Source: an optimization exercise on an open RTL-to-GDS flow (aim: a short achievable clock period and few clock cycles). Production flows keep margins and buffers that such runs may drop.
In this exercise RTL edits were held to simulation tests only and were not proved equivalent to the original.
Some runs may be left out. An edit can pass the tests and still lose a function that they never use.
Power is estimated from default activity; no workload was simulated.

Figure 1. Final layout (run 1).
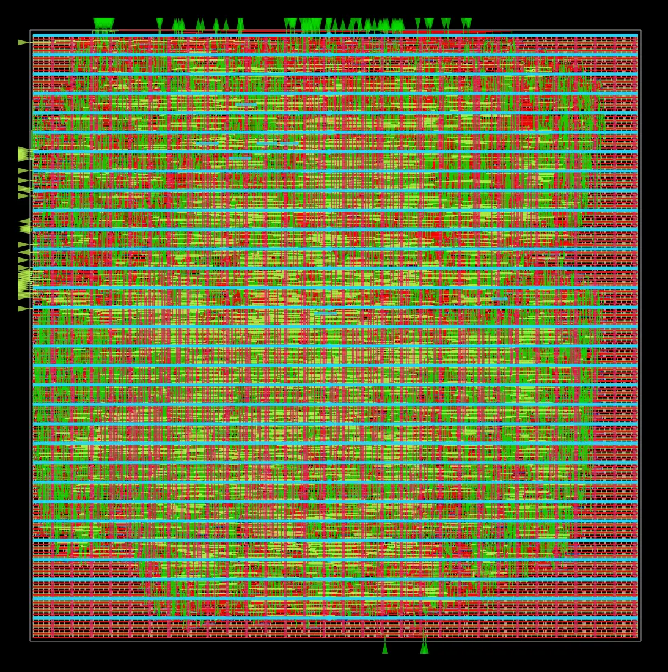
Figure 2. Routed metal, one colour a layer (run 1).
Drawn at 1.5 px/µm. Only two layers are drawn.
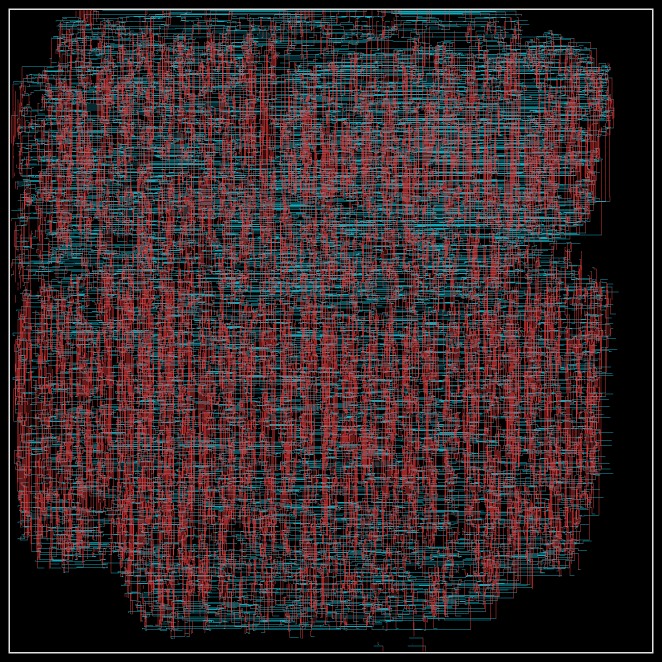
Figure 3. Wires at chosen ports, followed through buffers (run 1).
Drawn at 1 px/µm.
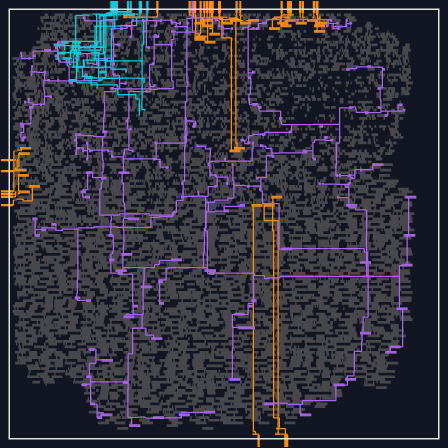
Figure 4. Met3 routing (run 1).
Drawn at 1 px/µm. Cells faint in the background.
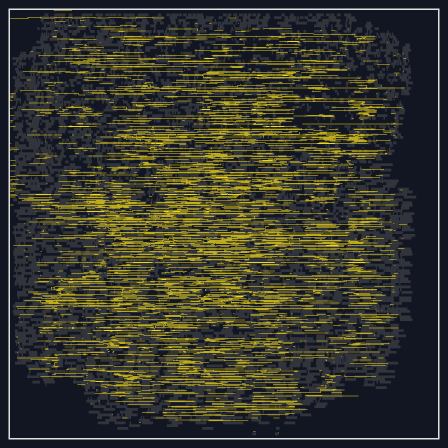
==> design.v <==
`default_nettype none
module pc
#(
  parameter                                                     NB_PC         = 32               
) 
(
  output wire [NB_PC                                  - 1 : 0]  o_pc                                ,  
  input  wire [NB_PC                                  - 1 : 0]  i_pc                                ,  
  input  wire                                                   i_write_en                          ,  
  input  wire                                                   i_reset                             ,  
  input  wire                                                   clock     
)                                                                                                   ;
  reg       [NB_PC                                    - 1 : 0]  output_pc                           ; 
  always @(posedge clock) 
  begin
    if (i_reset) 
    begin
      output_pc  <= {NB_PC{1'b0}}                                                                   ;
    end
    else if (i_write_en) 
    begin
      output_pc  <= i_pc                                                                            ;
    end
  end
  assign o_pc    = output_pc                                                                         ;
endmodule
`default_nettype none
module adder
#(
  parameter                                                     NB_ADDER      = 32                
) 
(
  output wire [NB_ADDER                               - 1 : 0]  o_result                            ,
  input  wire [NB_ADDER                               - 1 : 0]  i_data_a                            ,  
  input  wire [NB_ADDER                               - 1 : 0]  i_data_b     
)                                                                                                   ;
  assign o_result = i_data_a + i_data_b                                                             ;
endmodule
`default_nettype none
module mux_2to1
#(
  parameter                                                     NB_MUX        = 32                
) 
(
  output wire [NB_MUX                                 - 1 : 0]  o_mux                               ,  
  input  wire [NB_MUX                                 - 1 : 0]  i_data_a                            , 
  input  wire [NB_MUX                                 - 1 : 0]  i_data_b                            , 
  input  wire                                                   i_data_sel  
)                                                                                                   ;
  localparam                                                    DATA_A        = 1'b0                ;
  localparam                                                    DATA_B        = 1'b1                ;
  reg       [NB_MUX                                   - 1 : 0]  output_mux                          ;
  always @(*) 
  begin
    output_mux = {NB_MUX{1'b0}}                                                                     ;
    case (i_data_sel)
      DATA_A                                                                                        : 
      begin
        output_mux = i_data_a                                                                       ; 
      end
      DATA_B                                                                                        : 
      begin
        output_mux = i_data_b                                                                       ; 
      end
    endcase
  end
  assign o_mux    = output_mux                                                                      ;
endmodule
`default_nettype none
module mux_3to1
#(
  parameter                                                     NB_MUX        = 32                  ,
  parameter                                                     NB_SELECT     = 2     
) 
(
  output wire [NB_MUX                                 - 1 : 0]  o_mux                               ,  
  input  wire [NB_MUX                                 - 1 : 0]  i_data_a                            , 
  input  wire [NB_MUX                                 - 1 : 0]  i_data_b                            , 
  input  wire [NB_MUX                                 - 1 : 0]  i_data_c                            , 
  input  wire [NB_SELECT                              - 1 : 0]  i_data_sel  
)                                                                                                   ;
  localparam                                                    DATA_A        = 2'b00               ;
  localparam                                                    DATA_B        = 2'b01               ;
  localparam                                                    DATA_C        = 2'b10               ;
  reg       [NB_MUX                                   - 1 : 0]  output_mux                          ;
  always @(*) 
  begin
    output_mux     = {NB_MUX{1'b0}}                                                                 ;
    case (i_data_sel)
      DATA_A                                                                                        : 
      begin
        output_mux = i_data_a                                                                       ; 
      end
      DATA_B                                                                                        : 
      begin
        output_mux = i_data_b                                                                       ; 
      end
      DATA_C                                                                                        :
      begin
        output_mux = i_data_c                                                                       ; 
      end
    endcase
  end
  assign o_mux     = output_mux                                                                     ;
endmodule
`default_nettype none
module mux_4to1
#(
  parameter                                                     NB_MUX        = 32                  ,
  parameter                                                     NB_SELECT     = 2     
) 
(
  output wire [NB_MUX                                 - 1 : 0]  o_mux                               ,  
  input  wire [NB_MUX                                 - 1 : 0]  i_data_a                            , 
  input  wire [NB_MUX                                 - 1 : 0]  i_data_b                            , 
  input  wire [NB_MUX                                 - 1 : 0]  i_data_c                            , 
  input  wire [NB_MUX                                 - 1 : 0]  i_data_d                            ,
  input  wire [NB_SELECT                              - 1 : 0]  i_data_sel  
)                                                                                                   ;
  localparam                                                    DATA_A        = 2'b00               ;
  localparam                                                    DATA_B        = 2'b01               ;
  localparam                                                    DATA_C        = 2'b10               ;
  localparam                                                    DATA_D        = 2'b11               ;
  reg       [NB_MUX                                   - 1 : 0]  output_mux                          ;
  always @(*) 
  begin
    output_mux     = {NB_MUX{1'b0}}                                                                 ;
    case (i_data_sel)
      DATA_A                                                                                        : 
      begin
        output_mux = i_data_a                                                                       ; 
      end
      DATA_B                                                                                        : 
      begin
        output_mux = i_data_b                                                                       ; 
      end
      DATA_C                                                                                        :
      begin
        output_mux = i_data_c                                                                       ; 
      end
      DATA_D                                                                                        :
      begin
        output_mux = i_data_d                                                                       ; 
      end
    endcase
  end
  assign o_mux     = output_mux                                                                     ;
endmodule
`default_nettype none
module if_id_reg
#(
  parameter                                                     NB_INSTR      = 32                  ,      
  parameter                                                     NB_PC         = 32                  ,
  parameter                                                     NB_OP_CODE    = 6                   ,
  parameter                                                     NB_ADDR       = $clog2(NB_INSTR)    ,
  parameter                                                     NB_FUNC3      = 3                   ,
  parameter                                                     NB_FUNC7      = 7                   
) 
(
  output wire [NB_PC                                  - 1 : 0]  o_pc                                , 
  output wire [NB_PC                                  - 1 : 0]  o_pc_next                           ,  
  output wire [NB_INSTR                               - 1 : 0]  o_instruction                       ,  
  output wire [NB_OP_CODE                             - 1 : 0]  o_opcode                            ,
  output wire [NB_ADDR                                - 1 : 0]  o_rd_addr                           ,
  output wire [NB_FUNC3                               - 1 : 0]  o_func3                             ,
  output wire [NB_ADDR                                - 1 : 0]  o_rs1_addr                          ,
  output wire [NB_ADDR                                - 1 : 0]  o_rs2_addr                          ,
  output wire [NB_FUNC7                               - 1 : 0]  o_func7                             ,
  input  wire [NB_INSTR                               - 1 : 0]  i_instruction                       ,       
  input  wire [NB_PC                                  - 1 : 0]  i_pc                                , 
  input  wire [NB_PC                                  - 1 : 0]  i_pc_next                           , 
  input  wire                                                   i_flush                             , 
  input  wire                                                   i_enable                            , 
  input  wire                                                   i_rst                               , 
  input  wire                                                   clock                                   
);
  localparam                                                    OP_CODE_INDEX    = 0                ;
  localparam                                                    RD_ADDR_INDEX    = 7                ;
  localparam                                                    FUNC3_INDEX      = 12               ;
  localparam                                                    RS1_ADDR_INDEX   = 15               ;
  localparam                                                    RS2_ADDR_INDEX   = 20               ;
  localparam                                                    FUNC7_INDEX      = 25               ;
  reg       [NB_PC                                    - 1 : 0]  pc_out                              ;
  reg       [NB_PC                                    - 1 : 0]  pc_next_out                         ;
  reg       [NB_INSTR                                 - 1 : 0]  instruction_out                     ;
  reg       [NB_OP_CODE                               - 1 : 0]  opcode_out                          ;
  reg       [NB_ADDR                                  - 1 : 0]  rd_addr_out                         ;
  reg       [NB_FUNC3                                 - 1 : 0]  func3_out                           ;
  reg       [NB_ADDR                                  - 1 : 0]  rs1_addr_out                        ;
  reg       [NB_ADDR                                  - 1 : 0]  rs2_addr_out                        ;
  reg       [NB_FUNC7                                 - 1 : 0]  func7_out                           ;
  always @(posedge clock) 
  begin
    if (i_rst || i_flush) 
    begin
      pc_out          <= {NB_PC{1'b0}}                                                              ;
      pc_next_out     <= {NB_PC{1'b0}}                                                              ;
      instruction_out <= {NB_INSTR{1'b0}}                                                           ;
      opcode_out      <= {NB_OP_CODE{1'b0}}                                                         ;
      rd_addr_out     <= {NB_ADDR{1'b0}}                                                            ;
      func3_out       <= {NB_FUNC3{1'b0}}                                                           ;
      rs1_addr_out    <= {NB_ADDR{1'b0}}                                                            ;
      rs2_addr_out    <= {NB_ADDR{1'b0}}                                                            ;
      func7_out       <= {NB_FUNC7{1'b0}}                                                           ;
    end
    else if (i_enable) 
    begin
      pc_out          <= i_pc                                                                       ;
      pc_next_out     <= i_pc_next                                                                  ;
      instruction_out <= i_instruction                                                              ;
      opcode_out      <= i_instruction[OP_CODE_INDEX  +: NB_OP_CODE ]                               ;
      rd_addr_out     <= i_instruction[RD_ADDR_INDEX  +: NB_ADDR    ]                               ;
      func3_out       <= i_instruction[FUNC3_INDEX    +: NB_FUNC3   ]                               ;
      rs1_addr_out    <= i_instruction[RS1_ADDR_INDEX +: NB_ADDR    ]                               ;
      rs2_addr_out    <= i_instruction[RS2_ADDR_INDEX +: NB_ADDR    ]                               ;
      func7_out       <= i_instruction[FUNC7_INDEX    +: NB_FUNC7   ]                               ;
    end
  end
  assign o_pc           = pc_out                                                                    ;
  assign o_pc_next      = pc_next_out                                                               ;
  assign o_instruction  = instruction_out                                                           ;
  assign o_opcode       = opcode_out                                                                ;
  assign o_rd_addr      = rd_addr_out                                                               ;
  assign o_func3        = func3_out                                                                 ;
  assign o_rs1_addr     = rs1_addr_out                                                              ;
  assign o_rs2_addr     = rs2_addr_out                                                              ;
  assign o_func7        = func7_out                                                                 ;
endmodule
`default_nettype none
module regfile
#(
  parameter                                                     NB_DATA       = 32                  ,
  parameter                                                     NB_ADDRESS    = $clog2(NB_DATA)
) 
(
  output wire [NB_DATA                                - 1 : 0]  o_data_a                            ,  
  output wire [NB_DATA                                - 1 : 0]  o_data_b                            ,
  input  wire [NB_ADDRESS                             - 1 : 0]  i_read_address_a                    ,
  input  wire [NB_ADDRESS                             - 1 : 0]  i_read_address_b                    , 
  input  wire [NB_ADDRESS                             - 1 : 0]  i_write_address                     , 
  input  wire [NB_DATA                                - 1 : 0]  i_write_data                        ,
  input  wire                                                   i_write_enable                      ,
  input  wire                                                   i_reset                             , 
  input  wire                                                   clock       
)                                                                                                   ;
  localparam                                                    REGFILE_DEPTH = 2**NB_ADDRESS       ;   
  reg       [NB_DATA                                  - 1 : 0]  regs    [REGFILE_DEPTH - 1 : 0]     ;
  integer                                                       index                               ;
  always @(posedge clock) 
  begin
    if (i_reset) 
    begin
      for (index = 0; index < REGFILE_DEPTH; index = index + 1)
      begin
        regs[index]                  <= {NB_DATA{1'b0}}                                          ;
      end
    end
    else 
    begin
      if (i_write_enable)
      begin
        if (i_write_address != {NB_ADDRESS{1'b0}}) 
        begin 
          regs[i_write_address]      <= i_write_data                                             ;
        end
      end
    end
  end
  assign o_data_a                           = regs[i_read_address_a]                             ;
  assign o_data_b                           = regs[i_read_address_b]                             ;
endmodule
`default_nettype none
module imm_gen
#(
  parameter                                                     NB_DATA       = 32                  
) 
(
  output wire [NB_DATA                                - 1 : 0]  o_immediate                        ,
  input wire  [NB_DATA                                - 1 : 0]  i_instruction 
)                                                                                                   ;
  localparam                                                    NB_OPCODE = 7                       ;
  localparam                                                    R_TYPE    = 7'b0110011              ;   
  localparam                                                    I_TYPE_1  = 7'b0010011              ;   
  localparam                                                    I_TYPE_2  = 7'b0000011              ;   
  localparam                                                    I_TYPE_3  = 7'b1100111              ;   
  localparam                                                    S_TYPE    = 7'b0100011              ;   
  localparam                                                    B_TYPE    = 7'b1100011              ;   
  localparam                                                    U_TYPE    = 7'b0110111              ;   
  localparam                                                    J_TYPE    = 7'b1101111              ;   
  reg       [NB_DATA                                  - 1 : 0]  output_immediate                    ;   
  always @(*) 
  begin
    case (i_instruction[NB_OPCODE - 1 : 0])
        R_TYPE                                                                                      :
        begin
          output_immediate = {NB_DATA{1'b0}}                                                        ; 
        end
        I_TYPE_1, I_TYPE_2, I_TYPE_3                                                                : 
        begin
          output_immediate = {{20{i_instruction[31]}}, i_instruction[31:20]}                        ;
        end
        S_TYPE                                                                                      : 
        begin
          output_immediate = {{20{i_instruction[31]}}, i_instruction[31:25], i_instruction[11:7]}   ;
        end
        B_TYPE                                                                                      : 
        begin
          output_immediate = {{19{i_instruction[31]}}, i_instruction[31], i_instruction[7], i_instruction[30:25], i_instruction[11:8], 1'b0}; 
        end
        U_TYPE, 7'b0010111                                                                          :
        begin
          output_immediate = {i_instruction[31:12], 12'b0}                                          ; 
        end
        J_TYPE                                                                                      :
        begin
          output_immediate = {{11{i_instruction[31]}}, i_instruction[31], i_instruction[19:12], i_instruction[20], i_instruction[30:21], 1'b0} ;  
        end
        default: 
        begin
          output_immediate = {NB_DATA{1'b0}}                                                        ; 
        end
    endcase
  end
  assign o_immediate = output_immediate                                                             ;
endmodule
`default_nettype none
module base_integer_ctrl_unit
#(
  parameter                                                     NB_CTRL       = 9                   ,  
  parameter                                                     NB_OPCODE     = 7                   ,  
  parameter                                                     NB_FUNC3      = 3                      
) 
(
  output wire [NB_CTRL                                - 1 : 0]  o_ctrl                              ,
  input wire  [NB_OPCODE                              - 1 : 0]  i_opcode                            ,
  input wire  [NB_FUNC3                               - 1 : 0]  i_func3                                
)                                                                                                   ;
  localparam                                                    I_TYPE_1          = 7'b0010011      ;  
  localparam                                                    I_TYPE_2          = 7'b0000011      ;  
  localparam                                                    I_TYPE_3          = 7'b1100111      ;  
  localparam                                                    R_TYPE            = 7'b0110011      ;  
  localparam                                                    J_TYPE            = 7'b1101111      ;  
  localparam                                                    S_TYPE            = 7'b0100011      ;  
  localparam                                                    B_TYPE            = 7'b1100011      ;  
  localparam                                                    U_TYPE_1          = 7'b0110111      ;  
  localparam                                                    U_TYPE_2          = 7'b0010111      ;  
  localparam                                                    REG_WRITE_INDEX   = 0               ; 
  localparam                                                    MEM_READ_INDEX    = 1               ;
  localparam                                                    MEM_WRITE_INDEX   = 2               ;
  localparam                                                    ALU_SRC_INDEX     = 3               ;
  localparam                                                    MEM_TO_REG_INDEX  = 4               ;
  localparam                                                    ALU_OP_INDEX      = 5               ;
  localparam                                                    DATA_SIZE_INDEX   = 7               ;
  localparam                                                    LB_SB            = 3'b000           ;
  localparam                                                    LH_SH            = 3'b001           ;
  localparam                                                    LW_SW            = 3'b010           ;
  localparam                                                    LBU              = 3'b100           ;
  localparam                                                    LHU              = 3'b101           ;
  localparam                                                    BYTE             = 2'b01            ;
  localparam                                                    HALF             = 2'b10            ;
  localparam                                                    WORD             = 2'b11            ;
  localparam                                                    NONE             = 2'b00            ;
  reg       [NB_CTRL                                  - 1 : 0]  ctrl_out                            ;
  always @(*) 
  begin
    ctrl_out = {NB_CTRL{1'b0}}                                                                      ;
    case (i_func3)
      LB_SB   : ctrl_out[DATA_SIZE_INDEX + 1 : DATA_SIZE_INDEX] = BYTE                              ;  
      LH_SH   : ctrl_out[DATA_SIZE_INDEX + 1 : DATA_SIZE_INDEX] = HALF                              ;  
      LW_SW   : ctrl_out[DATA_SIZE_INDEX + 1 : DATA_SIZE_INDEX] = WORD                              ;  
      LBU     : ctrl_out[DATA_SIZE_INDEX + 1 : DATA_SIZE_INDEX] = BYTE                              ;  
      LHU     : ctrl_out[DATA_SIZE_INDEX + 1 : DATA_SIZE_INDEX] = HALF                              ;  
      default : ctrl_out[DATA_SIZE_INDEX + 1 : DATA_SIZE_INDEX] = NONE                              ;  
    endcase 
    case (i_opcode)
      R_TYPE                                                                                        : 
      begin
        ctrl_out[REG_WRITE_INDEX                ] = 1'b1                                            ;  
        ctrl_out[ALU_OP_INDEX + 1 : ALU_OP_INDEX] = 2'b10                                           ;  
      end
      I_TYPE_1                                                                                      : 
      begin
        ctrl_out[REG_WRITE_INDEX                ] = 1'b1                                            ;  
        ctrl_out[ALU_SRC_INDEX                  ] = 1'b1                                            ;  
        ctrl_out[ALU_OP_INDEX + 1 : ALU_OP_INDEX] = 2'b11                                           ;  
      end
      I_TYPE_2                                                                                      : 
      begin
        ctrl_out[REG_WRITE_INDEX                ] = 1'b1                                            ;  
        ctrl_out[MEM_READ_INDEX                 ] = 1'b1                                            ;  
        ctrl_out[ALU_SRC_INDEX                  ] = 1'b1                                            ;  
        ctrl_out[MEM_TO_REG_INDEX               ] = 1'b1                                            ;  
      end
      S_TYPE                                                                                        : 
      begin
        ctrl_out[MEM_WRITE_INDEX                ] = 1'b1                                            ;  
        ctrl_out[ALU_SRC_INDEX                  ] = 1'b1                                            ;  
      end
      U_TYPE_1, U_TYPE_2                                                                            : 
      begin
        ctrl_out[REG_WRITE_INDEX                ] = 1'b1                                            ;  
        ctrl_out[ALU_SRC_INDEX                  ] = 1'b1                                            ;  
      end
      J_TYPE                                                                                        :
      begin
        ctrl_out[REG_WRITE_INDEX                ] = 1'b1                                            ;  
        ctrl_out[ALU_OP_INDEX + 1 : ALU_OP_INDEX] = 2'b00                                           ;  
      end
      I_TYPE_3                                                                                      :
      begin
        ctrl_out[REG_WRITE_INDEX                ] = 1'b1                                            ;  
        ctrl_out[ALU_SRC_INDEX                  ] = 1'b1                                            ;  
        ctrl_out[ALU_OP_INDEX + 1 : ALU_OP_INDEX] = 2'b00                                           ;  
      end
      default                                                                                       : 
      begin
        ctrl_out                                  = {NB_CTRL{1'b0}}                                 ;  
      end
    endcase
  end
  assign o_ctrl           = ctrl_out                                                                ;
endmodule
`default_nettype none
module hazard_detection_unit
#(
  parameter                                                     NB_ADDR       = 5                                            
) 
(
  output wire                                                   o_write_enable                      ,
  output wire                                                   o_control_mux                       ,
  input wire                                                    i_id_ex_mem_read                    ,
  input wire [NB_ADDR                                 - 1 : 0]  i_id_ex_rd                          ,
  input wire [NB_ADDR                                 - 1 : 0]  i_if_id_rs1                         ,
  input wire [NB_ADDR                                 - 1 : 0]  i_if_id_rs2                            
)                                                                                                   ;
  reg                                                           write_enable_out                    ;
  reg                                                           control_mux_out                     ;
  always @(*) 
  begin
    write_enable_out = 1'b1                                                                         ; 
    control_mux_out  = 1'b0                                                                         ;
    if (i_id_ex_mem_read && ((i_id_ex_rd == i_if_id_rs1) || (i_id_ex_rd == i_if_id_rs2))) 
    begin
      write_enable_out = 1'b0                                                                       ;
      control_mux_out  = 1'b1                                                                       ;
    end
  end
  assign o_write_enable   = write_enable_out                                                        ;
  assign o_control_mux    = control_mux_out                                                         ;
endmodule
`default_nettype none
module jump_hazard_detection_unit
#(
  parameter                                                     NB_OPCODE     = 7                   ,
  parameter                                                     NB_ADDR       = 5                                            
) 
(
  output wire                                                   o_write_enable                      ,
  input wire [NB_OPCODE                               - 1 : 0]  i_opcode                            ,
  input wire                                                    i_ex_reg_write                      ,
  input wire [NB_ADDR                                 - 1 : 0]  i_ex_rd                             ,
  input wire [NB_ADDR                                 - 1 : 0]  i_id_rs1                            ,
  input wire [NB_ADDR                                 - 1 : 0]  i_id_rs2                            ,
  input wire                                                    i_mem_mem_read                      ,  
  input wire [NB_ADDR                                 - 1 : 0]  i_mem_rd                            ,  
  input wire                                                    clock                                  
)                                                                                                   ;
  localparam                                                    I_TYPE_3      = 7'b1100111          ;
  localparam                                                    B_TYPE        = 7'b1100011          ;
  reg                                                           write_enable_out                    ;
  always @(*) 
  begin
    write_enable_out = 1'b1                                                                         ;
    if (i_opcode == I_TYPE_3) 
    begin
      if ((i_ex_reg_write && (i_ex_rd == i_id_rs1)) || (i_mem_mem_read && (i_mem_rd == i_id_rs1))) 
      begin
        write_enable_out = 1'b0                                                                     ;
      end
    end
    if (i_opcode == B_TYPE) 
    begin
      if ((i_ex_reg_write && ((i_ex_rd == i_id_rs1) || (i_ex_rd == i_id_rs2))) ||
          (i_mem_mem_read && ((i_mem_rd == i_id_rs1) || (i_mem_rd == i_id_rs2)))) 
      begin
        write_enable_out = 1'b0                                                                     ;
      end
    end
  end
  assign o_write_enable   = write_enable_out                                                        ;
endmodule
`default_nettype none
module jump_ctrl_unit
#(
  parameter                                                     NB_PC         = 32                  ,
  parameter                                                     NB_OPCODE     = 7                   ,
  parameter                                                     NB_PC_SRC     = 2                                            
) 
(
  output wire [NB_PC_SRC                              - 1 : 0]  o_pc_src                            ,
  output wire                                                   o_reg_write                         ,
  output wire                                                   o_flush                             ,
  input wire [NB_OPCODE                               - 1 : 0]  i_opcode                            ,
  input wire                                                    i_stall                                
)                                                                                                   ;
  localparam                                                    J_TYPE        = 7'b1101111          ;
  localparam                                                    I_TYPE_3      = 7'b1100111          ;
  reg       [NB_PC_SRC                                - 1 : 0]  pc_src_out                          ;
  reg                                                           reg_write_out                       ;
  reg                                                           flush_out                           ;
  always @(*) 
  begin
    pc_src_out          = 2'b00                                                                     ;
    reg_write_out       = 1'b0                                                                      ;
    flush_out           = 1'b0                                                                      ;
    if (~i_stall) 
    begin
      case (i_opcode)
        J_TYPE: 
        begin
          pc_src_out    = 2'b01                                                                     ;
          reg_write_out = 1'b1                                                                      ;
          flush_out     = 1'b1                                                                      ;
        end
        I_TYPE_3: 
        begin
          pc_src_out    = 2'b10                                                                     ;
          reg_write_out = 1'b1                                                                      ;
          flush_out     = 1'b1                                                                      ;
        end
        default: 
        begin
          pc_src_out    = 2'b00                                                                     ;
          reg_write_out = 1'b0                                                                      ;
          flush_out     = 1'b0                                                                      ;
        end
      endcase
    end
  end
  assign o_pc_src       = pc_src_out                                                                ;
  assign o_reg_write    = reg_write_out                                                             ;
  assign o_flush        = flush_out                                                                 ;
endmodule
`default_nettype none
module id_forwarding_unit
#(
  parameter                                                     NB_ADDR       = 5                   ,
  parameter                                                     NB_FORWARD    = 2                                            
) 
(
  output wire [NB_FORWARD                             - 1 : 0]  o_forward_a                         ,
  output wire [NB_FORWARD                             - 1 : 0]  o_forward_b                         ,
  input wire [NB_ADDR                                 - 1 : 0]  i_id_rs1                            ,
  input wire [NB_ADDR                                 - 1 : 0]  i_id_rs2                            ,
  input wire [NB_ADDR                                 - 1 : 0]  i_mem_rd                            ,
  input wire [NB_ADDR                                 - 1 : 0]  i_wb_rd                             ,
  input wire                                                    i_mem_reg_write                     ,
  input wire                                                    i_wb_reg_write                      ,
  input wire                                                    i_mem_mem_read                         
)                                                                                                   ;
  reg       [NB_FORWARD                               - 1 : 0]  forward_a_out                       ;
  reg       [NB_FORWARD                               - 1 : 0]  forward_b_out                       ;
  always @(*) 
  begin
    forward_a_out = 2'b00                                                                           ;
    forward_b_out = 2'b00                                                                           ;
    if (i_mem_reg_write && (i_mem_rd != 0) && (i_mem_rd == i_id_rs1) && ~i_mem_mem_read) 
    begin
      forward_a_out = 2'b01                                                                         ;
    end 
    else if (i_wb_reg_write && (i_wb_rd != 0) && (i_wb_rd == i_id_rs1)) 
    begin
      forward_a_out = 2'b10                                                                         ;
    end
    if (i_mem_reg_write && (i_mem_rd != 0) && (i_mem_rd == i_id_rs2) && ~i_mem_mem_read) 
    begin
      forward_b_out = 2'b01                                                                         ;
    end 
    else if (i_wb_reg_write && (i_wb_rd != 0) && (i_wb_rd == i_id_rs2)) 
    begin
      forward_b_out = 2'b10                                                                         ;
    end
  end
  assign o_forward_a      = forward_a_out                                                           ;
  assign o_forward_b      = forward_b_out                                                           ;
endmodule
`default_nettype none
module id_ex_reg
#(
  parameter                                                     NB_DATA       = 32                  ,               
  parameter                                                     NB_CTRL       = 9                   ,
  parameter                                                     NB_INSTR      = 32                  ,
  parameter                                                     NB_PC         = 32                  ,
  parameter                                                     NB_OP_CODE    = 6                   ,
  parameter                                                     NB_ADDR       = $clog2(NB_INSTR)    ,
  parameter                                                     NB_FUNC3      = 3                   ,
  parameter                                                     NB_FUNC7      = 7                   ,
  parameter                                                     NB_ALU_OP     = 2                   ,
  parameter                                                     NB_DATA_SIZE  = 6                                            
) 
(
  output wire                                                   o_reg_write                         ,
  output wire                                                   o_mem_read                          ,
  output wire                                                   o_mem_write                         ,
  output wire                                                   o_alu_source                        ,
  output wire                                                   o_mem_to_reg                        ,
  output wire [NB_ALU_OP                              - 1 : 0]  o_alu_op                            ,
  output wire [NB_DATA_SIZE                           - 1 : 0]  o_data_size                         , 
  output wire [NB_DATA                                - 1 : 0]  o_rs1_data                          ,  
  output wire [NB_DATA                                - 1 : 0]  o_rs2_data                          ,  
  output wire [NB_DATA                                - 1 : 0]  o_immediate                         ,  
  output wire [NB_ADDR                                - 1 : 0]  o_rd_addr                           ,
  output wire [NB_FUNC3                               - 1 : 0]  o_func3                             ,
  output wire [NB_ADDR                                - 1 : 0]  o_rs1_addr                          ,
  output wire [NB_ADDR                                - 1 : 0]  o_rs2_addr                          ,
  output wire [NB_FUNC7                               - 1 : 0]  o_func7                             ,
  input wire [NB_CTRL                                 - 1 : 0]  i_control                           , 
  input wire [NB_DATA                                 - 1 : 0]  i_rs1_data                          , 
  input wire [NB_DATA                                 - 1 : 0]  i_rs2_data                          , 
  input wire [NB_DATA                                 - 1 : 0]  i_immediate                         , 
  input wire [NB_ADDR                                 - 1 : 0]  i_rd_addr                           ,
  input wire [NB_FUNC3                                - 1 : 0]  i_func3                             ,
  input wire [NB_ADDR                                 - 1 : 0]  i_rs1_addr                          ,
  input wire [NB_ADDR                                 - 1 : 0]  i_rs2_addr                          ,
  input wire [NB_FUNC7                                - 1 : 0]  i_func7                             ,
  input wire                                                    i_flush                             ,
  input wire                                                    i_enable                            ,  
  input wire                                                    clock                                  
)                                                                                                   ;
  localparam                                                    REG_WRITE_INDEX   = 0               ;
  localparam                                                    MEM_READ_INDEX    = 1               ;
  localparam                                                    MEM_WRITE_INDEX   = 2               ;
  localparam                                                    ALU_SOURCE_INDEX  = 3               ;
  localparam                                                    MEM_TO_REG_INDEX  = 4               ;
  localparam                                                    ALU_OP_INDEX      = 5               ;
  localparam                                                    DATA_SIZE_INDEX   = 7               ;
  reg                                                           reg_write_out                       ;
  reg                                                           mem_read_out                        ;
  reg                                                           mem_write_out                       ;
  reg                                                           alu_source_out                      ;
  reg                                                           mem_to_reg_out                      ;
  (* fsm_encoding = "none" *) reg [NB_ALU_OP                                - 1 : 0]  alu_op_out                          ;
  reg       [NB_DATA_SIZE                             - 1 : 0]  data_size_out                       ; 
  reg       [NB_DATA                                  - 1 : 0]  rs1_data_out                        ;  
  reg       [NB_DATA                                  - 1 : 0]  rs2_data_out                        ;  
  reg       [NB_DATA                                  - 1 : 0]  immediate_out                       ;  
  reg       [NB_ADDR                                  - 1 : 0]  rd_addr_out                         ;
  reg       [NB_FUNC3                                 - 1 : 0]  func3_out                           ;
  reg       [NB_ADDR                                  - 1 : 0]  rs1_addr_out                        ;
  reg       [NB_ADDR                                  - 1 : 0]  rs2_addr_out                        ;
  reg       [NB_FUNC7                                 - 1 : 0]  func7_out                           ;
  always @(posedge clock) 
  begin
    if (i_flush) 
    begin
      reg_write_out       <= 1'b0                                                                   ;
      mem_read_out        <= 1'b0                                                                   ;
      mem_write_out       <= 1'b0                                                                   ;
      alu_source_out      <= 1'b0                                                                   ;
      mem_to_reg_out      <= 1'b0                                                                   ;
      alu_op_out          <= {NB_ALU_OP   {1'b0}}                                                   ;
      data_size_out       <= {NB_DATA_SIZE{1'b0}}                                                   ;
      rs1_data_out        <= {NB_DATA     {1'b0}}                                                   ;
      rs2_data_out        <= {NB_DATA     {1'b0}}                                                   ;
      immediate_out       <= {NB_DATA     {1'b0}}                                                   ;
      rd_addr_out         <= {NB_ADDR     {1'b0}}                                                   ;
      func3_out           <= {NB_FUNC3    {1'b0}}                                                   ;
      rs1_addr_out        <= {NB_ADDR     {1'b0}}                                                   ;
      rs2_addr_out        <= {NB_ADDR     {1'b0}}                                                   ;
      func7_out           <= {NB_FUNC7    {1'b0}}                                                   ;
    end
    else if (i_enable) 
    begin
      reg_write_out       <= i_control[REG_WRITE_INDEX                      ]                       ;
      mem_read_out        <= i_control[MEM_READ_INDEX                       ]                       ;
      mem_write_out       <= i_control[MEM_WRITE_INDEX                      ]                       ;
      alu_source_out      <= i_control[ALU_SOURCE_INDEX                     ]                       ;
      mem_to_reg_out      <= i_control[MEM_TO_REG_INDEX                     ]                       ;
      alu_op_out          <= i_control[ALU_OP_INDEX    + 1 : ALU_OP_INDEX   ]                       ;
      data_size_out       <= i_control[DATA_SIZE_INDEX + 1 : DATA_SIZE_INDEX]                       ;
      rs1_data_out        <= i_rs1_data                                                             ;
      rs2_data_out        <= i_rs2_data                                                             ;
      immediate_out       <= i_immediate                                                            ;
      rd_addr_out         <= i_rd_addr                                                              ;
      func3_out           <= i_func3                                                                ;
      rs1_addr_out        <= i_rs1_addr                                                             ;
      rs2_addr_out        <= i_rs2_addr                                                             ;
      func7_out           <= i_func7                                                                ;
    end
  end
  assign o_reg_write      = reg_write_out                                                           ;
  assign o_mem_read       = mem_read_out                                                            ;
  assign o_mem_write      = mem_write_out                                                           ;
  assign o_alu_source     = alu_source_out                                                          ;
  assign o_mem_to_reg     = mem_to_reg_out                                                          ;
  assign o_alu_op         = alu_op_out                                                              ;
  assign o_data_size      = data_size_out                                                           ;
  assign o_rs1_data       = rs1_data_out                                                            ;
  assign o_rs2_data       = rs2_data_out                                                            ;
  assign o_immediate      = immediate_out                                                           ;
  assign o_rd_addr        = rd_addr_out                                                             ;
  assign o_func3          = func3_out                                                               ;
  assign o_rs1_addr       = rs1_addr_out                                                            ;
  assign o_rs2_addr       = rs2_addr_out                                                            ;
  assign o_func7          = func7_out                                                               ;
endmodule
`default_nettype none
module alu_ctrl_unit
#(
  parameter                                                     NB_ALU_OP     = 2                   ,
  parameter                                                     NB_OP_CODE    = 6                   ,
  parameter                                                     NB_FUNCT7     = 7                   ,
  parameter                                                     NB_FUNCT3     = 3
)
(
  output wire [NB_OP_CODE                             - 1 : 0]  o_alu_op_code                       ,  
  input  wire [NB_ALU_OP                              - 1 : 0]  i_alu_op                            ,  
  input  wire [NB_FUNCT7                              - 1 : 0]  i_funct7                            ,  
  input  wire [NB_FUNCT3                              - 1 : 0]  i_funct3                               
)                                                                                                   ;                                                                                       
  localparam                                                    ADD_OP            = 6'b100000       ;   
  localparam                                                    SUB_OP            = 6'b100010       ;
  localparam                                                    AND_OP            = 6'b100100       ;
  localparam                                                    OR_OP             = 6'b100101       ;
  localparam                                                    XOR_OP            = 6'b100110       ;
  localparam                                                    SRA_OP            = 6'b000011       ;
  localparam                                                    SRL_OP            = 6'b000010       ;
  localparam                                                    NOR_OP            = 6'b100111       ;
  localparam                                                    SLL_OP            = 6'b000000       ;
  localparam                                                    SLT_OP            = 6'b000100       ;
  localparam                                                    SLTU_OP           = 6'b000101       ;
  localparam                                                    LD_ST_INSTR       = 2'b00           ;
  localparam                                                    BEQ_INSTR         = 2'b01           ;
  localparam                                                    R_TYPE_INSTR      = 2'b10           ;
  localparam                                                    I_TYPE_INSTR      = 2'b11           ;
  localparam                                                    FUNCT3R_ADD_SUB   = 3'b000          ;
  localparam                                                    FUNCT3R_SLL       = 3'b001          ;
  localparam                                                    FUNCT3R_SLT       = 3'b010          ;
  localparam                                                    FUNCT3R_SLTU      = 3'b011          ;
  localparam                                                    FUNCT3R_XOR       = 3'b100          ;
  localparam                                                    FUNCT3R_SRL_SRA   = 3'b101          ;
  localparam                                                    FUNCT3R_OR        = 3'b110          ;
  localparam                                                    FUNCT3R_AND       = 3'b111          ;
  localparam                                                    FUNCT7R_ADD_SRL   = 7'b0000000      ;
  localparam                                                    FUNCT7R_SUB_SRA   = 7'b0100000      ;
  localparam                                                    FUNCT3I_ADDI      = 3'b000          ;
  localparam                                                    FUNCT3I_SLTI      = 3'b010          ;
  localparam                                                    FUNCT3I_SLTIU     = 3'b011          ;
  localparam                                                    FUNCT3I_XORI      = 3'b100          ;
  localparam                                                    FUNCT3I_ORI       = 3'b110          ;
  localparam                                                    FUNCT3I_ANDI      = 3'b111          ;
  localparam                                                    FUNCT3I_SLLI      = 3'b001          ;
  localparam                                                    FUNCT3I_SRLI_SRAI = 3'b101          ;
  localparam                                                    FUNCT7I_SRLI      = 7'b0000000      ;
  localparam                                                    FUNCT7I_SRAI      = 7'b0100000      ;
  reg       [NB_OP_CODE                               - 1 : 0] output_alu_op                        ;
  always @(*) 
  begin
    output_alu_op     = ADD_OP                                                                      ;  
    case (i_alu_op)
      LD_ST_INSTR                                                                                   : 
      begin 
       output_alu_op  = ADD_OP                                                                      ;
      end
      BEQ_INSTR                                                                                     :
      begin 
       output_alu_op  = SUB_OP                                                                      ;
      end
      R_TYPE_INSTR                                                                                  : 
      begin  
        case (i_funct3)
           FUNCT3R_ADD_SUB : output_alu_op = (i_funct7 == FUNCT7R_ADD_SRL) ? ADD_OP : SUB_OP        ;
           FUNCT3R_SLL     : output_alu_op = SLL_OP                                                 ;
           FUNCT3R_SLT     : output_alu_op = SLT_OP                                                 ;  
           FUNCT3R_SLTU    : output_alu_op = SLTU_OP                                                ;
           FUNCT3R_XOR     : output_alu_op = XOR_OP                                                 ;
           FUNCT3R_SRL_SRA : output_alu_op = (i_funct7 == FUNCT7R_ADD_SRL) ? SRL_OP : SRA_OP        ;
           FUNCT3R_OR      : output_alu_op = OR_OP                                                  ;
           FUNCT3R_AND     : output_alu_op = AND_OP                                                 ;
        endcase
      end
      I_TYPE_INSTR                                                                                  :
      begin  
        case (i_funct3)
          FUNCT3I_ADDI      : output_alu_op = ADD_OP                                                ;
          FUNCT3I_SLTI      : output_alu_op = SLT_OP                                                ;
          FUNCT3I_SLTIU     : output_alu_op = SLTU_OP                                               ;
          FUNCT3I_XORI      : output_alu_op = XOR_OP                                                ;
          FUNCT3I_ORI       : output_alu_op = OR_OP                                                 ;
          FUNCT3I_ANDI      : output_alu_op = AND_OP                                                ;
          FUNCT3I_SLLI      : output_alu_op = SLL_OP                                                ;
          FUNCT3I_SRLI_SRAI : output_alu_op = (i_funct7 == FUNCT7I_SRLI) ? SRL_OP : SRA_OP          ;
        endcase
      end
    endcase
  end
  assign o_alu_op_code = output_alu_op                                                               ;
endmodule
`default_nettype none
module ex_forwarding_unit
#(
  parameter                                                     NB_ADDR       = 5                   ,
  parameter                                                     NB_FORWARD    = 2                                            
) 
(
  output wire [NB_FORWARD                             - 1 : 0]  o_forward_a                         ,
  output wire [NB_FORWARD                             - 1 : 0]  o_forward_b                         ,
  input wire  [NB_ADDR                                - 1 : 0]  i_ex_rs1                            ,
  input wire  [NB_ADDR                                - 1 : 0]  i_ex_rs2                            ,
  input wire  [NB_ADDR                                - 1 : 0]  i_mem_rd                            ,
  input wire  [NB_ADDR                                - 1 : 0]  i_wb_rd                             ,
  input wire                                                    i_mem_reg_write                     ,
  input wire                                                    i_wb_reg_write                         
)                                                                                                   ;
  reg         [NB_FORWARD                             - 1 : 0]  forward_a_out                       ;
  reg         [NB_FORWARD                             - 1 : 0]  forward_b_out                       ;
  always @(*) 
  begin
    forward_a_out = 2'b00                                                                           ;
    forward_b_out = 2'b00                                                                           ;
    if (i_mem_reg_write && (i_mem_rd != 0) && (i_mem_rd == i_ex_rs1)) 
    begin
      forward_a_out = 2'b01                                                                         ;
    end 
    else if (i_wb_reg_write && (i_wb_rd != 0) && !(i_mem_reg_write && (i_mem_rd != 0) && (i_mem_rd == i_ex_rs1)) && (i_wb_rd == i_ex_rs1)) 
    begin
      forward_a_out = 2'b10                                                                         ;
    end
    if (i_mem_reg_write && (i_mem_rd != 0) && (i_mem_rd == i_ex_rs2)) 
    begin
      forward_b_out = 2'b01                                                                         ;
    end 
    else if (i_wb_reg_write && (i_wb_rd != 0) && !(i_mem_reg_write && (i_mem_rd != 0) && (i_mem_rd == i_ex_rs2)) && (i_wb_rd == i_ex_rs2)) 
    begin
      forward_b_out = 2'b10                                                                         ;
    end
  end
  assign o_forward_a      = forward_a_out                                                           ;
  assign o_forward_b      = forward_b_out                                                           ;
endmodule
`default_nettype none
module alu 
#(
  parameter                                                     NB_DATA       = 32                  ,
  parameter                                                     NB_OP_CODE    = 6                      
)           
(       
  output wire [NB_DATA                                - 1 : 0]  o_result                            ,   
  output wire                                                   o_zero                              ,   
  output wire                                                   o_carry                             ,   
  input  wire [NB_DATA                                - 1 : 0]  i_data_a                            ,   
  input  wire [NB_DATA                                - 1 : 0]  i_data_b                            ,   
  input  wire [NB_OP_CODE                             - 1 : 0]  i_op_code                               
)                                                                                                   ;
  localparam                                                    ADD_OP = 6'b100000                  ;   
  localparam                                                    SUB_OP = 6'b100010                  ;
  localparam                                                    AND_OP = 6'b100100                  ;
  localparam                                                    OR_OP  = 6'b100101                  ;
  localparam                                                    XOR_OP = 6'b100110                  ;
  localparam                                                    SRA_OP = 6'b000011                  ;
  localparam                                                    SRL_OP = 6'b000010                  ;
  localparam                                                    NOR_OP = 6'b100111                  ;
  localparam                                                    SLL_OP = 6'b000000                  ;
  localparam                                                    SLT_OP = 6'b000100                  ;
  localparam                                                    SLTU_OP= 6'b000101                  ;
  reg       [NB_DATA                                      : 0]  result                              ;
  always @(*) 
  begin        
    case (i_op_code)
      ADD_OP  : result = {1'b0, i_data_a} + {1'b0, i_data_b}                                        ; 
      SUB_OP  : result = {1'b0, i_data_a} - {1'b0, i_data_b}                                        ; 
      AND_OP  : result = {1'b0, (i_data_a & i_data_b)}                                              ; 
      OR_OP   : result = {1'b0, (i_data_a | i_data_b)}                                              ; 
      XOR_OP  : result = {1'b0, (i_data_a ^ i_data_b)}                                              ; 
      SRA_OP  : result = {1'b0, ($signed(i_data_a) >>> i_data_b[$clog2(NB_DATA)-1:0])}              ; 
      SRL_OP  : result = {1'b0, (i_data_a >>  i_data_b[$clog2(NB_DATA)-1:0])}                       ; 
      NOR_OP  : result = {1'b0, ~(i_data_a | i_data_b)}                                             ; 
      SLL_OP  : result = {1'b0, (i_data_a << i_data_b[4:0])}                                        ; 
      SLT_OP  : result = {{NB_DATA{1'b0}}, ($signed(i_data_a) < $signed(i_data_b) ? 1'b1 : 1'b0)} ; 
      SLTU_OP : result = {{NB_DATA{1'b0}}, (i_data_a < i_data_b ? 1'b1 : 1'b0)}                   ; 
      default : result = {(NB_DATA+1){1'b0}}                                                        ; 
    endcase                             
  end
  assign o_zero   = ~(|result)                                                                      ;
  assign o_carry  = ((i_op_code == ADD_OP && result[NB_DATA])                                      || 
                     (i_op_code == SUB_OP && ~result[NB_DATA]))                                     ;
  assign o_result = result[NB_DATA - 1 : 0]                                                         ; 
endmodule
`default_nettype none
module ex_mem_reg
#(
  parameter                                                     NB_PC         = 32                  ,
  parameter                                                     NB_DATA       = 32                  ,
  parameter                                                     NB_ADDR       = 5                   ,
  parameter                                                     NB_FUNC3      = 3                   ,
  parameter                                                     NB_DATA_SIZE  = 2                                           
) 
(
  output wire                                                   o_reg_write                         ,
  output wire                                                   o_mem_read                          ,
  output wire                                                   o_mem_write                         ,
  output wire                                                   o_mem_to_reg                        ,
  output wire [NB_DATA_SIZE                           - 1 : 0]  o_data_size                         ,
  output wire [NB_DATA                                - 1 : 0]  o_alu                               ,
  output wire [NB_DATA                                - 1 : 0]  o_data2                             ,
  output wire [NB_ADDR                                - 1 : 0]  o_rd_addr                           ,
  output wire [NB_FUNC3                               - 1 : 0]  o_func3                             ,
  input wire                                                    i_reg_write                         ,
  input wire                                                    i_mem_read                          ,
  input wire                                                    i_mem_write                         ,
  input wire                                                    i_mem_to_reg                        ,
  input wire [NB_DATA_SIZE                            - 1 : 0]  i_data_size                         ,
  input wire [NB_DATA                                 - 1 : 0]  i_alu                               ,
  input wire [NB_DATA                                 - 1 : 0]  i_data2                             ,
  input wire [NB_ADDR                                 - 1 : 0]  i_rd_addr                           ,
  input wire [NB_FUNC3                                - 1 : 0]  i_func3                             ,
  input wire                                                    i_enable                            ,
  input wire                                                    i_flush                             ,
  input wire                                                    clock                                  
)                                                                                                   ;
  reg                                                           reg_write_out                       ;
  reg                                                           mem_read_out                        ;
  reg                                                           mem_write_out                       ;
  reg                                                           mem_to_reg_out                      ;
  reg        [NB_DATA_SIZE                            - 1 : 0]  data_size_out                       ;
  reg        [NB_DATA                                 - 1 : 0]  alu_out                             ;
  reg        [NB_DATA                                 - 1 : 0]  data2_out                           ;
  reg        [NB_ADDR                                 - 1 : 0]  rd_addr_out                         ;
  reg        [NB_FUNC3                                - 1 : 0]  func3_out                           ;
  always @(posedge clock) 
  begin
    if (i_flush) 
    begin
      reg_write_out       <= 1'b0                                                                   ;
      mem_read_out        <= 1'b0                                                                   ;
      mem_write_out       <= 1'b0                                                                   ;
      mem_to_reg_out      <= 1'b0                                                                   ;
      data_size_out       <= {NB_DATA_SIZE{1'b0}}                                                   ;
      alu_out             <= {NB_DATA     {1'b0}}                                                   ;
      data2_out           <= {NB_DATA     {1'b0}}                                                   ;
      rd_addr_out         <= {NB_ADDR     {1'b0}}                                                   ;
      func3_out           <= {NB_FUNC3    {1'b0}}                                                   ;
    end
    else if (i_enable) 
    begin
      reg_write_out       <= i_reg_write                                                            ;
      mem_read_out        <= i_mem_read                                                             ;
      mem_write_out       <= i_mem_write                                                            ;
      mem_to_reg_out      <= i_mem_to_reg                                                           ;
      data_size_out       <= i_data_size                                                            ;
      alu_out             <= i_alu                                                                  ;
      data2_out           <= i_data2                                                                ;
      rd_addr_out         <= i_rd_addr                                                              ;
      func3_out           <= i_func3                                                                ;
    end
  end
  assign o_reg_write      = reg_write_out                                                           ;
  assign o_mem_read       = mem_read_out                                                            ;
  assign o_mem_write      = mem_write_out                                                           ;
  assign o_mem_to_reg     = mem_to_reg_out                                                          ;
  assign o_data_size      = data_size_out                                                           ;
  assign o_alu            = alu_out                                                                 ;
  assign o_data2          = data2_out                                                               ;
  assign o_rd_addr        = rd_addr_out                                                             ;
  assign o_func3          = func3_out                                                               ;
endmodule
`default_nettype none
module mem_wb_reg
#(
  parameter                                                     NB_PC         = 32                  ,
  parameter                                                     NB_DATA       = 32                  ,
  parameter                                                     NB_ADDR       = 5                   ,
  parameter                                                     NB_FUNC3      = 3                                            
) 
(
  output wire                                                   o_reg_write                         ,
  output wire                                                   o_mem_to_reg                        ,
  output wire [NB_DATA                                - 1 : 0]  o_data                              ,
  output wire [NB_DATA                                - 1 : 0]  o_alu                               ,
  output wire [NB_ADDR                                - 1 : 0]  o_rd_addr                           ,
  output wire [NB_FUNC3                               - 1 : 0]  o_func3                             ,
  input wire                                                    i_reg_write                         ,
  input wire                                                    i_mem_to_reg                        ,
  input wire [NB_DATA                                 - 1 : 0]  i_data                              ,
  input wire [NB_DATA                                 - 1 : 0]  i_alu                               ,
  input wire [NB_ADDR                                 - 1 : 0]  i_rd_addr                           ,
  input wire [NB_FUNC3                                - 1 : 0]  i_func3                             ,
  input wire                                                    i_enable                            ,
  input wire                                                    i_rst                               ,
  input wire                                                    clock                                  
)                                                                                                   ;
  reg                                                           reg_write_out                       ;
  reg                                                           mem_to_reg_out                      ;
  reg       [NB_DATA                                  - 1 : 0]  data_out                            ;
  reg       [NB_DATA                                  - 1 : 0]  alu_out                             ;
  reg       [NB_ADDR                                  - 1 : 0]  rd_addr_out                         ;
  reg       [NB_FUNC3                                 - 1 : 0]  func3_out                           ;
  always @(posedge clock) 
  begin
    if (i_rst)
    begin
      reg_write_out  <= 1'b0                                                                        ;
      mem_to_reg_out <= 1'b0                                                                        ;
    end
    else if (i_enable) 
    begin
      reg_write_out       <= i_reg_write                                                            ;
      mem_to_reg_out      <= i_mem_to_reg                                                           ;
      data_out            <= i_data                                                                 ;
      alu_out             <= i_alu                                                                  ;
      rd_addr_out         <= i_rd_addr                                                              ;
      func3_out           <= i_func3                                                                ;
    end
  end
  assign o_reg_write      = reg_write_out                                                           ;
  assign o_mem_to_reg     = mem_to_reg_out                                                          ;
  assign o_data           = data_out                                                                ;
  assign o_alu            = alu_out                                                                 ;
  assign o_rd_addr        = rd_addr_out                                                             ;
  assign o_func3          = func3_out                                                               ;
endmodule
`default_nettype none
module data_mem_output_unit
#(
  parameter                                                     NB_DATA       = 32                  ,
  parameter                                                     NB_FUNC3      = 3                                            
) 
(
  output wire [NB_DATA                                - 1 : 0]  o_data                              ,
  input  wire [NB_DATA                                - 1 : 0]  i_data                              ,
  input  wire [NB_FUNC3                               - 1 : 0]  i_func3                                
)                                                                                                   ;
  localparam                                                    LB_SB            = 3'b000           ;
  localparam                                                    LH_SH            = 3'b001           ;
  localparam                                                    LW_SW            = 3'b010           ;
  localparam                                                    LBU              = 3'b100           ;
  localparam                                                    LHU              = 3'b101           ;
  localparam                                                    NB_BYTE          = 8                ;
  localparam                                                    NB_HALF          = 16               ;
  localparam                                                    NB_WORD          = 32               ;
  reg       [NB_DATA                                  - 1 : 0]  data_out                            ;
  always @(*) 
  begin
    data_out = i_data                                                                               ;
    case (i_func3)
      LB_SB   : data_out = {{(NB_DATA - NB_BYTE){i_data[7 ]}}, i_data[7  : 0]}                      ;
      LH_SH   : data_out = {{(NB_DATA - NB_HALF){i_data[15]}}, i_data[15 : 0]}                      ;
      LW_SW   : data_out = i_data                                                                   ;
      LBU     : data_out = {{(NB_DATA - NB_BYTE){1'b0      }}, i_data[7  : 0]}                      ;
      LHU     : data_out = {{(NB_DATA - NB_HALF){1'b0      }}, i_data[15 : 0]}                      ;
      default : data_out = i_data                                                                   ;
    endcase
  end
  assign o_data           = data_out                                                                ;
endmodule
module cpu_core
#(
  parameter                                                     NB_PC           = 32                ,  
  parameter                                                     NB_INSTRUCTION  = 32                ,  
  parameter                                                     NB_DATA         = 32                ,  
  parameter                                                     NB_REG          = 32                ,  
  parameter                                                     IMEM_ADDR_WIDTH = 10                ,  
  parameter                                                     DMEM_ADDR_WIDTH = 10                   
)
(
  output wire [IMEM_ADDR_WIDTH                        - 1 : 0]  o_imem_addr                         ,  
  output wire [DMEM_ADDR_WIDTH                        - 1 : 0]  o_dmem_addr                         ,  
  output wire                                                     o_dmem_we                           ,  
  output wire [NB_DATA                                - 1 : 0]  o_dmem_wdata                        ,  
  input wire  [NB_INSTRUCTION                         - 1 : 0]  i_imem_data                         ,  
  input wire  [NB_DATA                                - 1 : 0]  i_dmem_rdata                        ,  
  input wire                                                     i_en                                ,  
  input wire                                                     i_rst                               ,  
  input wire                                                     clk                                    
)                                                                                                    ;
  localparam                                                    NB_REGFILE_ADDR  = 5                ;
  localparam                                                    NB_CTRL          = 9                ;
  localparam                                                    NB_ALU_OP        = 2                ;
  localparam                                                    NB_ALU_OP_CODE   = 6                ;
  localparam                                                    NB_FUNC3         = 3                ;
  localparam                                                    NB_FUNC7         = 7                ;
  localparam                                                    NB_DATA_SIZE     = 6                ;  
  localparam                                                    NB_FORWARD       = 2                ;
  localparam                                                    B_TYPE           = 7'b1100011       ;  
  localparam                                                    BEQ              = 3'b000           ;
  localparam                                                    BNE              = 3'b001           ;
  localparam                                                    BLT              = 3'b100           ;
  localparam                                                    BGE              = 3'b101           ;
  localparam                                                    BLTU             = 3'b110           ;
  localparam                                                    BGEU             = 3'b111           ;
  localparam                                                    PC_SRC_PLUS4     = 2'b00            ;  
  localparam                                                    PC_SRC_JAL       = 2'b01            ;  
  localparam                                                    PC_SRC_JALR      = 2'b10            ;  
  localparam                                                    PC_SRC_BRANCH    = 2'b11            ;  
  wire [NB_PC          - 1 : 0]  pc_out                                                             ;  
  wire [NB_PC          - 1 : 0]  pc_plus4                                                           ;  
  wire [NB_PC          - 1 : 0]  pc_next_mux                                                        ;  
  wire [NB_INSTRUCTION - 1 : 0]  imem_rdata                                                         ;  
  wire [NB_PC          - 1 : 0]  ifid_pc                                                            ;
  wire [NB_PC          - 1 : 0]  ifid_pc_next                                                       ;
  wire [NB_INSTRUCTION - 1 : 0]  ifid_instr                                                         ;
  wire [NB_REGFILE_ADDR- 1 : 0]  ifid_rd_addr                                                       ;
  wire [NB_FUNC3       - 1 : 0]  ifid_func3                                                         ;
  wire [NB_REGFILE_ADDR- 1 : 0]  ifid_rs1_addr                                                      ;
  wire [NB_REGFILE_ADDR- 1 : 0]  ifid_rs2_addr                                                      ;
  wire [NB_FUNC7       - 1 : 0]  ifid_func7                                                         ;
  wire [6                   : 0]  ifid_opcode_7b                                                     ;
  assign ifid_opcode_7b = ifid_instr[6:0]                                                           ;
  wire [NB_REG         - 1 : 0]  rs1_data_raw                                                       ;  
  wire [NB_REG         - 1 : 0]  rs2_data_raw                                                       ;  
  wire [NB_DATA        - 1 : 0]  imm_ext                                                            ;  
  wire [NB_CTRL        - 1 : 0]  ctrl_signals                                                       ;  
  wire                            haz_write_enable                                                   ;  
  wire                            haz_ctrl_mux                                                       ;  
  wire                            jhaz_write_enable                                                  ;  
  wire                            stall                                                              ;  
  assign stall = ~haz_write_enable | ~jhaz_write_enable                                             ;
  wire [1                   : 0]  jump_pc_src                                                        ;
  wire                            jump_reg_write                                                     ;
  wire                            jump_flush                                                         ;
  wire [NB_PC          - 1 : 0]  id_pc_imm                                                          ;
  wire [NB_PC          - 1 : 0]  id_rs1_imm                                                         ;
  wire [NB_FORWARD     - 1 : 0]  id_fwd_a                                                           ;
  wire [NB_FORWARD     - 1 : 0]  id_fwd_b                                                           ;
  wire [NB_REG         - 1 : 0]  id_rs1_fwd                                                         ;  
  wire [NB_REG         - 1 : 0]  id_rs2_fwd                                                         ;  
  reg                             branch_taken_reg                                                   ;
  wire                            branch_taken                                                       ;
  assign branch_taken = branch_taken_reg                                                             ;
  wire [1                   : 0]  pc_src                                                             ;
  assign pc_src = branch_taken          ? PC_SRC_BRANCH :
                  (jump_pc_src == 2'b01) ? PC_SRC_JAL    :
                  (jump_pc_src == 2'b10) ? PC_SRC_JALR   :
                                           PC_SRC_PLUS4   ;
  wire                            flush_ifid                                                         ;
  assign flush_ifid = (branch_taken | jump_flush) & i_en                                            ;
  wire                            idex_reg_write                                                     ;
  wire                            idex_mem_read                                                      ;
  wire                            idex_mem_write                                                     ;
  wire                            idex_alu_source                                                    ;
  wire                            idex_mem_to_reg                                                    ;
  wire [NB_ALU_OP      - 1 : 0]  idex_alu_op                                                        ;
  wire [NB_DATA_SIZE   - 1 : 0]  idex_data_size                                                     ;
  wire [NB_DATA        - 1 : 0]  idex_rs1_data                                                      ;
  wire [NB_DATA        - 1 : 0]  idex_rs2_data                                                      ;
  wire [NB_DATA        - 1 : 0]  idex_immediate                                                     ;
  wire [NB_REGFILE_ADDR- 1 : 0]  idex_rd_addr                                                       ;
  wire [NB_FUNC3       - 1 : 0]  idex_func3                                                         ;
  wire [NB_REGFILE_ADDR- 1 : 0]  idex_rs1_addr                                                      ;
  wire [NB_REGFILE_ADDR- 1 : 0]  idex_rs2_addr                                                      ;
  wire [NB_FUNC7       - 1 : 0]  idex_func7                                                         ;
  wire                            idex_flush                                                         ;
  assign idex_flush = (stall & i_en) | i_rst                                                        ;  
  wire [NB_ALU_OP_CODE - 1 : 0]  alu_opcode                                                         ;  
  wire [NB_DATA        - 1 : 0]  alu_result                                                         ;  
  wire                            alu_zero                                                           ;  
  wire                            alu_carry                                                          ;  
  wire [NB_FORWARD     - 1 : 0]  ex_fwd_a                                                           ;  
  wire [NB_FORWARD     - 1 : 0]  ex_fwd_b                                                           ;  
  wire [NB_DATA        - 1 : 0]  ex_alu_a                                                           ;  
  wire [NB_DATA        - 1 : 0]  ex_alu_b_pre                                                       ;  
  wire [NB_DATA        - 1 : 0]  ex_alu_b                                                           ;  
  wire                            exmem_reg_write                                                    ;
  wire                            exmem_mem_read                                                     ;
  wire                            exmem_mem_write                                                    ;
  wire                            exmem_mem_to_reg                                                   ;
  wire [1                   : 0]  exmem_data_size                                                    ;  
  wire [NB_DATA        - 1 : 0]  exmem_alu                                                          ;
  wire [NB_DATA        - 1 : 0]  exmem_data2                                                        ;  
  wire [NB_REGFILE_ADDR- 1 : 0]  exmem_rd_addr                                                      ;
  wire [NB_FUNC3       - 1 : 0]  exmem_func3                                                        ;
  wire [NB_DATA        - 1 : 0]  dmem_rdata_cpu                                                     ;  
  wire                            memwb_reg_write                                                    ;
  wire                            memwb_mem_to_reg                                                   ;
  wire [NB_DATA        - 1 : 0]  memwb_data                                                         ;  
  wire [NB_DATA        - 1 : 0]  memwb_alu                                                          ;  
  wire [NB_REGFILE_ADDR- 1 : 0]  memwb_rd_addr                                                      ;
  wire [NB_FUNC3       - 1 : 0]  memwb_func3                                                        ;
  wire [NB_DATA        - 1 : 0]  wb_mem_data                                                        ;  
  wire [NB_DATA        - 1 : 0]  wb_result                                                          ;  
  wire                            regfile_wr_en                                                      ;
  wire [NB_REGFILE_ADDR- 1 : 0]  regfile_wr_addr                                                    ;
  wire [NB_DATA        - 1 : 0]  regfile_wr_data                                                    ;
  wire  pc_wen    = i_en & ~stall                                                                    ;  
  wire  ifid_en   = i_en & ~stall                                                                    ;  
  wire  idex_en   = ifid_en                                                                          ;  
  wire  exmem_en  = i_en                                                                             ;  
  wire  memwb_en  = i_en                                                                             ;  
  wire  reset_all = i_rst                                                                            ;
  pc #(
    .NB_PC        (NB_PC)
  ) u_pc (
    .o_pc         (pc_out),
    .i_pc         (pc_next_mux),
    .i_write_en   (pc_wen),
    .i_reset      (reset_all),
    .clock        (clk)
  );
  adder #(
    .NB_ADDER     (NB_PC)
  ) u_pc4_adder (
    .o_result     (pc_plus4),
    .i_data_a     (pc_out),
    .i_data_b     ({{(NB_PC-3){1'b0}}, 3'd4})
  );
  assign imem_rdata  = i_imem_data                                                                  ;
  assign o_imem_addr = pc_out[IMEM_ADDR_WIDTH+1:2]                                                  ;
  mux_4to1 #(
    .NB_MUX       (NB_PC)
  ) u_pc_mux (
    .o_mux        (pc_next_mux),
    .i_data_a     (pc_plus4),     
    .i_data_b     (id_pc_imm),    
    .i_data_c     (id_rs1_imm),   
    .i_data_d     (id_pc_imm),    
    .i_data_sel   (pc_src)
  );
  if_id_reg #(
    .NB_INSTR     (NB_INSTRUCTION),
    .NB_PC        (NB_PC)
  ) u_if_id (
    .o_pc         (ifid_pc),
    .o_pc_next    (ifid_pc_next),
    .o_instruction(ifid_instr),
    .o_opcode     (),             
    .o_rd_addr    (ifid_rd_addr),
    .o_func3      (ifid_func3),
    .o_rs1_addr   (ifid_rs1_addr),
    .o_rs2_addr   (ifid_rs2_addr),
    .o_func7      (ifid_func7),
    .i_instruction(imem_rdata),
    .i_pc         (pc_out),
    .i_pc_next    (pc_plus4),
    .i_flush      (flush_ifid),
    .i_enable     (ifid_en),
    .i_rst        (reset_all),
    .clock        (clk)
  );
  regfile #(
    .NB_DATA      (NB_REG)
  ) u_regfile (
    .o_data_a         (rs1_data_raw),
    .o_data_b         (rs2_data_raw),
    .i_read_address_a (ifid_rs1_addr),
    .i_read_address_b (ifid_rs2_addr),
    .i_write_address  (regfile_wr_addr),
    .i_write_data     (regfile_wr_data),
    .i_write_enable   (regfile_wr_en),
    .i_reset          (reset_all),
    .clock            (clk)
  );
  imm_gen #(
    .NB_DATA      (NB_DATA)
  ) u_imm_gen (
    .o_immediate  (imm_ext),
    .i_instruction(ifid_instr)
  );
  base_integer_ctrl_unit #(
    .NB_CTRL      (NB_CTRL),
    .NB_OPCODE    (7),
    .NB_FUNC3     (NB_FUNC3)
  ) u_ctrl_unit (
    .o_ctrl       (ctrl_signals),
    .i_opcode     (ifid_opcode_7b),
    .i_func3      (ifid_func3)
  );
  hazard_detection_unit #(
    .NB_ADDR      (NB_REGFILE_ADDR)
  ) u_hazard (
    .o_write_enable   (haz_write_enable),
    .o_control_mux    (haz_ctrl_mux),
    .i_id_ex_mem_read (idex_mem_read),
    .i_id_ex_rd       (idex_rd_addr),
    .i_if_id_rs1      (ifid_rs1_addr),
    .i_if_id_rs2      (ifid_rs2_addr)
  );
  jump_hazard_detection_unit #(
    .NB_OPCODE    (7),
    .NB_ADDR      (NB_REGFILE_ADDR)
  ) u_jump_hazard (
    .o_write_enable   (jhaz_write_enable),
    .i_opcode         (ifid_opcode_7b),
    .i_ex_reg_write   (idex_reg_write),
    .i_ex_rd          (idex_rd_addr),
    .i_id_rs1         (ifid_rs1_addr),
    .i_id_rs2         (ifid_rs2_addr),
    .i_mem_mem_read   (exmem_mem_read),
    .i_mem_rd         (exmem_rd_addr),
    .clock            (clk)
  );
  jump_ctrl_unit #(
    .NB_PC        (NB_PC),
    .NB_OPCODE    (7)
  ) u_jump_ctrl (
    .o_pc_src     (jump_pc_src),
    .o_reg_write  (jump_reg_write),
    .o_flush      (jump_flush),
    .i_opcode     (ifid_opcode_7b),
    .i_stall      (stall)
  );
  id_forwarding_unit #(
    .NB_ADDR      (NB_REGFILE_ADDR)
  ) u_id_fwd (
    .o_forward_a      (id_fwd_a),
    .o_forward_b      (id_fwd_b),
    .i_id_rs1         (ifid_rs1_addr),
    .i_id_rs2         (ifid_rs2_addr),
    .i_mem_rd         (exmem_rd_addr),
    .i_wb_rd          (memwb_rd_addr),
    .i_mem_reg_write  (exmem_reg_write),
    .i_wb_reg_write   (memwb_reg_write),
    .i_mem_mem_read   (exmem_mem_read)
  );
  mux_3to1 #(
    .NB_MUX       (NB_REG)
  ) u_id_fwd_mux_a (
    .o_mux        (id_rs1_fwd),
    .i_data_a     (rs1_data_raw),   
    .i_data_b     (exmem_alu),      
    .i_data_c     (wb_result),      
    .i_data_sel   (id_fwd_a)
  );
  mux_3to1 #(
    .NB_MUX       (NB_REG)
  ) u_id_fwd_mux_b (
    .o_mux        (id_rs2_fwd),
    .i_data_a     (rs2_data_raw),   
    .i_data_b     (exmem_alu),      
    .i_data_c     (wb_result),      
    .i_data_sel   (id_fwd_b)
  );
  adder #(
    .NB_ADDER     (NB_PC)
  ) u_branch_adder (
    .o_result     (id_pc_imm),
    .i_data_a     (ifid_pc),
    .i_data_b     (imm_ext)
  );
  adder #(
    .NB_ADDER     (NB_PC)
  ) u_jalr_adder (
    .o_result     (id_rs1_imm),
    .i_data_a     (id_rs1_fwd),
    .i_data_b     (imm_ext)
  );
  always @(*)
  begin
    branch_taken_reg = 1'b0                                                                         ;
    if (ifid_opcode_7b == B_TYPE && ~stall && i_en)
    begin
      case (ifid_func3)
        BEQ     : branch_taken_reg = (id_rs1_fwd == id_rs2_fwd)                                    ;
        BNE     : branch_taken_reg = (id_rs1_fwd != id_rs2_fwd)                                    ;
        BLT     : branch_taken_reg = ($signed(id_rs1_fwd) <  $signed(id_rs2_fwd))                  ;
        BGE     : branch_taken_reg = ($signed(id_rs1_fwd) >= $signed(id_rs2_fwd))                  ;
        BLTU    : branch_taken_reg = (id_rs1_fwd <  id_rs2_fwd)                                    ;
        BGEU    : branch_taken_reg = (id_rs1_fwd >= id_rs2_fwd)                                    ;
        default : branch_taken_reg = 1'b0                                                          ;
      endcase
    end
  end
  id_ex_reg #(
    .NB_DATA      (NB_DATA),
    .NB_CTRL      (NB_CTRL)
  ) u_id_ex (
    .o_reg_write  (idex_reg_write),
    .o_mem_read   (idex_mem_read),
    .o_mem_write  (idex_mem_write),
    .o_alu_source (idex_alu_source),
    .o_mem_to_reg (idex_mem_to_reg),
    .o_alu_op     (idex_alu_op),
    .o_data_size  (idex_data_size),
    .o_rs1_data   (idex_rs1_data),
    .o_rs2_data   (idex_rs2_data),
    .o_immediate  (idex_immediate),
    .o_rd_addr    (idex_rd_addr),
    .o_func3      (idex_func3),
    .o_rs1_addr   (idex_rs1_addr),
    .o_rs2_addr   (idex_rs2_addr),
    .o_func7      (idex_func7),
    .i_control    (((ifid_opcode_7b == 7'b1101111) || (ifid_opcode_7b == 7'b1100111)) ? (ctrl_signals | 9'b000001000) : ctrl_signals),  
    .i_rs1_data   ((ifid_opcode_7b == 7'b0010111 ||
                      ifid_opcode_7b == 7'b1101111 ||
                      ifid_opcode_7b == 7'b1100111) ? ifid_pc :
                     (ifid_opcode_7b == 7'b0110111) ? {NB_DATA{1'b0}} : id_rs1_fwd),  
    .i_rs2_data   (id_rs2_fwd),
    .i_immediate  ((ifid_opcode_7b == 7'b1101111 ||
                      ifid_opcode_7b == 7'b1100111) ? 32'd4 : imm_ext),  
    .i_rd_addr    (ifid_rd_addr),
    .i_func3      (ifid_func3),
    .i_rs1_addr   ((ifid_opcode_7b == 7'b0010111 || ifid_opcode_7b == 7'b0110111 ||
                      ifid_opcode_7b == 7'b1101111 || ifid_opcode_7b == 7'b1100111) ? {NB_REGFILE_ADDR{1'b0}} : ifid_rs1_addr),  
    .i_rs2_addr   (ifid_rs2_addr),
    .i_func7      (ifid_func7),
    .i_flush      (idex_flush),
    .i_enable     (idex_en),
    .clock        (clk)
  );
  alu_ctrl_unit #(
    .NB_ALU_OP    (NB_ALU_OP),
    .NB_OP_CODE   (NB_ALU_OP_CODE),
    .NB_FUNCT7    (NB_FUNC7),
    .NB_FUNCT3    (NB_FUNC3)
  ) u_alu_ctrl (
    .o_alu_op_code(alu_opcode),
    .i_alu_op     (idex_alu_op),
    .i_funct7     (idex_func7),
    .i_funct3     (idex_func3)
  );
  ex_forwarding_unit #(
    .NB_ADDR      (NB_REGFILE_ADDR)
  ) u_ex_fwd (
    .o_forward_a      (ex_fwd_a),
    .o_forward_b      (ex_fwd_b),
    .i_ex_rs1         (idex_rs1_addr),
    .i_ex_rs2         (idex_rs2_addr),
    .i_mem_rd         (exmem_rd_addr),
    .i_wb_rd          (memwb_rd_addr),
    .i_mem_reg_write  (exmem_reg_write),
    .i_wb_reg_write   (memwb_reg_write)
  );
  mux_3to1 #(
    .NB_MUX       (NB_DATA)
  ) u_ex_fwd_mux_a (
    .o_mux        (ex_alu_a),
    .i_data_a     (idex_rs1_data),   
    .i_data_b     (exmem_alu),       
    .i_data_c     (wb_result),       
    .i_data_sel   (ex_fwd_a)
  );
  mux_3to1 #(
    .NB_MUX       (NB_DATA)
  ) u_ex_fwd_mux_b (
    .o_mux        (ex_alu_b_pre),
    .i_data_a     (idex_rs2_data),   
    .i_data_b     (exmem_alu),       
    .i_data_c     (wb_result),       
    .i_data_sel   (ex_fwd_b)
  );
  mux_2to1 #(
    .NB_MUX       (NB_DATA)
  ) u_alu_src_mux (
    .o_mux        (ex_alu_b),
    .i_data_a     (ex_alu_b_pre),    
    .i_data_b     (idex_immediate),  
    .i_data_sel   (idex_alu_source)
  );
  alu #(
    .NB_DATA      (NB_DATA),
    .NB_OP_CODE   (NB_ALU_OP_CODE)
  ) u_alu (
    .o_result     (alu_result),
    .o_zero       (alu_zero),
    .o_carry      (alu_carry),
    .i_data_a     (ex_alu_a),
    .i_data_b     (ex_alu_b),
    .i_op_code    (alu_opcode)
  );
  ex_mem_reg #(
    .NB_DATA      (NB_DATA),
    .NB_ADDR      (NB_REGFILE_ADDR),
    .NB_FUNC3     (NB_FUNC3),
    .NB_DATA_SIZE (2)
  ) u_ex_mem (
    .o_reg_write  (exmem_reg_write),
    .o_mem_read   (exmem_mem_read),
    .o_mem_write  (exmem_mem_write),
    .o_mem_to_reg (exmem_mem_to_reg),
    .o_data_size  (exmem_data_size),
    .o_alu        (exmem_alu),
    .o_data2      (exmem_data2),
    .o_rd_addr    (exmem_rd_addr),
    .o_func3      (exmem_func3),
    .i_reg_write  (idex_reg_write),
    .i_mem_read   (idex_mem_read),
    .i_mem_write  (idex_mem_write),
    .i_mem_to_reg (idex_mem_to_reg),
    .i_data_size  (idex_data_size[1:0]),   
    .i_alu        (alu_result),
    .i_data2      (ex_alu_b_pre),          
    .i_rd_addr    (idex_rd_addr),
    .i_func3      (idex_func3),
    .i_enable     (exmem_en),
    .i_flush      (reset_all),
    .clock        (clk)
  );
  assign dmem_rdata_cpu = i_dmem_rdata                                                              ;
  assign o_dmem_addr    = exmem_alu[DMEM_ADDR_WIDTH-1:0]                                            ;
  assign o_dmem_we      = i_en & exmem_mem_write                                                    ;
  assign o_dmem_wdata   = exmem_data2                                                               ;
  mem_wb_reg #(
    .NB_DATA      (NB_DATA),
    .NB_ADDR      (NB_REGFILE_ADDR),
    .NB_FUNC3     (NB_FUNC3)
  ) u_mem_wb (
    .o_reg_write  (memwb_reg_write),
    .o_mem_to_reg (memwb_mem_to_reg),
    .o_data       (memwb_data),
    .o_alu        (memwb_alu),
    .o_rd_addr    (memwb_rd_addr),
    .o_func3      (memwb_func3),
    .i_reg_write  (exmem_reg_write),
    .i_mem_to_reg (exmem_mem_to_reg),
    .i_data       (dmem_rdata_cpu),
    .i_alu        (exmem_alu),
    .i_rd_addr    (exmem_rd_addr),
    .i_func3      (exmem_func3),
    .i_enable     (memwb_en),
    .i_rst        (reset_all),
    .clock        (clk)
  );
  data_mem_output_unit #(
    .NB_DATA      (NB_DATA),
    .NB_FUNC3     (NB_FUNC3)
  ) u_dmem_out (
    .o_data       (wb_mem_data),
    .i_data       (memwb_data),
    .i_func3      (memwb_func3)
  );
  mux_2to1 #(
    .NB_MUX       (NB_DATA)
  ) u_wb_mux (
    .o_mux        (wb_result),
    .i_data_a     (memwb_alu),     
    .i_data_b     (wb_mem_data),   
    .i_data_sel   (memwb_mem_to_reg)
  );
  assign regfile_wr_en   = memwb_reg_write & i_en                                                   ;
  assign regfile_wr_addr = memwb_rd_addr                                                            ;
  assign regfile_wr_data = wb_result                                                                ;
endmodule
==> run.sh <==
#!/bin/bash
# synth_recipe.tcl (not shown) runs the flow's synth.tcl, then flattens the netlist and writes it again
# the make line also repeats each setting of config.mk as NAME=value (left out here)
make -C /OpenROAD-flow-scripts/flow DESIGN_CONFIG=/design/flow/config.mk WORK_HOME=/design/flow/orfs CLKGATE_MAP_FILE= SYNTH_SCRIPT=/design/flow/synth_recipe.tcl finish
==> config.mk <==
export PLATFORM = sky130hd
export DESIGN_NAME = cpu_core
export DESIGN_NICKNAME = cpu_core
export VERILOG_FILES = /design/flow/design.v
export SDC_FILE = /design/flow/constraint.sdc
export NUM_CORES = 4
export LEC_CHECK = 0
export CAP_MARGIN = 20
export CORE_MARGIN = 2
export CORE_UTILIZATION = 45
export PLACE_DENSITY = 0.6
export SLEW_MARGIN = 20
==> constraint.sdc <==
create_clock -name core_clock -period 10.5 [get_ports {clk}]
set_input_delay 2.1000 -clock core_clock [delete_from_list [all_inputs] [get_ports {clk}]]
set_output_delay 2.1000 -clock core_clock [all_outputs]
set_load 0.01 [all_outputs]
==> metrics.md, run 1 <==
| Metric | Value |
|---|---|
| WS Path Type | `flip-flop to flip-flop` |
| Die area | `about 180000 µm²` |
| Logic inverters | `138` |
| Io pins | `120` |
| Fin area | `about 90000 µm²` |
| Ys async rst share | `0%` |
| Sw Ratio | `between 20 and 30%` |
| Slowest cell on crit path | `a211oi_1` |
| Largest net degree at the start of global routing | `156` |
| Share of layout cells above drive strength 1 | `19.82%` |
| Non-clock buffer count in the final layout | `around 370` |
| Logic power comb | `2.50 mW` |
| Utilization after layout | `between 50 and 60%` |
| Vias per std cell | `6.858` |
| Worst reg-to-reg setup slack | `between 0.7 and 0.8 ns` |
| Worst setup path endpoint | `u_pc.output_pc[26]` |
| Most frequent cells in the layout | `nor2_1, edfxtp_1, mux4_2, nand2_1, a21oi_1` |
| Sequential share of cell area | `43.07%` |
| Tcrit/Tclk final | `92.89%` |
| Critical R2R Capture | `u_pc.output_pc[26]` |
| Worst-margin pin slew | `between 1 and 1.5 ns` |
| Post-DP HPWL | `roughly 220 mm` |
| Clock net power | `between 5 and 6 mW` |
| Resize count post-CTS | `0` |
| Worst path most repeated cell | `a211oi_1` |
| Placed insts | `between 9k and 10k` |
| RSZ-0062 raised after global routing | `no` |
| Leakage | `around 33 nW` |
| CTS tree | `built` |
| Clock-cell share | `under 10%` |
| Routed wire per std cell | `roughly 36 µm` |
| Worst-Skew Late Latency | `approximately 0.85 ns` |
| YS warnings | `20` |
| CP Capture Type | `flip-flop` |
| N_diodes | `4` |
| Worst Reg-to-Reg Cells | `30` |
| Total power | `roughly 15 mW` |
| Register area | `a little under 40000 µm²` |
| Final setup viols | `0` |
| Worst EP required | `about 11 ns` |
| Seq_cells | `~1.4k` |
| First-pass GRT wire length | `~470 mm` |
| P_seq | `around 6.4 mW` |
| Buffering overhead | `3.765%` |
| Setup ws final | `0.7470 ns` |
| Cells after synthesis | `between 7k and 8k` |
| Post-Route WL | `between 300 and 400 mm` |
| Post-synth EDFFs | `1096` |
| DRC viols | `0` |
| Max-area cell class | `multi-input gates` |
| Sequential share of power | `a little over two fifths` |
| Cell Area, Placed | `~86000 µm²` |
| Number of cells on the critical path | `30` |
| Total number of vias | `about 65k` |
| Vias in the first global route | `around 62k` |
| Max Cap Viol | `0` |
| Dominant synthesized flop cell | `edfxtp_1` |
| Area of the multi-input gates | `a little under 40000 µm²` |
| Buf/Inv on CP | `4` |
| Starting Density | `between 40 and 50%` |
| CTS Buf Count | `~160` |
| Well Taps | `between 2k and 2.5k` |
| Min-Delay Path Class | `flip-flop to flip-flop` |
| Multi-input gate share of the layout cell area | `about 44%` |
| Run status | `finished clean` |
| VDD IR max | `around 0.19 mV` |
| Drt pass-1 iters | `8` |
| Clock transition at path regs | `approximately 0.070 ns` |
| Distinct cell type count of the synthesized netlist | `95` |
Testbench counts for the RTL of run 1, summed over its fixed seeds: cycles 14,381.
Back to the opening pictures, Figure 1:
cell row count: 155
final cell count without fillers: 9419
Die Y-Extent: 427.9 µm
Die Wd: 427.9 µm

Back to the opening pictures, Figure 2:
Key: cyan = metal 1 [wire length 128 mm]; red = metal 2 [wire length 145 mm]

Back to the opening pictures, Figure 3:
Key: cyan = `o_imem_addr` [bits 10, direction output, edge north, end cells 10, wire 1460 µm]; purple = `i_rst` [bits 1, direction input, edge north, end cells 218, wire 5580 µm]; orange = `i_dmem_rdata` [bits 32, direction input, edge 23 north, 6 west, 3 south, end cells 32, wire 1740 µm]

Back to the opening pictures, Figure 4:
The wires run mostly horizontal. The layer holds 13% of the routed length. The longest straight run is 231 µm.

==> run 1: layer usage <==
metal	vias to the layer above	part of all wire (%)	global-route usage, %
met5	-	0.026	0
met4	14	6.6	20.88
met3	989	13	9.656
met2	4954	43	52.57
met1	32530	38	49.96
li1	26100	-	-
==> run 1: registers in the layout, indices dropped and copies added, names as in the netlist, 5 cells and up, named ones only <==
| name | count |
|---|---|
| u_pc.output_pc | 32 |
| u_ex_mem.rd_addr_out | 5 |
| u_mem_wb.alu_out | 32 |
| u_ex_mem.data2_out | 32 |
| u_if_id.instruction_out | 32 |
| u_id_ex.rs2_data_out | 32 |
| u_mem_wb.rd_addr_out | 5 |
| u_id_ex.immediate_out | 32 |
| u_regfile.regs | 1024 |
| u_id_ex.rs2_addr_out | 5 |
| u_id_ex.func7_out | 7 |
| u_mem_wb.data_out | 32 |
| u_if_id.pc_out | 32 |
| u_id_ex.rs1_data_out | 32 |
| u_ex_mem.alu_out | 32 |
| u_id_ex.rd_addr_out | 5 |
| u_id_ex.rs1_addr_out | 5 |
==> run 1: worst reg2reg max path, delay by kind of cell, from the launching register on <==
kind / cells / cell delay [ns]
fa+ha+maj: 2 / 0.65
mux: 3 / 1.39
simple gates: 5 / 1.06
buf+inv: 4 / 1.26
xor+xnor: 1 / 0.06
compound gates: 15 / 4.61
flops: 1 / 0.58
==> run 1: cell usage after synthesis, types with 60 or more instances <==
cell	instances
mux2_2	79
ha_1	161
buf_2	61
o21ai_0	244
nand2_1	502
inv_1	128
nor2_1	1391
clkbuf_1	509
dfxtp_1	310
nand2b_1	60
a21oi_1	423
nor3_1	120
xnor2_1	69
a211oi_1	130
mux4_2	646
nand3_1	96
mux2i_1	220
edfxtp_1	1096
==> run 1: cells by family (layout without fill, tap and decap cells) <==
| group | Yosys count | in the layout | share of synthesized area [%] |
|---|---|---|---|
| xor gates and xnor gates | 99 | 99 | 1.089 |
| DFF | 1406 | 1406 | 48.37 |
| AOI/OAI and AO/OA | 1245 | 1245 | 9.954 |
| muxes | 946 | 946 | 21.84 |
| and+or+nand+nor | 2369 | 2369 | 12.22 |
| adders and majority gates | 164 | 164 | 2.565 |
| other | 1 | 36 | 0.004637 |
| buffers and inverters | 798 | 799 | 3.956 |
--- run 2 (changed files replaced; the others as in run 1) ---
==> design.v <==
`default_nettype none
module cpu_core
(
  output wire [9:0]   o_imem_addr ,
  output wire [9:0]   o_dmem_addr ,
  output wire         o_dmem_we   ,
  output wire [31:0]  o_dmem_wdata,
  input  wire [31:0]  i_imem_data ,
  input  wire [31:0]  i_dmem_rdata,
  input  wire         i_en        ,
  input  wire         i_rst       ,
  input  wire         clk
);
  reg  [31:0] pc_f;                        
  reg  [31:0] ex_a, ex_b;                  
  reg  [31:0] ex_sd;                       
  reg  [31:0] ex_pre;                      
  reg  [31:0] ex_tgt;                      
  reg  [4:0]  ex_rd;
  reg         ex_wen;                      
  reg  [31:1] ex_wsel;                     
  reg         ex_st;
  reg         ex_ld_b, ex_ld_h, ex_ld_w, ex_ld_bu, ex_ld_hu;
  reg         ex_use_pre;
  reg         ex_jal, ex_jalr;
  reg         ex_beq, ex_bne, ex_blt, ex_bge, ex_bltu, ex_bgeu;
  reg         op_add, op_sub, op_sll, op_slt, op_sltu, op_xor, op_srl, op_sra, op_or, op_and;
  reg  [31:0] regs [1:31];
  wire        eq     = (ex_a == ex_b);
  wire        ltu    = (ex_a <  ex_b);
  wire        lt     = ($signed(ex_a) < $signed(ex_b));
  wire        taken  = ex_jal | ex_jalr |
                       (ex_beq  &  eq ) | (ex_bne  & ~eq ) |
                       (ex_blt  &  lt ) | (ex_bge  & ~lt ) |
                       (ex_bltu &  ltu) | (ex_bgeu & ~ltu);
  wire [31:0] sum    = ex_a + ex_b;
  wire [31:0] diff   = ex_a - ex_b;
  wire [31:0] shl    = ex_a << ex_b[4:0];
  wire [31:0] shr    = ex_a >> ex_b[4:0];
  wire [31:0] sha    = $signed(ex_a) >>> ex_b[4:0];
  wire [31:0] alu    = ({32{op_add }} & sum        ) |
                       ({32{op_sub }} & diff       ) |
                       ({32{op_sll }} & shl        ) |
                       ({32{op_srl }} & shr        ) |
                       ({32{op_sra }} & sha        ) |
                       ({32{op_xor }} & (ex_a ^ ex_b)) |
                       ({32{op_or  }} & (ex_a | ex_b)) |
                       ({32{op_and }} & (ex_a & ex_b)) |
                       {31'd0, (op_slt & lt) | (op_sltu & ltu)};
  wire [31:0] rdw    = i_dmem_rdata;
  wire [31:0] ldv    = ({32{ex_ld_w }} & rdw                          ) |
                       ({32{ex_ld_b }} & {{24{rdw[7]}},  rdw[7:0]}    ) |
                       ({32{ex_ld_h }} & {{16{rdw[15]}}, rdw[15:0]}   ) |
                       ({32{ex_ld_bu}} & {24'd0,         rdw[7:0]}    ) |
                       ({32{ex_ld_hu}} & {16'd0,         rdw[15:0]}   );
  wire [31:0] res    = ldv | alu | ({32{ex_use_pre}} & ex_pre);
  wire [31:0] tgt    = ex_jalr ? sum : ex_tgt;
  wire [31:0] fa     = taken ? tgt : pc_f;
  wire [11:0] jlo    = ex_a[11:0] + ex_b[11:0];
  assign o_imem_addr = taken ? (ex_jalr ? jlo[11:2] : ex_tgt[11:2]) : pc_f[11:2];
  assign o_dmem_addr  = ex_a[9:0] + ex_b[9:0];
  assign o_dmem_we    = i_en & ex_st;
  assign o_dmem_wdata = ex_sd;
  wire [31:0] ins    = i_imem_data;
  wire [4:0]  opc    = ins[6:2];
  wire [2:0]  f3     = ins[14:12];
  wire [4:0]  rd     = ins[11:7];
  wire [4:0]  rs1    = ins[19:15];
  wire [4:0]  rs2    = ins[24:20];
  wire        alt    = ins[30];
  wire        is_lui   = (opc == 5'b01101);
  wire        is_auipc = (opc == 5'b00101);
  wire        is_jal   = (opc == 5'b11011);
  wire        is_jalr  = (opc == 5'b11001);
  wire        is_br    = (opc == 5'b11000);
  wire        is_ld    = (opc == 5'b00000);
  wire        is_st    = (opc == 5'b01000);
  wire        is_opi   = (opc == 5'b00100);
  wire        is_op    = (opc == 5'b01100);
  wire        is_alu   = is_op | is_opi;
  wire [31:0] imm_i  = {{20{ins[31]}}, ins[31:20]};
  wire [31:0] imm_s  = {{20{ins[31]}}, ins[31:25], ins[11:7]};
  wire [31:0] imm_b  = {{19{ins[31]}}, ins[31], ins[7], ins[30:25], ins[11:8], 1'b0};
  wire [31:0] imm_u  = {ins[31:12], 12'd0};
  wire [31:0] imm_j  = {{11{ins[31]}}, ins[31], ins[19:12], ins[20], ins[30:21], 1'b0};
  wire        writes = is_lui | is_auipc | is_jal | is_jalr | is_ld | is_alu;
  wire        wen    = writes & (rd != 5'd0);
  wire [31:0] rf [0:31];
  assign rf[0] = 32'd0;
  genvar gi;
  generate
    for (gi = 1; gi < 32; gi = gi + 1) begin : g_rf
      assign rf[gi] = regs[gi];
    end
  endgenerate
  wire        fwd1   = ex_wen & (ex_rd == rs1);
  wire        fwd2   = ex_wen & (ex_rd == rs2);
  wire [31:0] rv1    = fwd1 ? res : rf[rs1];
  wire [31:0] rv2    = fwd2 ? res : rf[rs2];
  wire [31:0] fa_imm = is_br ? imm_b : is_jal ? imm_j : imm_u;
  wire [31:0] fa_rel = fa + fa_imm;
  wire [31:0] fa_4   = fa + 32'd4;
  integer k;
  always @(posedge clk) begin
    if (i_rst) begin
      pc_f       <= 32'd0;
      ex_wen     <= 1'b0;
      ex_wsel    <= 31'd0;
      ex_st      <= 1'b0;
      ex_ld_b    <= 1'b0;
      ex_ld_h    <= 1'b0;
      ex_ld_w    <= 1'b0;
      ex_ld_bu   <= 1'b0;
      ex_ld_hu   <= 1'b0;
      ex_use_pre <= 1'b0;
      ex_jal     <= 1'b0;
      ex_jalr    <= 1'b0;
      ex_beq     <= 1'b0;
      ex_bne     <= 1'b0;
      ex_blt     <= 1'b0;
      ex_bge     <= 1'b0;
      ex_bltu    <= 1'b0;
      ex_bgeu    <= 1'b0;
      op_add     <= 1'b0;
      op_sub     <= 1'b0;
      op_sll     <= 1'b0;
      op_slt     <= 1'b0;
      op_sltu    <= 1'b0;
      op_xor     <= 1'b0;
      op_srl     <= 1'b0;
      op_sra     <= 1'b0;
      op_or      <= 1'b0;
      op_and     <= 1'b0;
    end else if (i_en) begin
      pc_f       <= fa_4;
      ex_wen     <= wen;
      for (k = 1; k < 32; k = k + 1)
        ex_wsel[k] <= wen & (rd == k);
      ex_st      <= is_st;
      ex_ld_b    <= is_ld & (f3 == 3'b000);
      ex_ld_h    <= is_ld & (f3 == 3'b001);
      ex_ld_w    <= is_ld & (f3 == 3'b010);
      ex_ld_bu   <= is_ld & (f3 == 3'b100);
      ex_ld_hu   <= is_ld & (f3 == 3'b101);
      ex_use_pre <= is_lui | is_auipc | is_jal | is_jalr;
      ex_jal     <= is_jal;
      ex_jalr    <= is_jalr;
      ex_beq     <= is_br & (f3 == 3'b000);
      ex_bne     <= is_br & (f3 == 3'b001);
      ex_blt     <= is_br & (f3 == 3'b100);
      ex_bge     <= is_br & (f3 == 3'b101);
      ex_bltu    <= is_br & (f3 == 3'b110);
      ex_bgeu    <= is_br & (f3 == 3'b111);
      op_add     <= (is_opi & (f3 == 3'b000)) | (is_op & (f3 == 3'b000) & ~alt);
      op_sub     <= is_op & (f3 == 3'b000) & alt;
      op_sll     <= is_alu & (f3 == 3'b001);
      op_slt     <= is_alu & (f3 == 3'b010);
      op_sltu    <= is_alu & (f3 == 3'b011);
      op_xor     <= is_alu & (f3 == 3'b100);
      op_srl     <= is_alu & (f3 == 3'b101) & ~alt;
      op_sra     <= is_alu & (f3 == 3'b101) & alt;
      op_or      <= is_alu & (f3 == 3'b110);
      op_and     <= is_alu & (f3 == 3'b111);
    end
  end
  always @(posedge clk) begin
    if (i_en) begin
      ex_rd  <= rd;
      ex_a   <= rv1;
      ex_b   <= (is_op | is_br) ? rv2 : (is_st ? imm_s : imm_i);
      ex_sd  <= rv2;
      ex_pre <= is_lui ? imm_u : is_auipc ? fa_rel : fa_4;
      ex_tgt <= fa_rel;
    end
  end
  always @(posedge clk) begin
    for (k = 1; k < 32; k = k + 1) begin
      if (i_rst)
        regs[k] <= 32'd0;
      else if (i_en & ex_wsel[k])
        regs[k] <= res;
    end
  end
endmodule
==> config.mk <==
export PLATFORM = sky130hd
export DESIGN_NAME = cpu_core
export DESIGN_NICKNAME = cpu_core
export VERILOG_FILES = /design/flow/design.v
export SDC_FILE = /design/flow/constraint.sdc
export NUM_CORES = 4
export LEC_CHECK = 0
export ABC_CLOCK_PERIOD_IN_PS = 4000
export CAP_MARGIN = 20
export CORE_MARGIN = 2
export CORE_UTILIZATION = 45
export PLACE_DENSITY = 0.6
export SETUP_SLACK_MARGIN = 5
export SLEW_MARGIN = 20
export TNS_END_PERCENT = 100
==> run 2 against run 1 <==
Against the previous run:
- worst hold slack improved by 0.045 ns
- non-clock buffer count rose by 240
- clock skew fell by 0.029 ns
- global-route usage rose by 10 points
- critical endpoint is now o_imem_addr[4]
- clock power fell by 13%
- largest power group unchanged
==> metrics.md, run 2 <==
| Metric | Value |
|---|---|
| CTS Buf Count | `141 (-11%)` |
| Vias in the first global route | `63.81k (+3.0%)` |
| CP cell instances | `inv_2 -> ha_4 -> or4_4 -> nor2_4 -> and4_4 -> mux2_4 -> a31oi_4 -> buf_6 -> buf_6 -> nor2_8 -> buf_4 -> buf_6 -> nand2_2 -> nand2_2 -> buf_6` |
| CTS Hold Bufs | `0` |
| Largest net degree at the start of global routing | `222 (+42%)` |
| Die Wd | `386.9 µm (-9.6%)` |
| Critical Path AT | `3.98 ns` |
| I/O Buffers | `~120` |
| Routed wire per std cell | `38.13 µm (+5.4%)` |
| Distinct cell type count of the synthesized netlist | `109 (+15%)` |
| RSZ-0062 raised after global routing | `yes` |
| P per Cell Area | `around 150 nW/µm²` |
| H-tree depth | `4` |
| Longest Clk Path Bufs | `3` |
| Worst-Skew Late Latency | `0.80 ns (-0.05 ns)` |
| Count leader, synth | `nor2_1` |
| Initial antenna violation count | `20` |
| Tcrit/Tclk final | `57.87% (-35 points)` |
| Most flops, register | `regs` |
| Setup TNS Final | `0 ns` |
| Vias per std cell | `7.367 (+7.4%)` |
| Area Overhead vs Synth | `18.35%` |
| Dominant synthesized flop cell | `dfxtp_1` |
| Seq cells post-synth | `~1.2k` |
| Largest register FFs | `992 (-3.1%)` |
| First-pass GRT wire length | `501.7 mm (+5.7%)` |
| Top cell type by total area after synthesis | `dfxtp_1` |
| CTS sink cnt | `1246` |
| Ys async rst share | `0% (unchanged)` |
| Post-DP HPWL | `221.8 mm (+0.58%)` |
| Critical Path Fanout Max | `5` |
| YS warnings | `2 (-90%)` |
| FMAX | `164.6 MHz` |
| DR iter-0 viols | `~14k` |
| Slew Limit Fails | `0` |
| Global placer's final weighted congestion | `1.019` |
| Post-synth top area share | `32.80%` |
| Average size of a mapped cell | `roughly 8.6 µm²` |
| Largest stage delay on the critical path | `around 0.6 ns` |
| Post-Syn Area | `65980 µm²` |
| Crit path max-delay family | `simple AND/OR/NAND/NOR gates` |
| Final setup viols | `0 (unchanged)` |
| Worst EP required | `8.40 ns (-2.78 ns)` |
| Total power | `12.08 mW (-18%)` |
| Routed Antenna Nets | `0` |
| All-layer global routing usage | `between 40 and 50%` |
| Run status | `finished clean` |
| Clock transition at path regs | `0.06 ns (about the same)` |
| WS Path Type | `flip-flop to primary output` |
| Post-synth EDFFs | `165 (-85%)` |
| Min-Delay Path Class | `flip-flop to flip-flop` |
| Most frequent cells in the layout | `nor2_1, dfxtp_1, a211oi_1, a22oi_1, buf_4` |
| Root Buffer | `clkbuf_16` |
| Worst-margin pin slew | `1.350 ns (+0.09959 ns)` |
| Starting Density | `45.33% (about the same)` |
| Leakage | `25.93 nW (-20%)` |
| DRC viols | `0 (unchanged)` |
| Worst path most repeated cell | `buf_6` |
| Max Cap Viol | `0 (unchanged)` |
| Cell row count | `140 (-9.7%)` |
| Worst setup SP type | `flip-flop` |
| Tmin final | `6.076 ns` |
| CTS tree | `built` |
| Share of layout cells above drive strength 1 | `16.07% (-3.8 points)` |
| Most common cell after layout, fill and taps aside | `nor2_1` |
| Congestion Overflow GR | `0` |
| Leading cell types by count after synthesis | `nor2_1, dfxtp_1, a211oi_1, clkbuf_1, a22oi_1` |
| Io pins | `120 (unchanged)` |
| Final hold viol count | `0` |
| VDD IR max | `0.1732 mV (-6.9%)` |
| Buf/Inv on CP | `6 (+2)` |
| Core ar. | `approximately 150000 µm²` |
| Area contributors post-synth | `dfxtp_1, a211oi_1, edfxtp_1` |
| Drt pass-1 iters | `12 (+4)` |
| Cells after synthesis | `7651 (+8.9%)` |
| Die area | `149700 µm² (-18%)` |
| Relative slew margins | `10.01%` |
| Total number of vias | `70.84k (+9.7%)` |
| Slowest cell on crit path | `or4_4` |
| CP Capture Type | `primary output` |
| Setup Skew | `0.03268 ns` |
| # nets final | `about 8k` |
| Post-synthesis sequential area ratio | `40.31%` |
Testbench counts for the RTL of run 2, summed over its fixed seeds: cycles 11,918.
==> run 2: where the power goes <==
group          leakage (nW)  internal, mW  switching, mW  total [mW]
registers              10.4          4.93         0.0867        5.02
logic                  13.3         0.736           1.33        2.07
clock network          2.23          2.78           2.22        5.00
==> run 2: worst paths after layout <==
kind / to / start / slack [ns] / cells past startpoint
worst max register to register: ex_pre[31] / ex_b[0] / 4.47 / 25
worst max-delay path: o_imem_addr[4] / ex_a[12] / 4.42 / 15
worst min register to register: ex_st / ex_st / 0.46 / 2
worst min-delay path: ex_st / ex_st / 0.46 / 2
==> run 2: kinds of logic (layout without fill, tap and decap cells) <==
family | Yosys count | count (layout) | share of synthesized area, %
AOI/OAI and AO/OA | 2821 | 2821 | 32.16
muxes | 184 | 184 | 3.243
buffers and inverters | 972 | 998 | 5.663
adders and majority gates | 127 | 127 | 2.439
DFF | 1246 | 1246 | 40.31
and+or+nand+nor | 2182 | 2186 | 14.59
other | 0 | 17 | 0
xor gates and xnor gates | 119 | 119 | 1.602
==> run 2: layer usage <==
metal | up-vias | track usage [%] | share of wire (%)
li1 | 29040 | - | -
met5 | - | 0.1595 | 0.025
met1 | 33590 | 55.56 | 35
met4 | 10 | 37.50 | 11
met3 | 2038 | 16.46 | 14
met2 | 6165 | 67.35 | 40
==> run 2: final cells by class <==
type / instances / area, µm²
Fill cell: 13460 / 67480
Multi-Input combinational cell: 5437 / 38630
Sequential cell: 1246 / 26600
Timing Repair Buffer: 608 / 5308
Clock buffer: 201 / 3998
Tap cell: 1917 / 2399
Clock inverter: 49 / 571.8
Inverter: 139 / 535.5
Antenna cell: 17 / 42.54
Timing Repair inverter: 1 / 5.005
==> run 2: repair_timing <==
item                       4_1_cts  5_1_grt
setup endpoints to repair      419      140
resized for setup              316      168
pin swaps                       91      109
gates cloned                     8        2
setup buffers                  139      101
==> run 2: per-stage QoR <==
step,hold slack [ns],cells,utilization (%),setup WS [ns],area (µm²)
floorplan,0.4317,7651,-,4.687,66300
CTS,0.4658,9495,52.49,4.334,76410
global route,0.4919,9598,53.61,4.370,78040
detailed placement,0.4578,9098,47.65,3.079,69360
global placement,0.4398,9096,47.63,3.163,69340
finish,0.4611,9615,53.64,4.424,78080
Figure 5. Final layout (run 2).
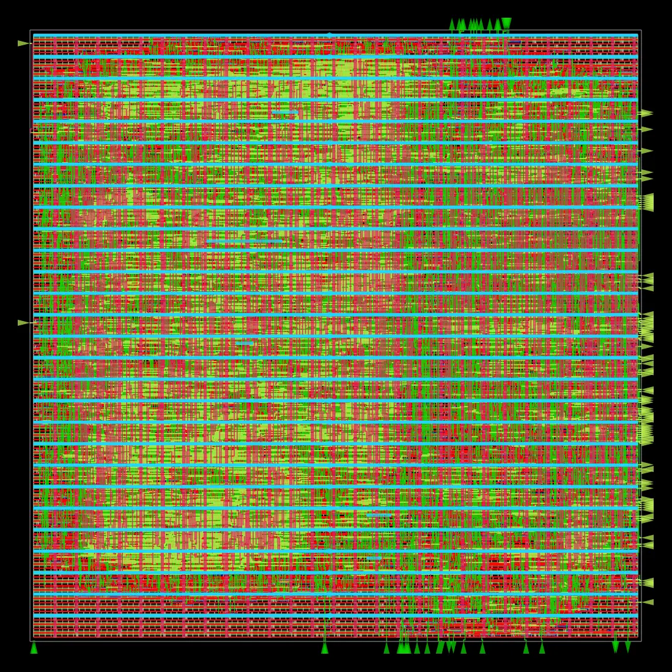
utilization after layout: 53.64%
Die Y-Extent: 386.9 µm
Post-Route WL: 366.7 mm
final cell count without fillers: 9615

Figure 6. Met3 routing (run 2).
Drawn at 1 px/µm. Cells faint in the background.
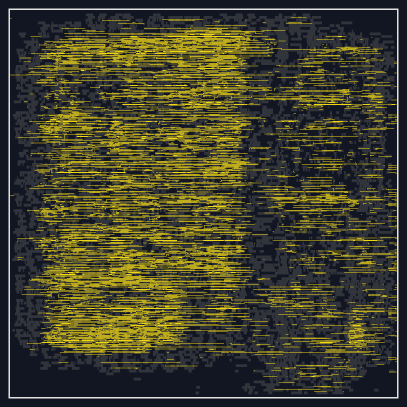
1307 nets have wire on it. The layer holds 14% of the routed length. The wires run mostly horizontal. The layer carries 51.5 mm of wire.

Figure 7. Wires at chosen ports, followed through buffers (run 2).
Drawn at 1 px/µm.
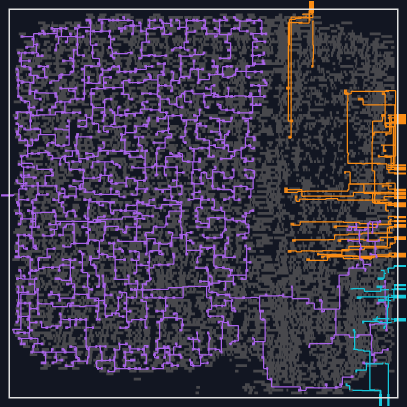
Key: purple = `i_rst` [bits 1, direction input, edge west, end cells 1081, wire 10500 µm]; cyan = `o_imem_addr` [bits 10, direction output, edge 7 east, 3 south, end cells 10, wire 450 µm]; orange = `i_dmem_rdata` [bits 32, direction input, edge 28 east, 4 north, end cells 34, wire 2670 µm]

==> run 3: a larger rewrite; changed files in full <==
removed: run.sh
==> design.v <==
`default_nettype none
module add_w
#(
  parameter W  = 5,
  parameter CI = 0
)
(
  output wire [W:0]   o_sum,       
  input  wire [W-1:0] i_a  ,
  input  wire [W-1:0] i_b
);
  assign o_sum = {1'b0, i_a} + {1'b0, i_b} + CI;
endmodule
module add_cs10
(
  output wire [9:0] o_sum,
  input  wire [9:0] i_a  ,
  input  wire [9:0] i_b
);
  wire [5:0] lo, hi0, hi1;
  add_w #(.W(5), .CI(0)) u_lo  (.o_sum(lo),  .i_a(i_a[4:0]), .i_b(i_b[4:0]));
  add_w #(.W(5), .CI(0)) u_hi0 (.o_sum(hi0), .i_a(i_a[9:5]), .i_b(i_b[9:5]));
  add_w #(.W(5), .CI(1)) u_hi1 (.o_sum(hi1), .i_a(i_a[9:5]), .i_b(i_b[9:5]));
  assign o_sum = {lo[5] ? hi1[4:0] : hi0[4:0], lo[4:0]};
endmodule
module add_32
(
  output wire [31:0] o_sum,
  input  wire [31:0] i_a  ,
  input  wire [31:0] i_b
);
  assign o_sum = i_a + i_b;
endmodule
`default_nettype none
module cpu_core
(
  output wire [9:0]   o_imem_addr ,
  output wire [9:0]   o_dmem_addr ,
  output wire         o_dmem_we   ,
  output wire [31:0]  o_dmem_wdata,
  input  wire [31:0]  i_imem_data ,
  input  wire [31:0]  i_dmem_rdata,
  input  wire         i_en        ,
  input  wire         i_rst       ,
  input  wire         clk
);
  reg  [31:0] pc_f;                        
  reg  [31:0] ex_a, ex_b;                  
  reg  [31:0] ex_sd;                       
  reg  [9:0]  ex_abase;                    
  reg  [9:0]  ex_aoff;                     
  reg  [31:0] ex_pre;                      
  reg  [31:0] ex_alt;                      
  reg  [4:0]  ex_rd;
  reg         ex_wen;                      
  reg  [31:1] ex_wsel;                     
  reg         ex_st;
  reg         ex_ld_b, ex_ld_h, ex_ld_w, ex_ld_bu, ex_ld_hu;
  reg         ex_use_pre;
  reg         ex_jalr;
  reg         ex_jslow;                    
  reg         ex_pt;                       
  reg         ex_beq, ex_bne, ex_blt, ex_bge, ex_bltu, ex_bgeu;
  reg         op_add, op_sub, op_sll, op_slt, op_sltu, op_xor, op_srl, op_sra, op_or, op_and;
  reg  [31:0] regs [1:31];
  reg  [63:0] bh_v;                        
  reg  [63:0] bh_t;                        
  reg  [5:0]  ex_bidx;                     
  reg         ex_br;                       
  wire        eq     = (ex_a == ex_b);
  wire        ltu    = (ex_a <  ex_b);
  wire        lt     = ($signed(ex_a) < $signed(ex_b));
  wire        cond   = (ex_beq  &  eq ) | (ex_bne  & ~eq ) |
                       (ex_blt  &  lt ) | (ex_bge  & ~lt ) |
                       (ex_bltu &  ltu) | (ex_bgeu & ~ltu);
  wire        mispred = ex_jslow | (cond ^ ex_pt);
  wire [31:0] sum    = ex_a + ex_b;
  wire [31:0] diff   = ex_a - ex_b;
  wire [31:0] shl    = ex_a << ex_b[4:0];
  wire [31:0] shr    = ex_a >> ex_b[4:0];
  wire [31:0] sha    = $signed(ex_a) >>> ex_b[4:0];
  wire [31:0] alu    = ({32{op_add }} & sum        ) |
                       ({32{op_sub }} & diff       ) |
                       ({32{op_sll }} & shl        ) |
                       ({32{op_srl }} & shr        ) |
                       ({32{op_sra }} & sha        ) |
                       ({32{op_xor }} & (ex_a ^ ex_b)) |
                       ({32{op_or  }} & (ex_a | ex_b)) |
                       ({32{op_and }} & (ex_a & ex_b)) |
                       {31'd0, (op_slt & lt) | (op_sltu & ltu)};
  wire [31:0] rdw    = i_dmem_rdata;
  wire [31:0] ldv    = ({32{ex_ld_w }} & rdw                          ) |
                       ({32{ex_ld_b }} & {{24{rdw[7]}},  rdw[7:0]}    ) |
                       ({32{ex_ld_h }} & {{16{rdw[15]}}, rdw[15:0]}   ) |
                       ({32{ex_ld_bu}} & {24'd0,         rdw[7:0]}    ) |
                       ({32{ex_ld_hu}} & {16'd0,         rdw[15:0]}   );
  wire [31:0] res    = ldv | alu | ({32{ex_use_pre}} & ex_pre);
  wire [31:0] fix_pc = ex_jalr ? sum : ex_alt;
  assign o_imem_addr  = pc_f[11:2];
  add_cs10 u_dadd (.o_sum(o_dmem_addr), .i_a(ex_abase), .i_b(ex_aoff));
  assign o_dmem_we    = i_en & ex_st;
  assign o_dmem_wdata = ex_sd;
  wire [31:0] ins    = i_imem_data;
  wire [4:0]  opc    = ins[6:2];
  wire [2:0]  f3     = ins[14:12];
  wire [4:0]  rd     = ins[11:7];
  wire [4:0]  rs1    = ins[19:15];
  wire [4:0]  rs2    = ins[24:20];
  wire        alt    = ins[30];
  wire        is_lui   = (opc == 5'b01101);
  wire        is_auipc = (opc == 5'b00101);
  wire        is_jal   = (opc == 5'b11011);
  wire        is_jalr  = (opc == 5'b11001);
  wire        is_br    = (opc == 5'b11000);
  wire        is_ld    = (opc == 5'b00000);
  wire        is_st    = (opc == 5'b01000);
  wire        is_opi   = (opc == 5'b00100);
  wire        is_op    = (opc == 5'b01100);
  wire        is_alu   = is_op | is_opi;
  wire [31:0] imm_i  = {{20{ins[31]}}, ins[31:20]};
  wire [31:0] imm_s  = {{20{ins[31]}}, ins[31:25], ins[11:7]};
  wire [31:0] imm_b  = {{19{ins[31]}}, ins[31], ins[7], ins[30:25], ins[11:8], 1'b0};
  wire [31:0] imm_u  = {ins[31:12], 12'd0};
  wire [31:0] imm_j  = {{11{ins[31]}}, ins[31], ins[19:12], ins[20], ins[30:21], 1'b0};
  wire        writes = is_lui | is_auipc | is_jal | is_jalr | is_ld | is_alu;
  wire        wen    = writes & (rd != 5'd0);
  wire        v      = ~mispred;           
  wire [31:0] rf [0:31];
  assign rf[0] = 32'd0;
  genvar gi;
  generate
    for (gi = 1; gi < 32; gi = gi + 1) begin : g_rf
      assign rf[gi] = regs[gi];
    end
  endgenerate
  wire        fwd1   = ex_wen & (ex_rd == rs1);
  wire        fwd2   = ex_wen & (ex_rd == rs2);
  wire [31:0] rv1    = fwd1 ? res : rf[rs1];
  wire [31:0] rv2    = fwd2 ? res : rf[rs2];
  wire [31:0] pc_4   = pc_f + 32'd4;
  wire [31:0] pc_b, pc_j, pc_u, pc_jr;
  add_32 u_pcb (.o_sum(pc_b), .i_a(pc_f), .i_b(imm_b));
  add_32 u_pcj (.o_sum(pc_j), .i_a(pc_f), .i_b(imm_j));
  add_32 u_pcu (.o_sum(pc_u), .i_a(pc_f), .i_b(imm_u));
  wire        br_st  = ins[31] | (f3 == 3'b001) | (f3 == 3'b101) | (f3 == 3'b111);
  wire [5:0]  bidx   = pc_f[7:2];
  wire        br_pt  = is_br & (bh_v[bidx] ? bh_t[bidx] : br_st);
  wire        jfast  = is_jalr & fwd1 & ex_use_pre;
  add_32 u_pcjr (.o_sum(pc_jr), .i_a(ex_pre), .i_b(imm_i));
  wire [31:0] pc_pred = is_jal ? pc_j : br_pt ? pc_b : jfast ? pc_jr : pc_4;
  wire [31:0] pc_next = mispred ? fix_pc : pc_pred;
  wire [9:0]  ls_off = is_st ? {ins[29:25], ins[11:7]} : ins[29:20];
  integer k;
  always @(posedge clk) begin
    if (i_rst) begin
      pc_f       <= 32'd0;
      ex_wen     <= 1'b0;
      ex_wsel    <= 31'd0;
      ex_st      <= 1'b0;
      ex_ld_b    <= 1'b0;
      ex_ld_h    <= 1'b0;
      ex_ld_w    <= 1'b0;
      ex_ld_bu   <= 1'b0;
      ex_ld_hu   <= 1'b0;
      ex_use_pre <= 1'b0;
      ex_jalr    <= 1'b0;
      ex_jslow   <= 1'b0;
      ex_pt      <= 1'b0;
      ex_br      <= 1'b0;
      ex_beq     <= 1'b0;
      ex_bne     <= 1'b0;
      ex_blt     <= 1'b0;
      ex_bge     <= 1'b0;
      ex_bltu    <= 1'b0;
      ex_bgeu    <= 1'b0;
      op_add     <= 1'b0;
      op_sub     <= 1'b0;
      op_sll     <= 1'b0;
      op_slt     <= 1'b0;
      op_sltu    <= 1'b0;
      op_xor     <= 1'b0;
      op_srl     <= 1'b0;
      op_sra     <= 1'b0;
      op_or      <= 1'b0;
      op_and     <= 1'b0;
    end else if (i_en) begin
      pc_f       <= pc_next;
      ex_wen     <= v & wen;
      for (k = 1; k < 32; k = k + 1)
        ex_wsel[k] <= v & wen & (rd == k);
      ex_st      <= v & is_st;
      ex_ld_b    <= v & is_ld & (f3 == 3'b000);
      ex_ld_h    <= v & is_ld & (f3 == 3'b001);
      ex_ld_w    <= v & is_ld & (f3 == 3'b010);
      ex_ld_bu   <= v & is_ld & (f3 == 3'b100);
      ex_ld_hu   <= v & is_ld & (f3 == 3'b101);
      ex_use_pre <= v & (is_lui | is_auipc | is_jal | is_jalr);
      ex_jalr    <= v & is_jalr;
      ex_jslow   <= v & is_jalr & ~jfast;
      ex_pt      <= v & br_pt;
      ex_br      <= v & is_br;
      ex_beq     <= v & is_br & (f3 == 3'b000);
      ex_bne     <= v & is_br & (f3 == 3'b001);
      ex_blt     <= v & is_br & (f3 == 3'b100);
      ex_bge     <= v & is_br & (f3 == 3'b101);
      ex_bltu    <= v & is_br & (f3 == 3'b110);
      ex_bgeu    <= v & is_br & (f3 == 3'b111);
      op_add     <= v & ((is_opi & (f3 == 3'b000)) | (is_op & (f3 == 3'b000) & ~alt));
      op_sub     <= v & is_op & (f3 == 3'b000) & alt;
      op_sll     <= v & is_alu & (f3 == 3'b001);
      op_slt     <= v & is_alu & (f3 == 3'b010);
      op_sltu    <= v & is_alu & (f3 == 3'b011);
      op_xor     <= v & is_alu & (f3 == 3'b100);
      op_srl     <= v & is_alu & (f3 == 3'b101) & ~alt;
      op_sra     <= v & is_alu & (f3 == 3'b101) & alt;
      op_or      <= v & is_alu & (f3 == 3'b110);
      op_and     <= v & is_alu & (f3 == 3'b111);
    end
  end
  always @(posedge clk) begin
    if (i_en) begin
      ex_rd   <= rd;
      ex_a    <= rv1;
      ex_b    <= (is_op | is_br) ? rv2 : imm_i;
      ex_sd   <= rv2;
      ex_pre  <= is_lui ? imm_u : is_auipc ? pc_u : pc_4;
      ex_alt  <= br_pt ? pc_4 : pc_b;
      ex_bidx <= bidx;
    end
  end
  always @(posedge clk) begin
    for (k = 0; k < 64; k = k + 1) begin
      if (i_rst) begin
        bh_v[k] <= 1'b0;
        bh_t[k] <= 1'b0;
      end else if (i_en & ex_br & (ex_bidx == k)) begin
        bh_v[k] <= 1'b1;
        bh_t[k] <= cond;
      end
    end
  end
  always @(posedge clk) begin
    if (i_en & (is_ld | is_st)) begin
      ex_abase <= rv1[9:0];
      ex_aoff  <= ls_off;
    end
  end
  always @(posedge clk) begin
    for (k = 1; k < 32; k = k + 1) begin
      if (i_rst)
        regs[k] <= 32'd0;
      else if (i_en & ex_wsel[k])
        regs[k] <= res;
    end
  end
endmodule
==> flow/run.sh <==
#!/bin/bash
# Standard ORFS layout (standard.sh, unchanged synthesis), with a larger setup-slack
# margin for the resizer's repair_timing steps so that timing is optimised past the 10.5 ns
# constraint. The clock period and I/O constraints are the design's.
set -euo pipefail
bash standard.sh SETUP_SLACK_MARGIN=6 finish > run_standard.log 2>&1
==> standard.sh <==
#!/bin/bash
# synth_recipe.tcl (not shown) runs the flow's synth.tcl, then flattens the netlist and writes it again
# the make line also repeats each setting of config.mk as NAME=value (left out here)
make -C /OpenROAD-flow-scripts/flow DESIGN_CONFIG=/design/flow/config.mk WORK_HOME=/design/flow/orfs CLKGATE_MAP_FILE= SYNTH_SCRIPT=/design/flow/synth_recipe.tcl "${@:-finish}"
==> config.mk <==
export PLATFORM = sky130hd
export DESIGN_NAME = cpu_core
export DESIGN_NICKNAME = cpu_core
export VERILOG_FILES = /design/flow/design.v
export SDC_FILE = /design/flow/constraint.sdc
export NUM_CORES = 4
export LEC_CHECK = 0
export CAP_MARGIN = 40
export CORE_MARGIN = 2
export CORE_UTILIZATION = 60
export PLACE_DENSITY = 0.6
export SLEW_MARGIN = 40
export SYNTH_HIERARCHICAL = 1
export TNS_END_PERCENT = 100
==> run 3 against run 2 <==
Against the previous run:
- die area fell by 10%
- worst hold slack got worse by 0.0077 ns
- global-route usage rose by 7.3 points
- register-to-register slack improved by 1.5 ns
- design area rose by 16%
- fmax rose by 26%
- total power rose by 11%
- setup slack improved by 1.3 ns
- non-clock buffer count fell by 92
- clock-buffer cell count rose by 17
- critical endpoint is now o_dmem_addr[9]
- largest cell class unchanged
- highest routed layer unchanged
==> metrics.md, run 3 <==
| Metric | Value |
|---|---|
| Final hold viol count | `0 (unchanged)` |
| DRC viols | `0 (unchanged)` |
| FMAX | `207.6 MHz (+26%)` |
| Global placer's final weighted congestion | `1.030 (+1.1%)` |
| Relative slew margins | `32.55% (+23 points)` |
| Core ar. | `129800 µm² (-11%)` |
| Total number of vias | `84.25k (+19%)` |
| Largest net degree at the start of global routing | `139 (-37%)` |
| Share of layout cells above drive strength 1 | `13.53% (-2.5 points)` |
| Average size of a mapped cell | `8.573 µm² (-0.58%)` |
| Drt pass-1 iters | `17 (+5)` |
| All-layer global routing usage | `53.83% (+7.3 points)` |
| Vias per std cell | `7.792 (+5.8%)` |
| Slew Limit Fails | `0 (unchanged)` |
| Buf/Inv on CP | `3 (-3)` |
| Starting Density | `60.62% (+15 points)` |
| Utilization after layout | `69.79% (+16 points)` |
| Hold path start | `ex_ld_bu` |
| H-tree depth | `4 (unchanged)` |
| Congestion Overflow GR | `0 (unchanged)` |
| Slowest cell on crit path | `edfxtp_1` |
| Cell Area, Placed | `81860 µm² (+18%)` |
| Total power | `13.35 mW (+11%)` |
| Routed wire per std cell | `35.15 µm (-7.8%)` |
| P per Cell Area | `147.4 nW/µm² (-4.7%)` |
| Setup ws final | `5.684 ns (+1.260 ns)` |
| CTS Hold Bufs | `0 (unchanged)` |
| DR iter-0 viols | `19.42k (+41%)` |
| WS Path Type | `flip-flop to primary output` |
| R2r startpoint | `ex_b[12]` |
| Tcrit/Tclk final | `45.87% (-12 points)` |
| Max Cap Viol | `0 (unchanged)` |
| Crit path max-delay family | `adder cells` |
| CTS Buf Count | `148 (+5.0%)` |
| Clock transition at path regs | `0.06 ns (about the same)` |
| Placed insts | `10.35k (+14%)` |
| Worst setup SP type | `flip-flop` |
| # nets final | `9250 (+19%)` |
| Worst EP required | `8.40 ns (about the same)` |
| CTS sink cnt | `1402 (+13%)` |
| Post-place setup slack | `4.032 ns (+0.9524 ns)` |
| Tmin final | `4.816 ns (-1.260 ns)` |
| Worst-margin pin slew | `1.012 ns (-0.3382 ns)` |
| Top Registers | `regs x992, bh_t x64, bh_v x64` |
| VDD IR max | `0.1848 mV (+6.7%)` |
| Post-Route WL | `380.1 mm (+3.7%)` |
| Cells after synthesis | `9179 (+20%)` |
| Critical R2R Capture | `regs[13][22]` |
| Vias in the first global route | `76.85k (+20%)` |
| Die area | `134100 µm² (-10%)` |
| Worst hold slack | `0.4534 ns (-0.007683 ns)` |
| Final cell count without fillers | `10.81k (+12%)` |
| Worst reg-to-reg setup slack | `5.98 ns (+1.51 ns)` |
| Min-Delay Path Class | `flip-flop to flip-flop` |
| Worst-Skew Late Latency | `0.84 ns (+0.04 ns)` |
| Setup TNS Final | `0 ns (unchanged)` |
| Leakage | `31.59 nW (+22%)` |
| First-pass GRT wire length | `535.4 mm (+6.7%)` |
| Most frequent cells in the layout | `nor2_1, dfxtp_1, a211oi_1, a21oi_1, o21ai_0` |
| Hold path depth | `2 (unchanged)` |
| Final setup viols | `0 (unchanged)` |
| Root Buffer | `clkbuf_16` |
| Post-DP HPWL | `226.8 mm (+2.3%)` |
| CTS tree | `built` |
| Worst Reg-to-Reg Cells | `14 (-44%)` |
| CP Capture Type | `primary output` |
| Routed Antenna Nets | `0 (unchanged)` |
| Initial antenna violation count | `26 (+30%)` |
| I/O Buffers | `117 (unchanged)` |
| Setup Skew | `0.05909 ns (+0.02641 ns)` |
| Most flops, register | `regs` |
| Run status | `finished clean` |
| Post-Syn Area | `78690 µm² (+19%)` |
| Largest register FFs | `992 (unchanged)` |
| YS warnings | `8 (+6)` |
| Critical Path Fanout Max | `2 (-3)` |
| Most common cell after layout, fill and taps aside | `nor2_1` |
| Largest stage delay on the critical path | `0.43 ns (-0.16 ns)` |
| CP cell instances | `inv_1 -> ha_2 -> inv_2 -> fa_2 -> a21o_1 -> a21oi_2 -> xnor2_1 -> mux2_4 -> buf_6` |
| Longest Clk Path Bufs | `3 (unchanged)` |
| RSZ-0062 raised after global routing | `yes` |
| WHS Endpoint | `ex_ld_bu` |
| Area Overhead vs Synth | `15.13%` |
| Critical Path AT | `2.72 ns (-1.26 ns)` |
Testbench counts for the RTL of run 3, summed over its fixed seeds: cycles 12,234.
-- run 3: changes by cell type in the layout (fill, tap and decap cells not counted), sizes merged, moves of 60 or more --
cell | before | now
a211oi | 1000 | 893
a21oi | 201 | 521
a22oi | 483 | 410
buf | 498 | 404
dfxtp | 1081 | 1211
ha | 123 | 238
mux4 | 19 | 79
nand2 | 232 | 393
nand3 | 167 | 237
nor2 | 1323 | 1392
o21ai | 207 | 469
-- run 3: repair_timing --
action                                  4_1_cts  5_1_grt
setup buffers                               103       59
endpoints found under the setup margin      949      376
gates resized for setup                     316      206
cloned                                       10        6
pin swaps                                    52       51
-- run 3: area by class of cell --
type,instances,area [µm²]
Sequential cell,1402,29990
Inverter,146,599.3
Timing Repair Buffer,516,5444
Clock buffer,218,4288
Antenna cell,11,27.53
Clock inverter,56,859.6
Multi-Input combinational cell,6722,47220
Tap cell,1742,2180
Fill cell,10360,39210
-- run 3: how the worst max path moves through the flow --
stage	start	to	slack, ns	cells past startpoint
finish	ex_aoff[5]	o_dmem_addr[9]	5.68	9
global route	ex_aoff[5]	o_dmem_addr[9]	5.60	7
CTS	ex_aoff[5]	o_dmem_addr[9]	5.68	9
detailed placement	i_imem_data[23]	ex_b[27]	4.03	11
global placement	i_imem_data[22]	ex_b[4]	3.82	11
floorplan	i_en	o_dmem_we	5.62	5
-- run 3: where the power goes --
| group | leakage, nW | switching, mW | internal, mW |
|---|---|---|---|
| sequential | 11.6 | 0.107 | 5.53 |
| clock | 2.51 | 2.38 | 3.19 |
| combinational | 17.4 | 1.40 | 0.740 |
| total | 31.6 | 3.89 | 9.46 |
-- run 3: metal layers --
metal / up-vias / global-route usage [%] / wire (µm)
met2: 7994 / 73.38 / 146600
met1: 39010 / 64.72 / 127400
li1: 34350 / - / -
met4: 26 / 44.70 / 42520
met5: - / 1.531 / 430
met3: 2870 / 23.65 / 63100
-- run 3: worst min-delay path, stage by stage, from the launching register on --
cell     delay [ns]
dfxtp_1        0.31
nand2_1        0.05
o21ai_1        0.05
Figure 8. Final layout (run 3).
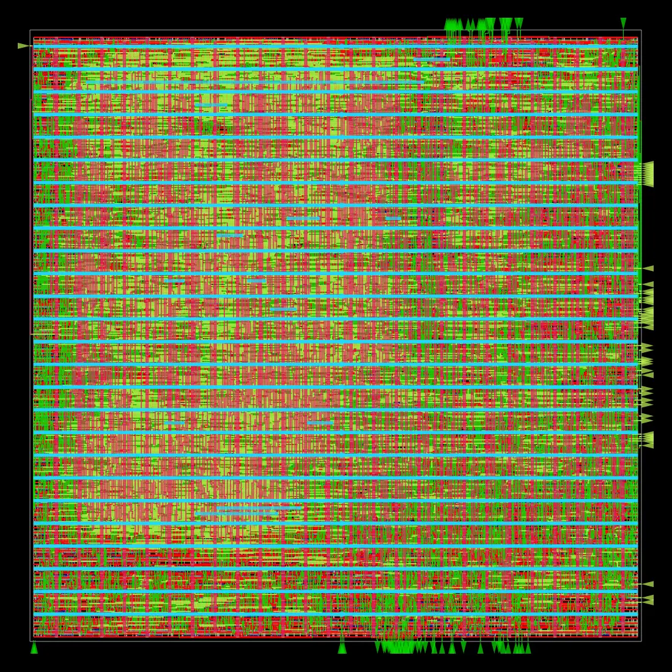
fin area: 90600 µm²
io pins: 120
cell row count: 132
Die Wd: 366.2 µm

Figure 9. Routed metal, one colour a layer (run 3).
Drawn at 1.5 px/µm. Only two layers are drawn.
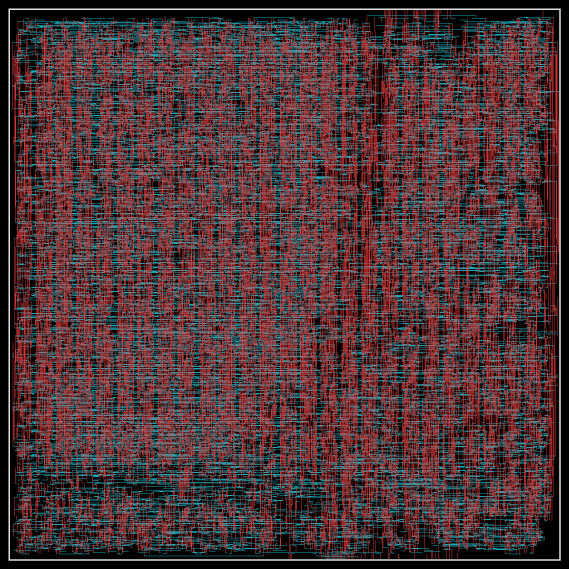
Key: cyan = metal 1 [wire length 127 mm]; red = metal 2 [wire length 147 mm]

Figure 10. Met3 routing (run 3).
Drawn at 1 px/µm. Cells faint in the background.
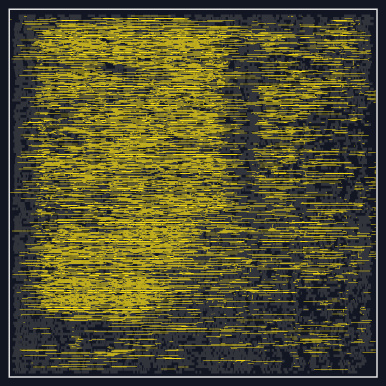
The layer holds 17% of the routed length. The layer carries 63.1 mm of wire. 1597 nets have wire on it. The longest straight run is 182 µm.

## re-timing with driven ports
How much do the figures lean on ideal ports? The routed layouts below were timed once more, with nothing changed but the port constraints.
Step 1 sets driving cells, clkbuf_16 on the clock port and buf_2 on the other inputs (assumed; they add their load-dependent delay and slew).
Step 2 adds t to the input delays and takes it off the output delays; t is the mean of the earliest and latest rising clock arrival at the registers after step 1. Input paths then give back, and output paths get back, about the clock's delay inside the block.
a / b / c = ideal / step 1 / step 2; a / b = the first two.
run	t, ns	slack for setup (ns)	slew at the worst register clock pin (ns)	cell pins on the clock port's net
run 1	0.912	0.747 / 0.747 / 0.747	0.07 / 0.07	1
run 2	0.880	4.424 / 4.334 / 3.776	0.07 / 0.07	1
run 3	0.898	5.684 / 5.601 / 4.928	0.07 / 0.07	1
After both steps every run listed still meets setup and hold. For run 3, which loses most, drivers alone change the setup slack by -0.083 ns; drivers and shift together by -0.756 ns.
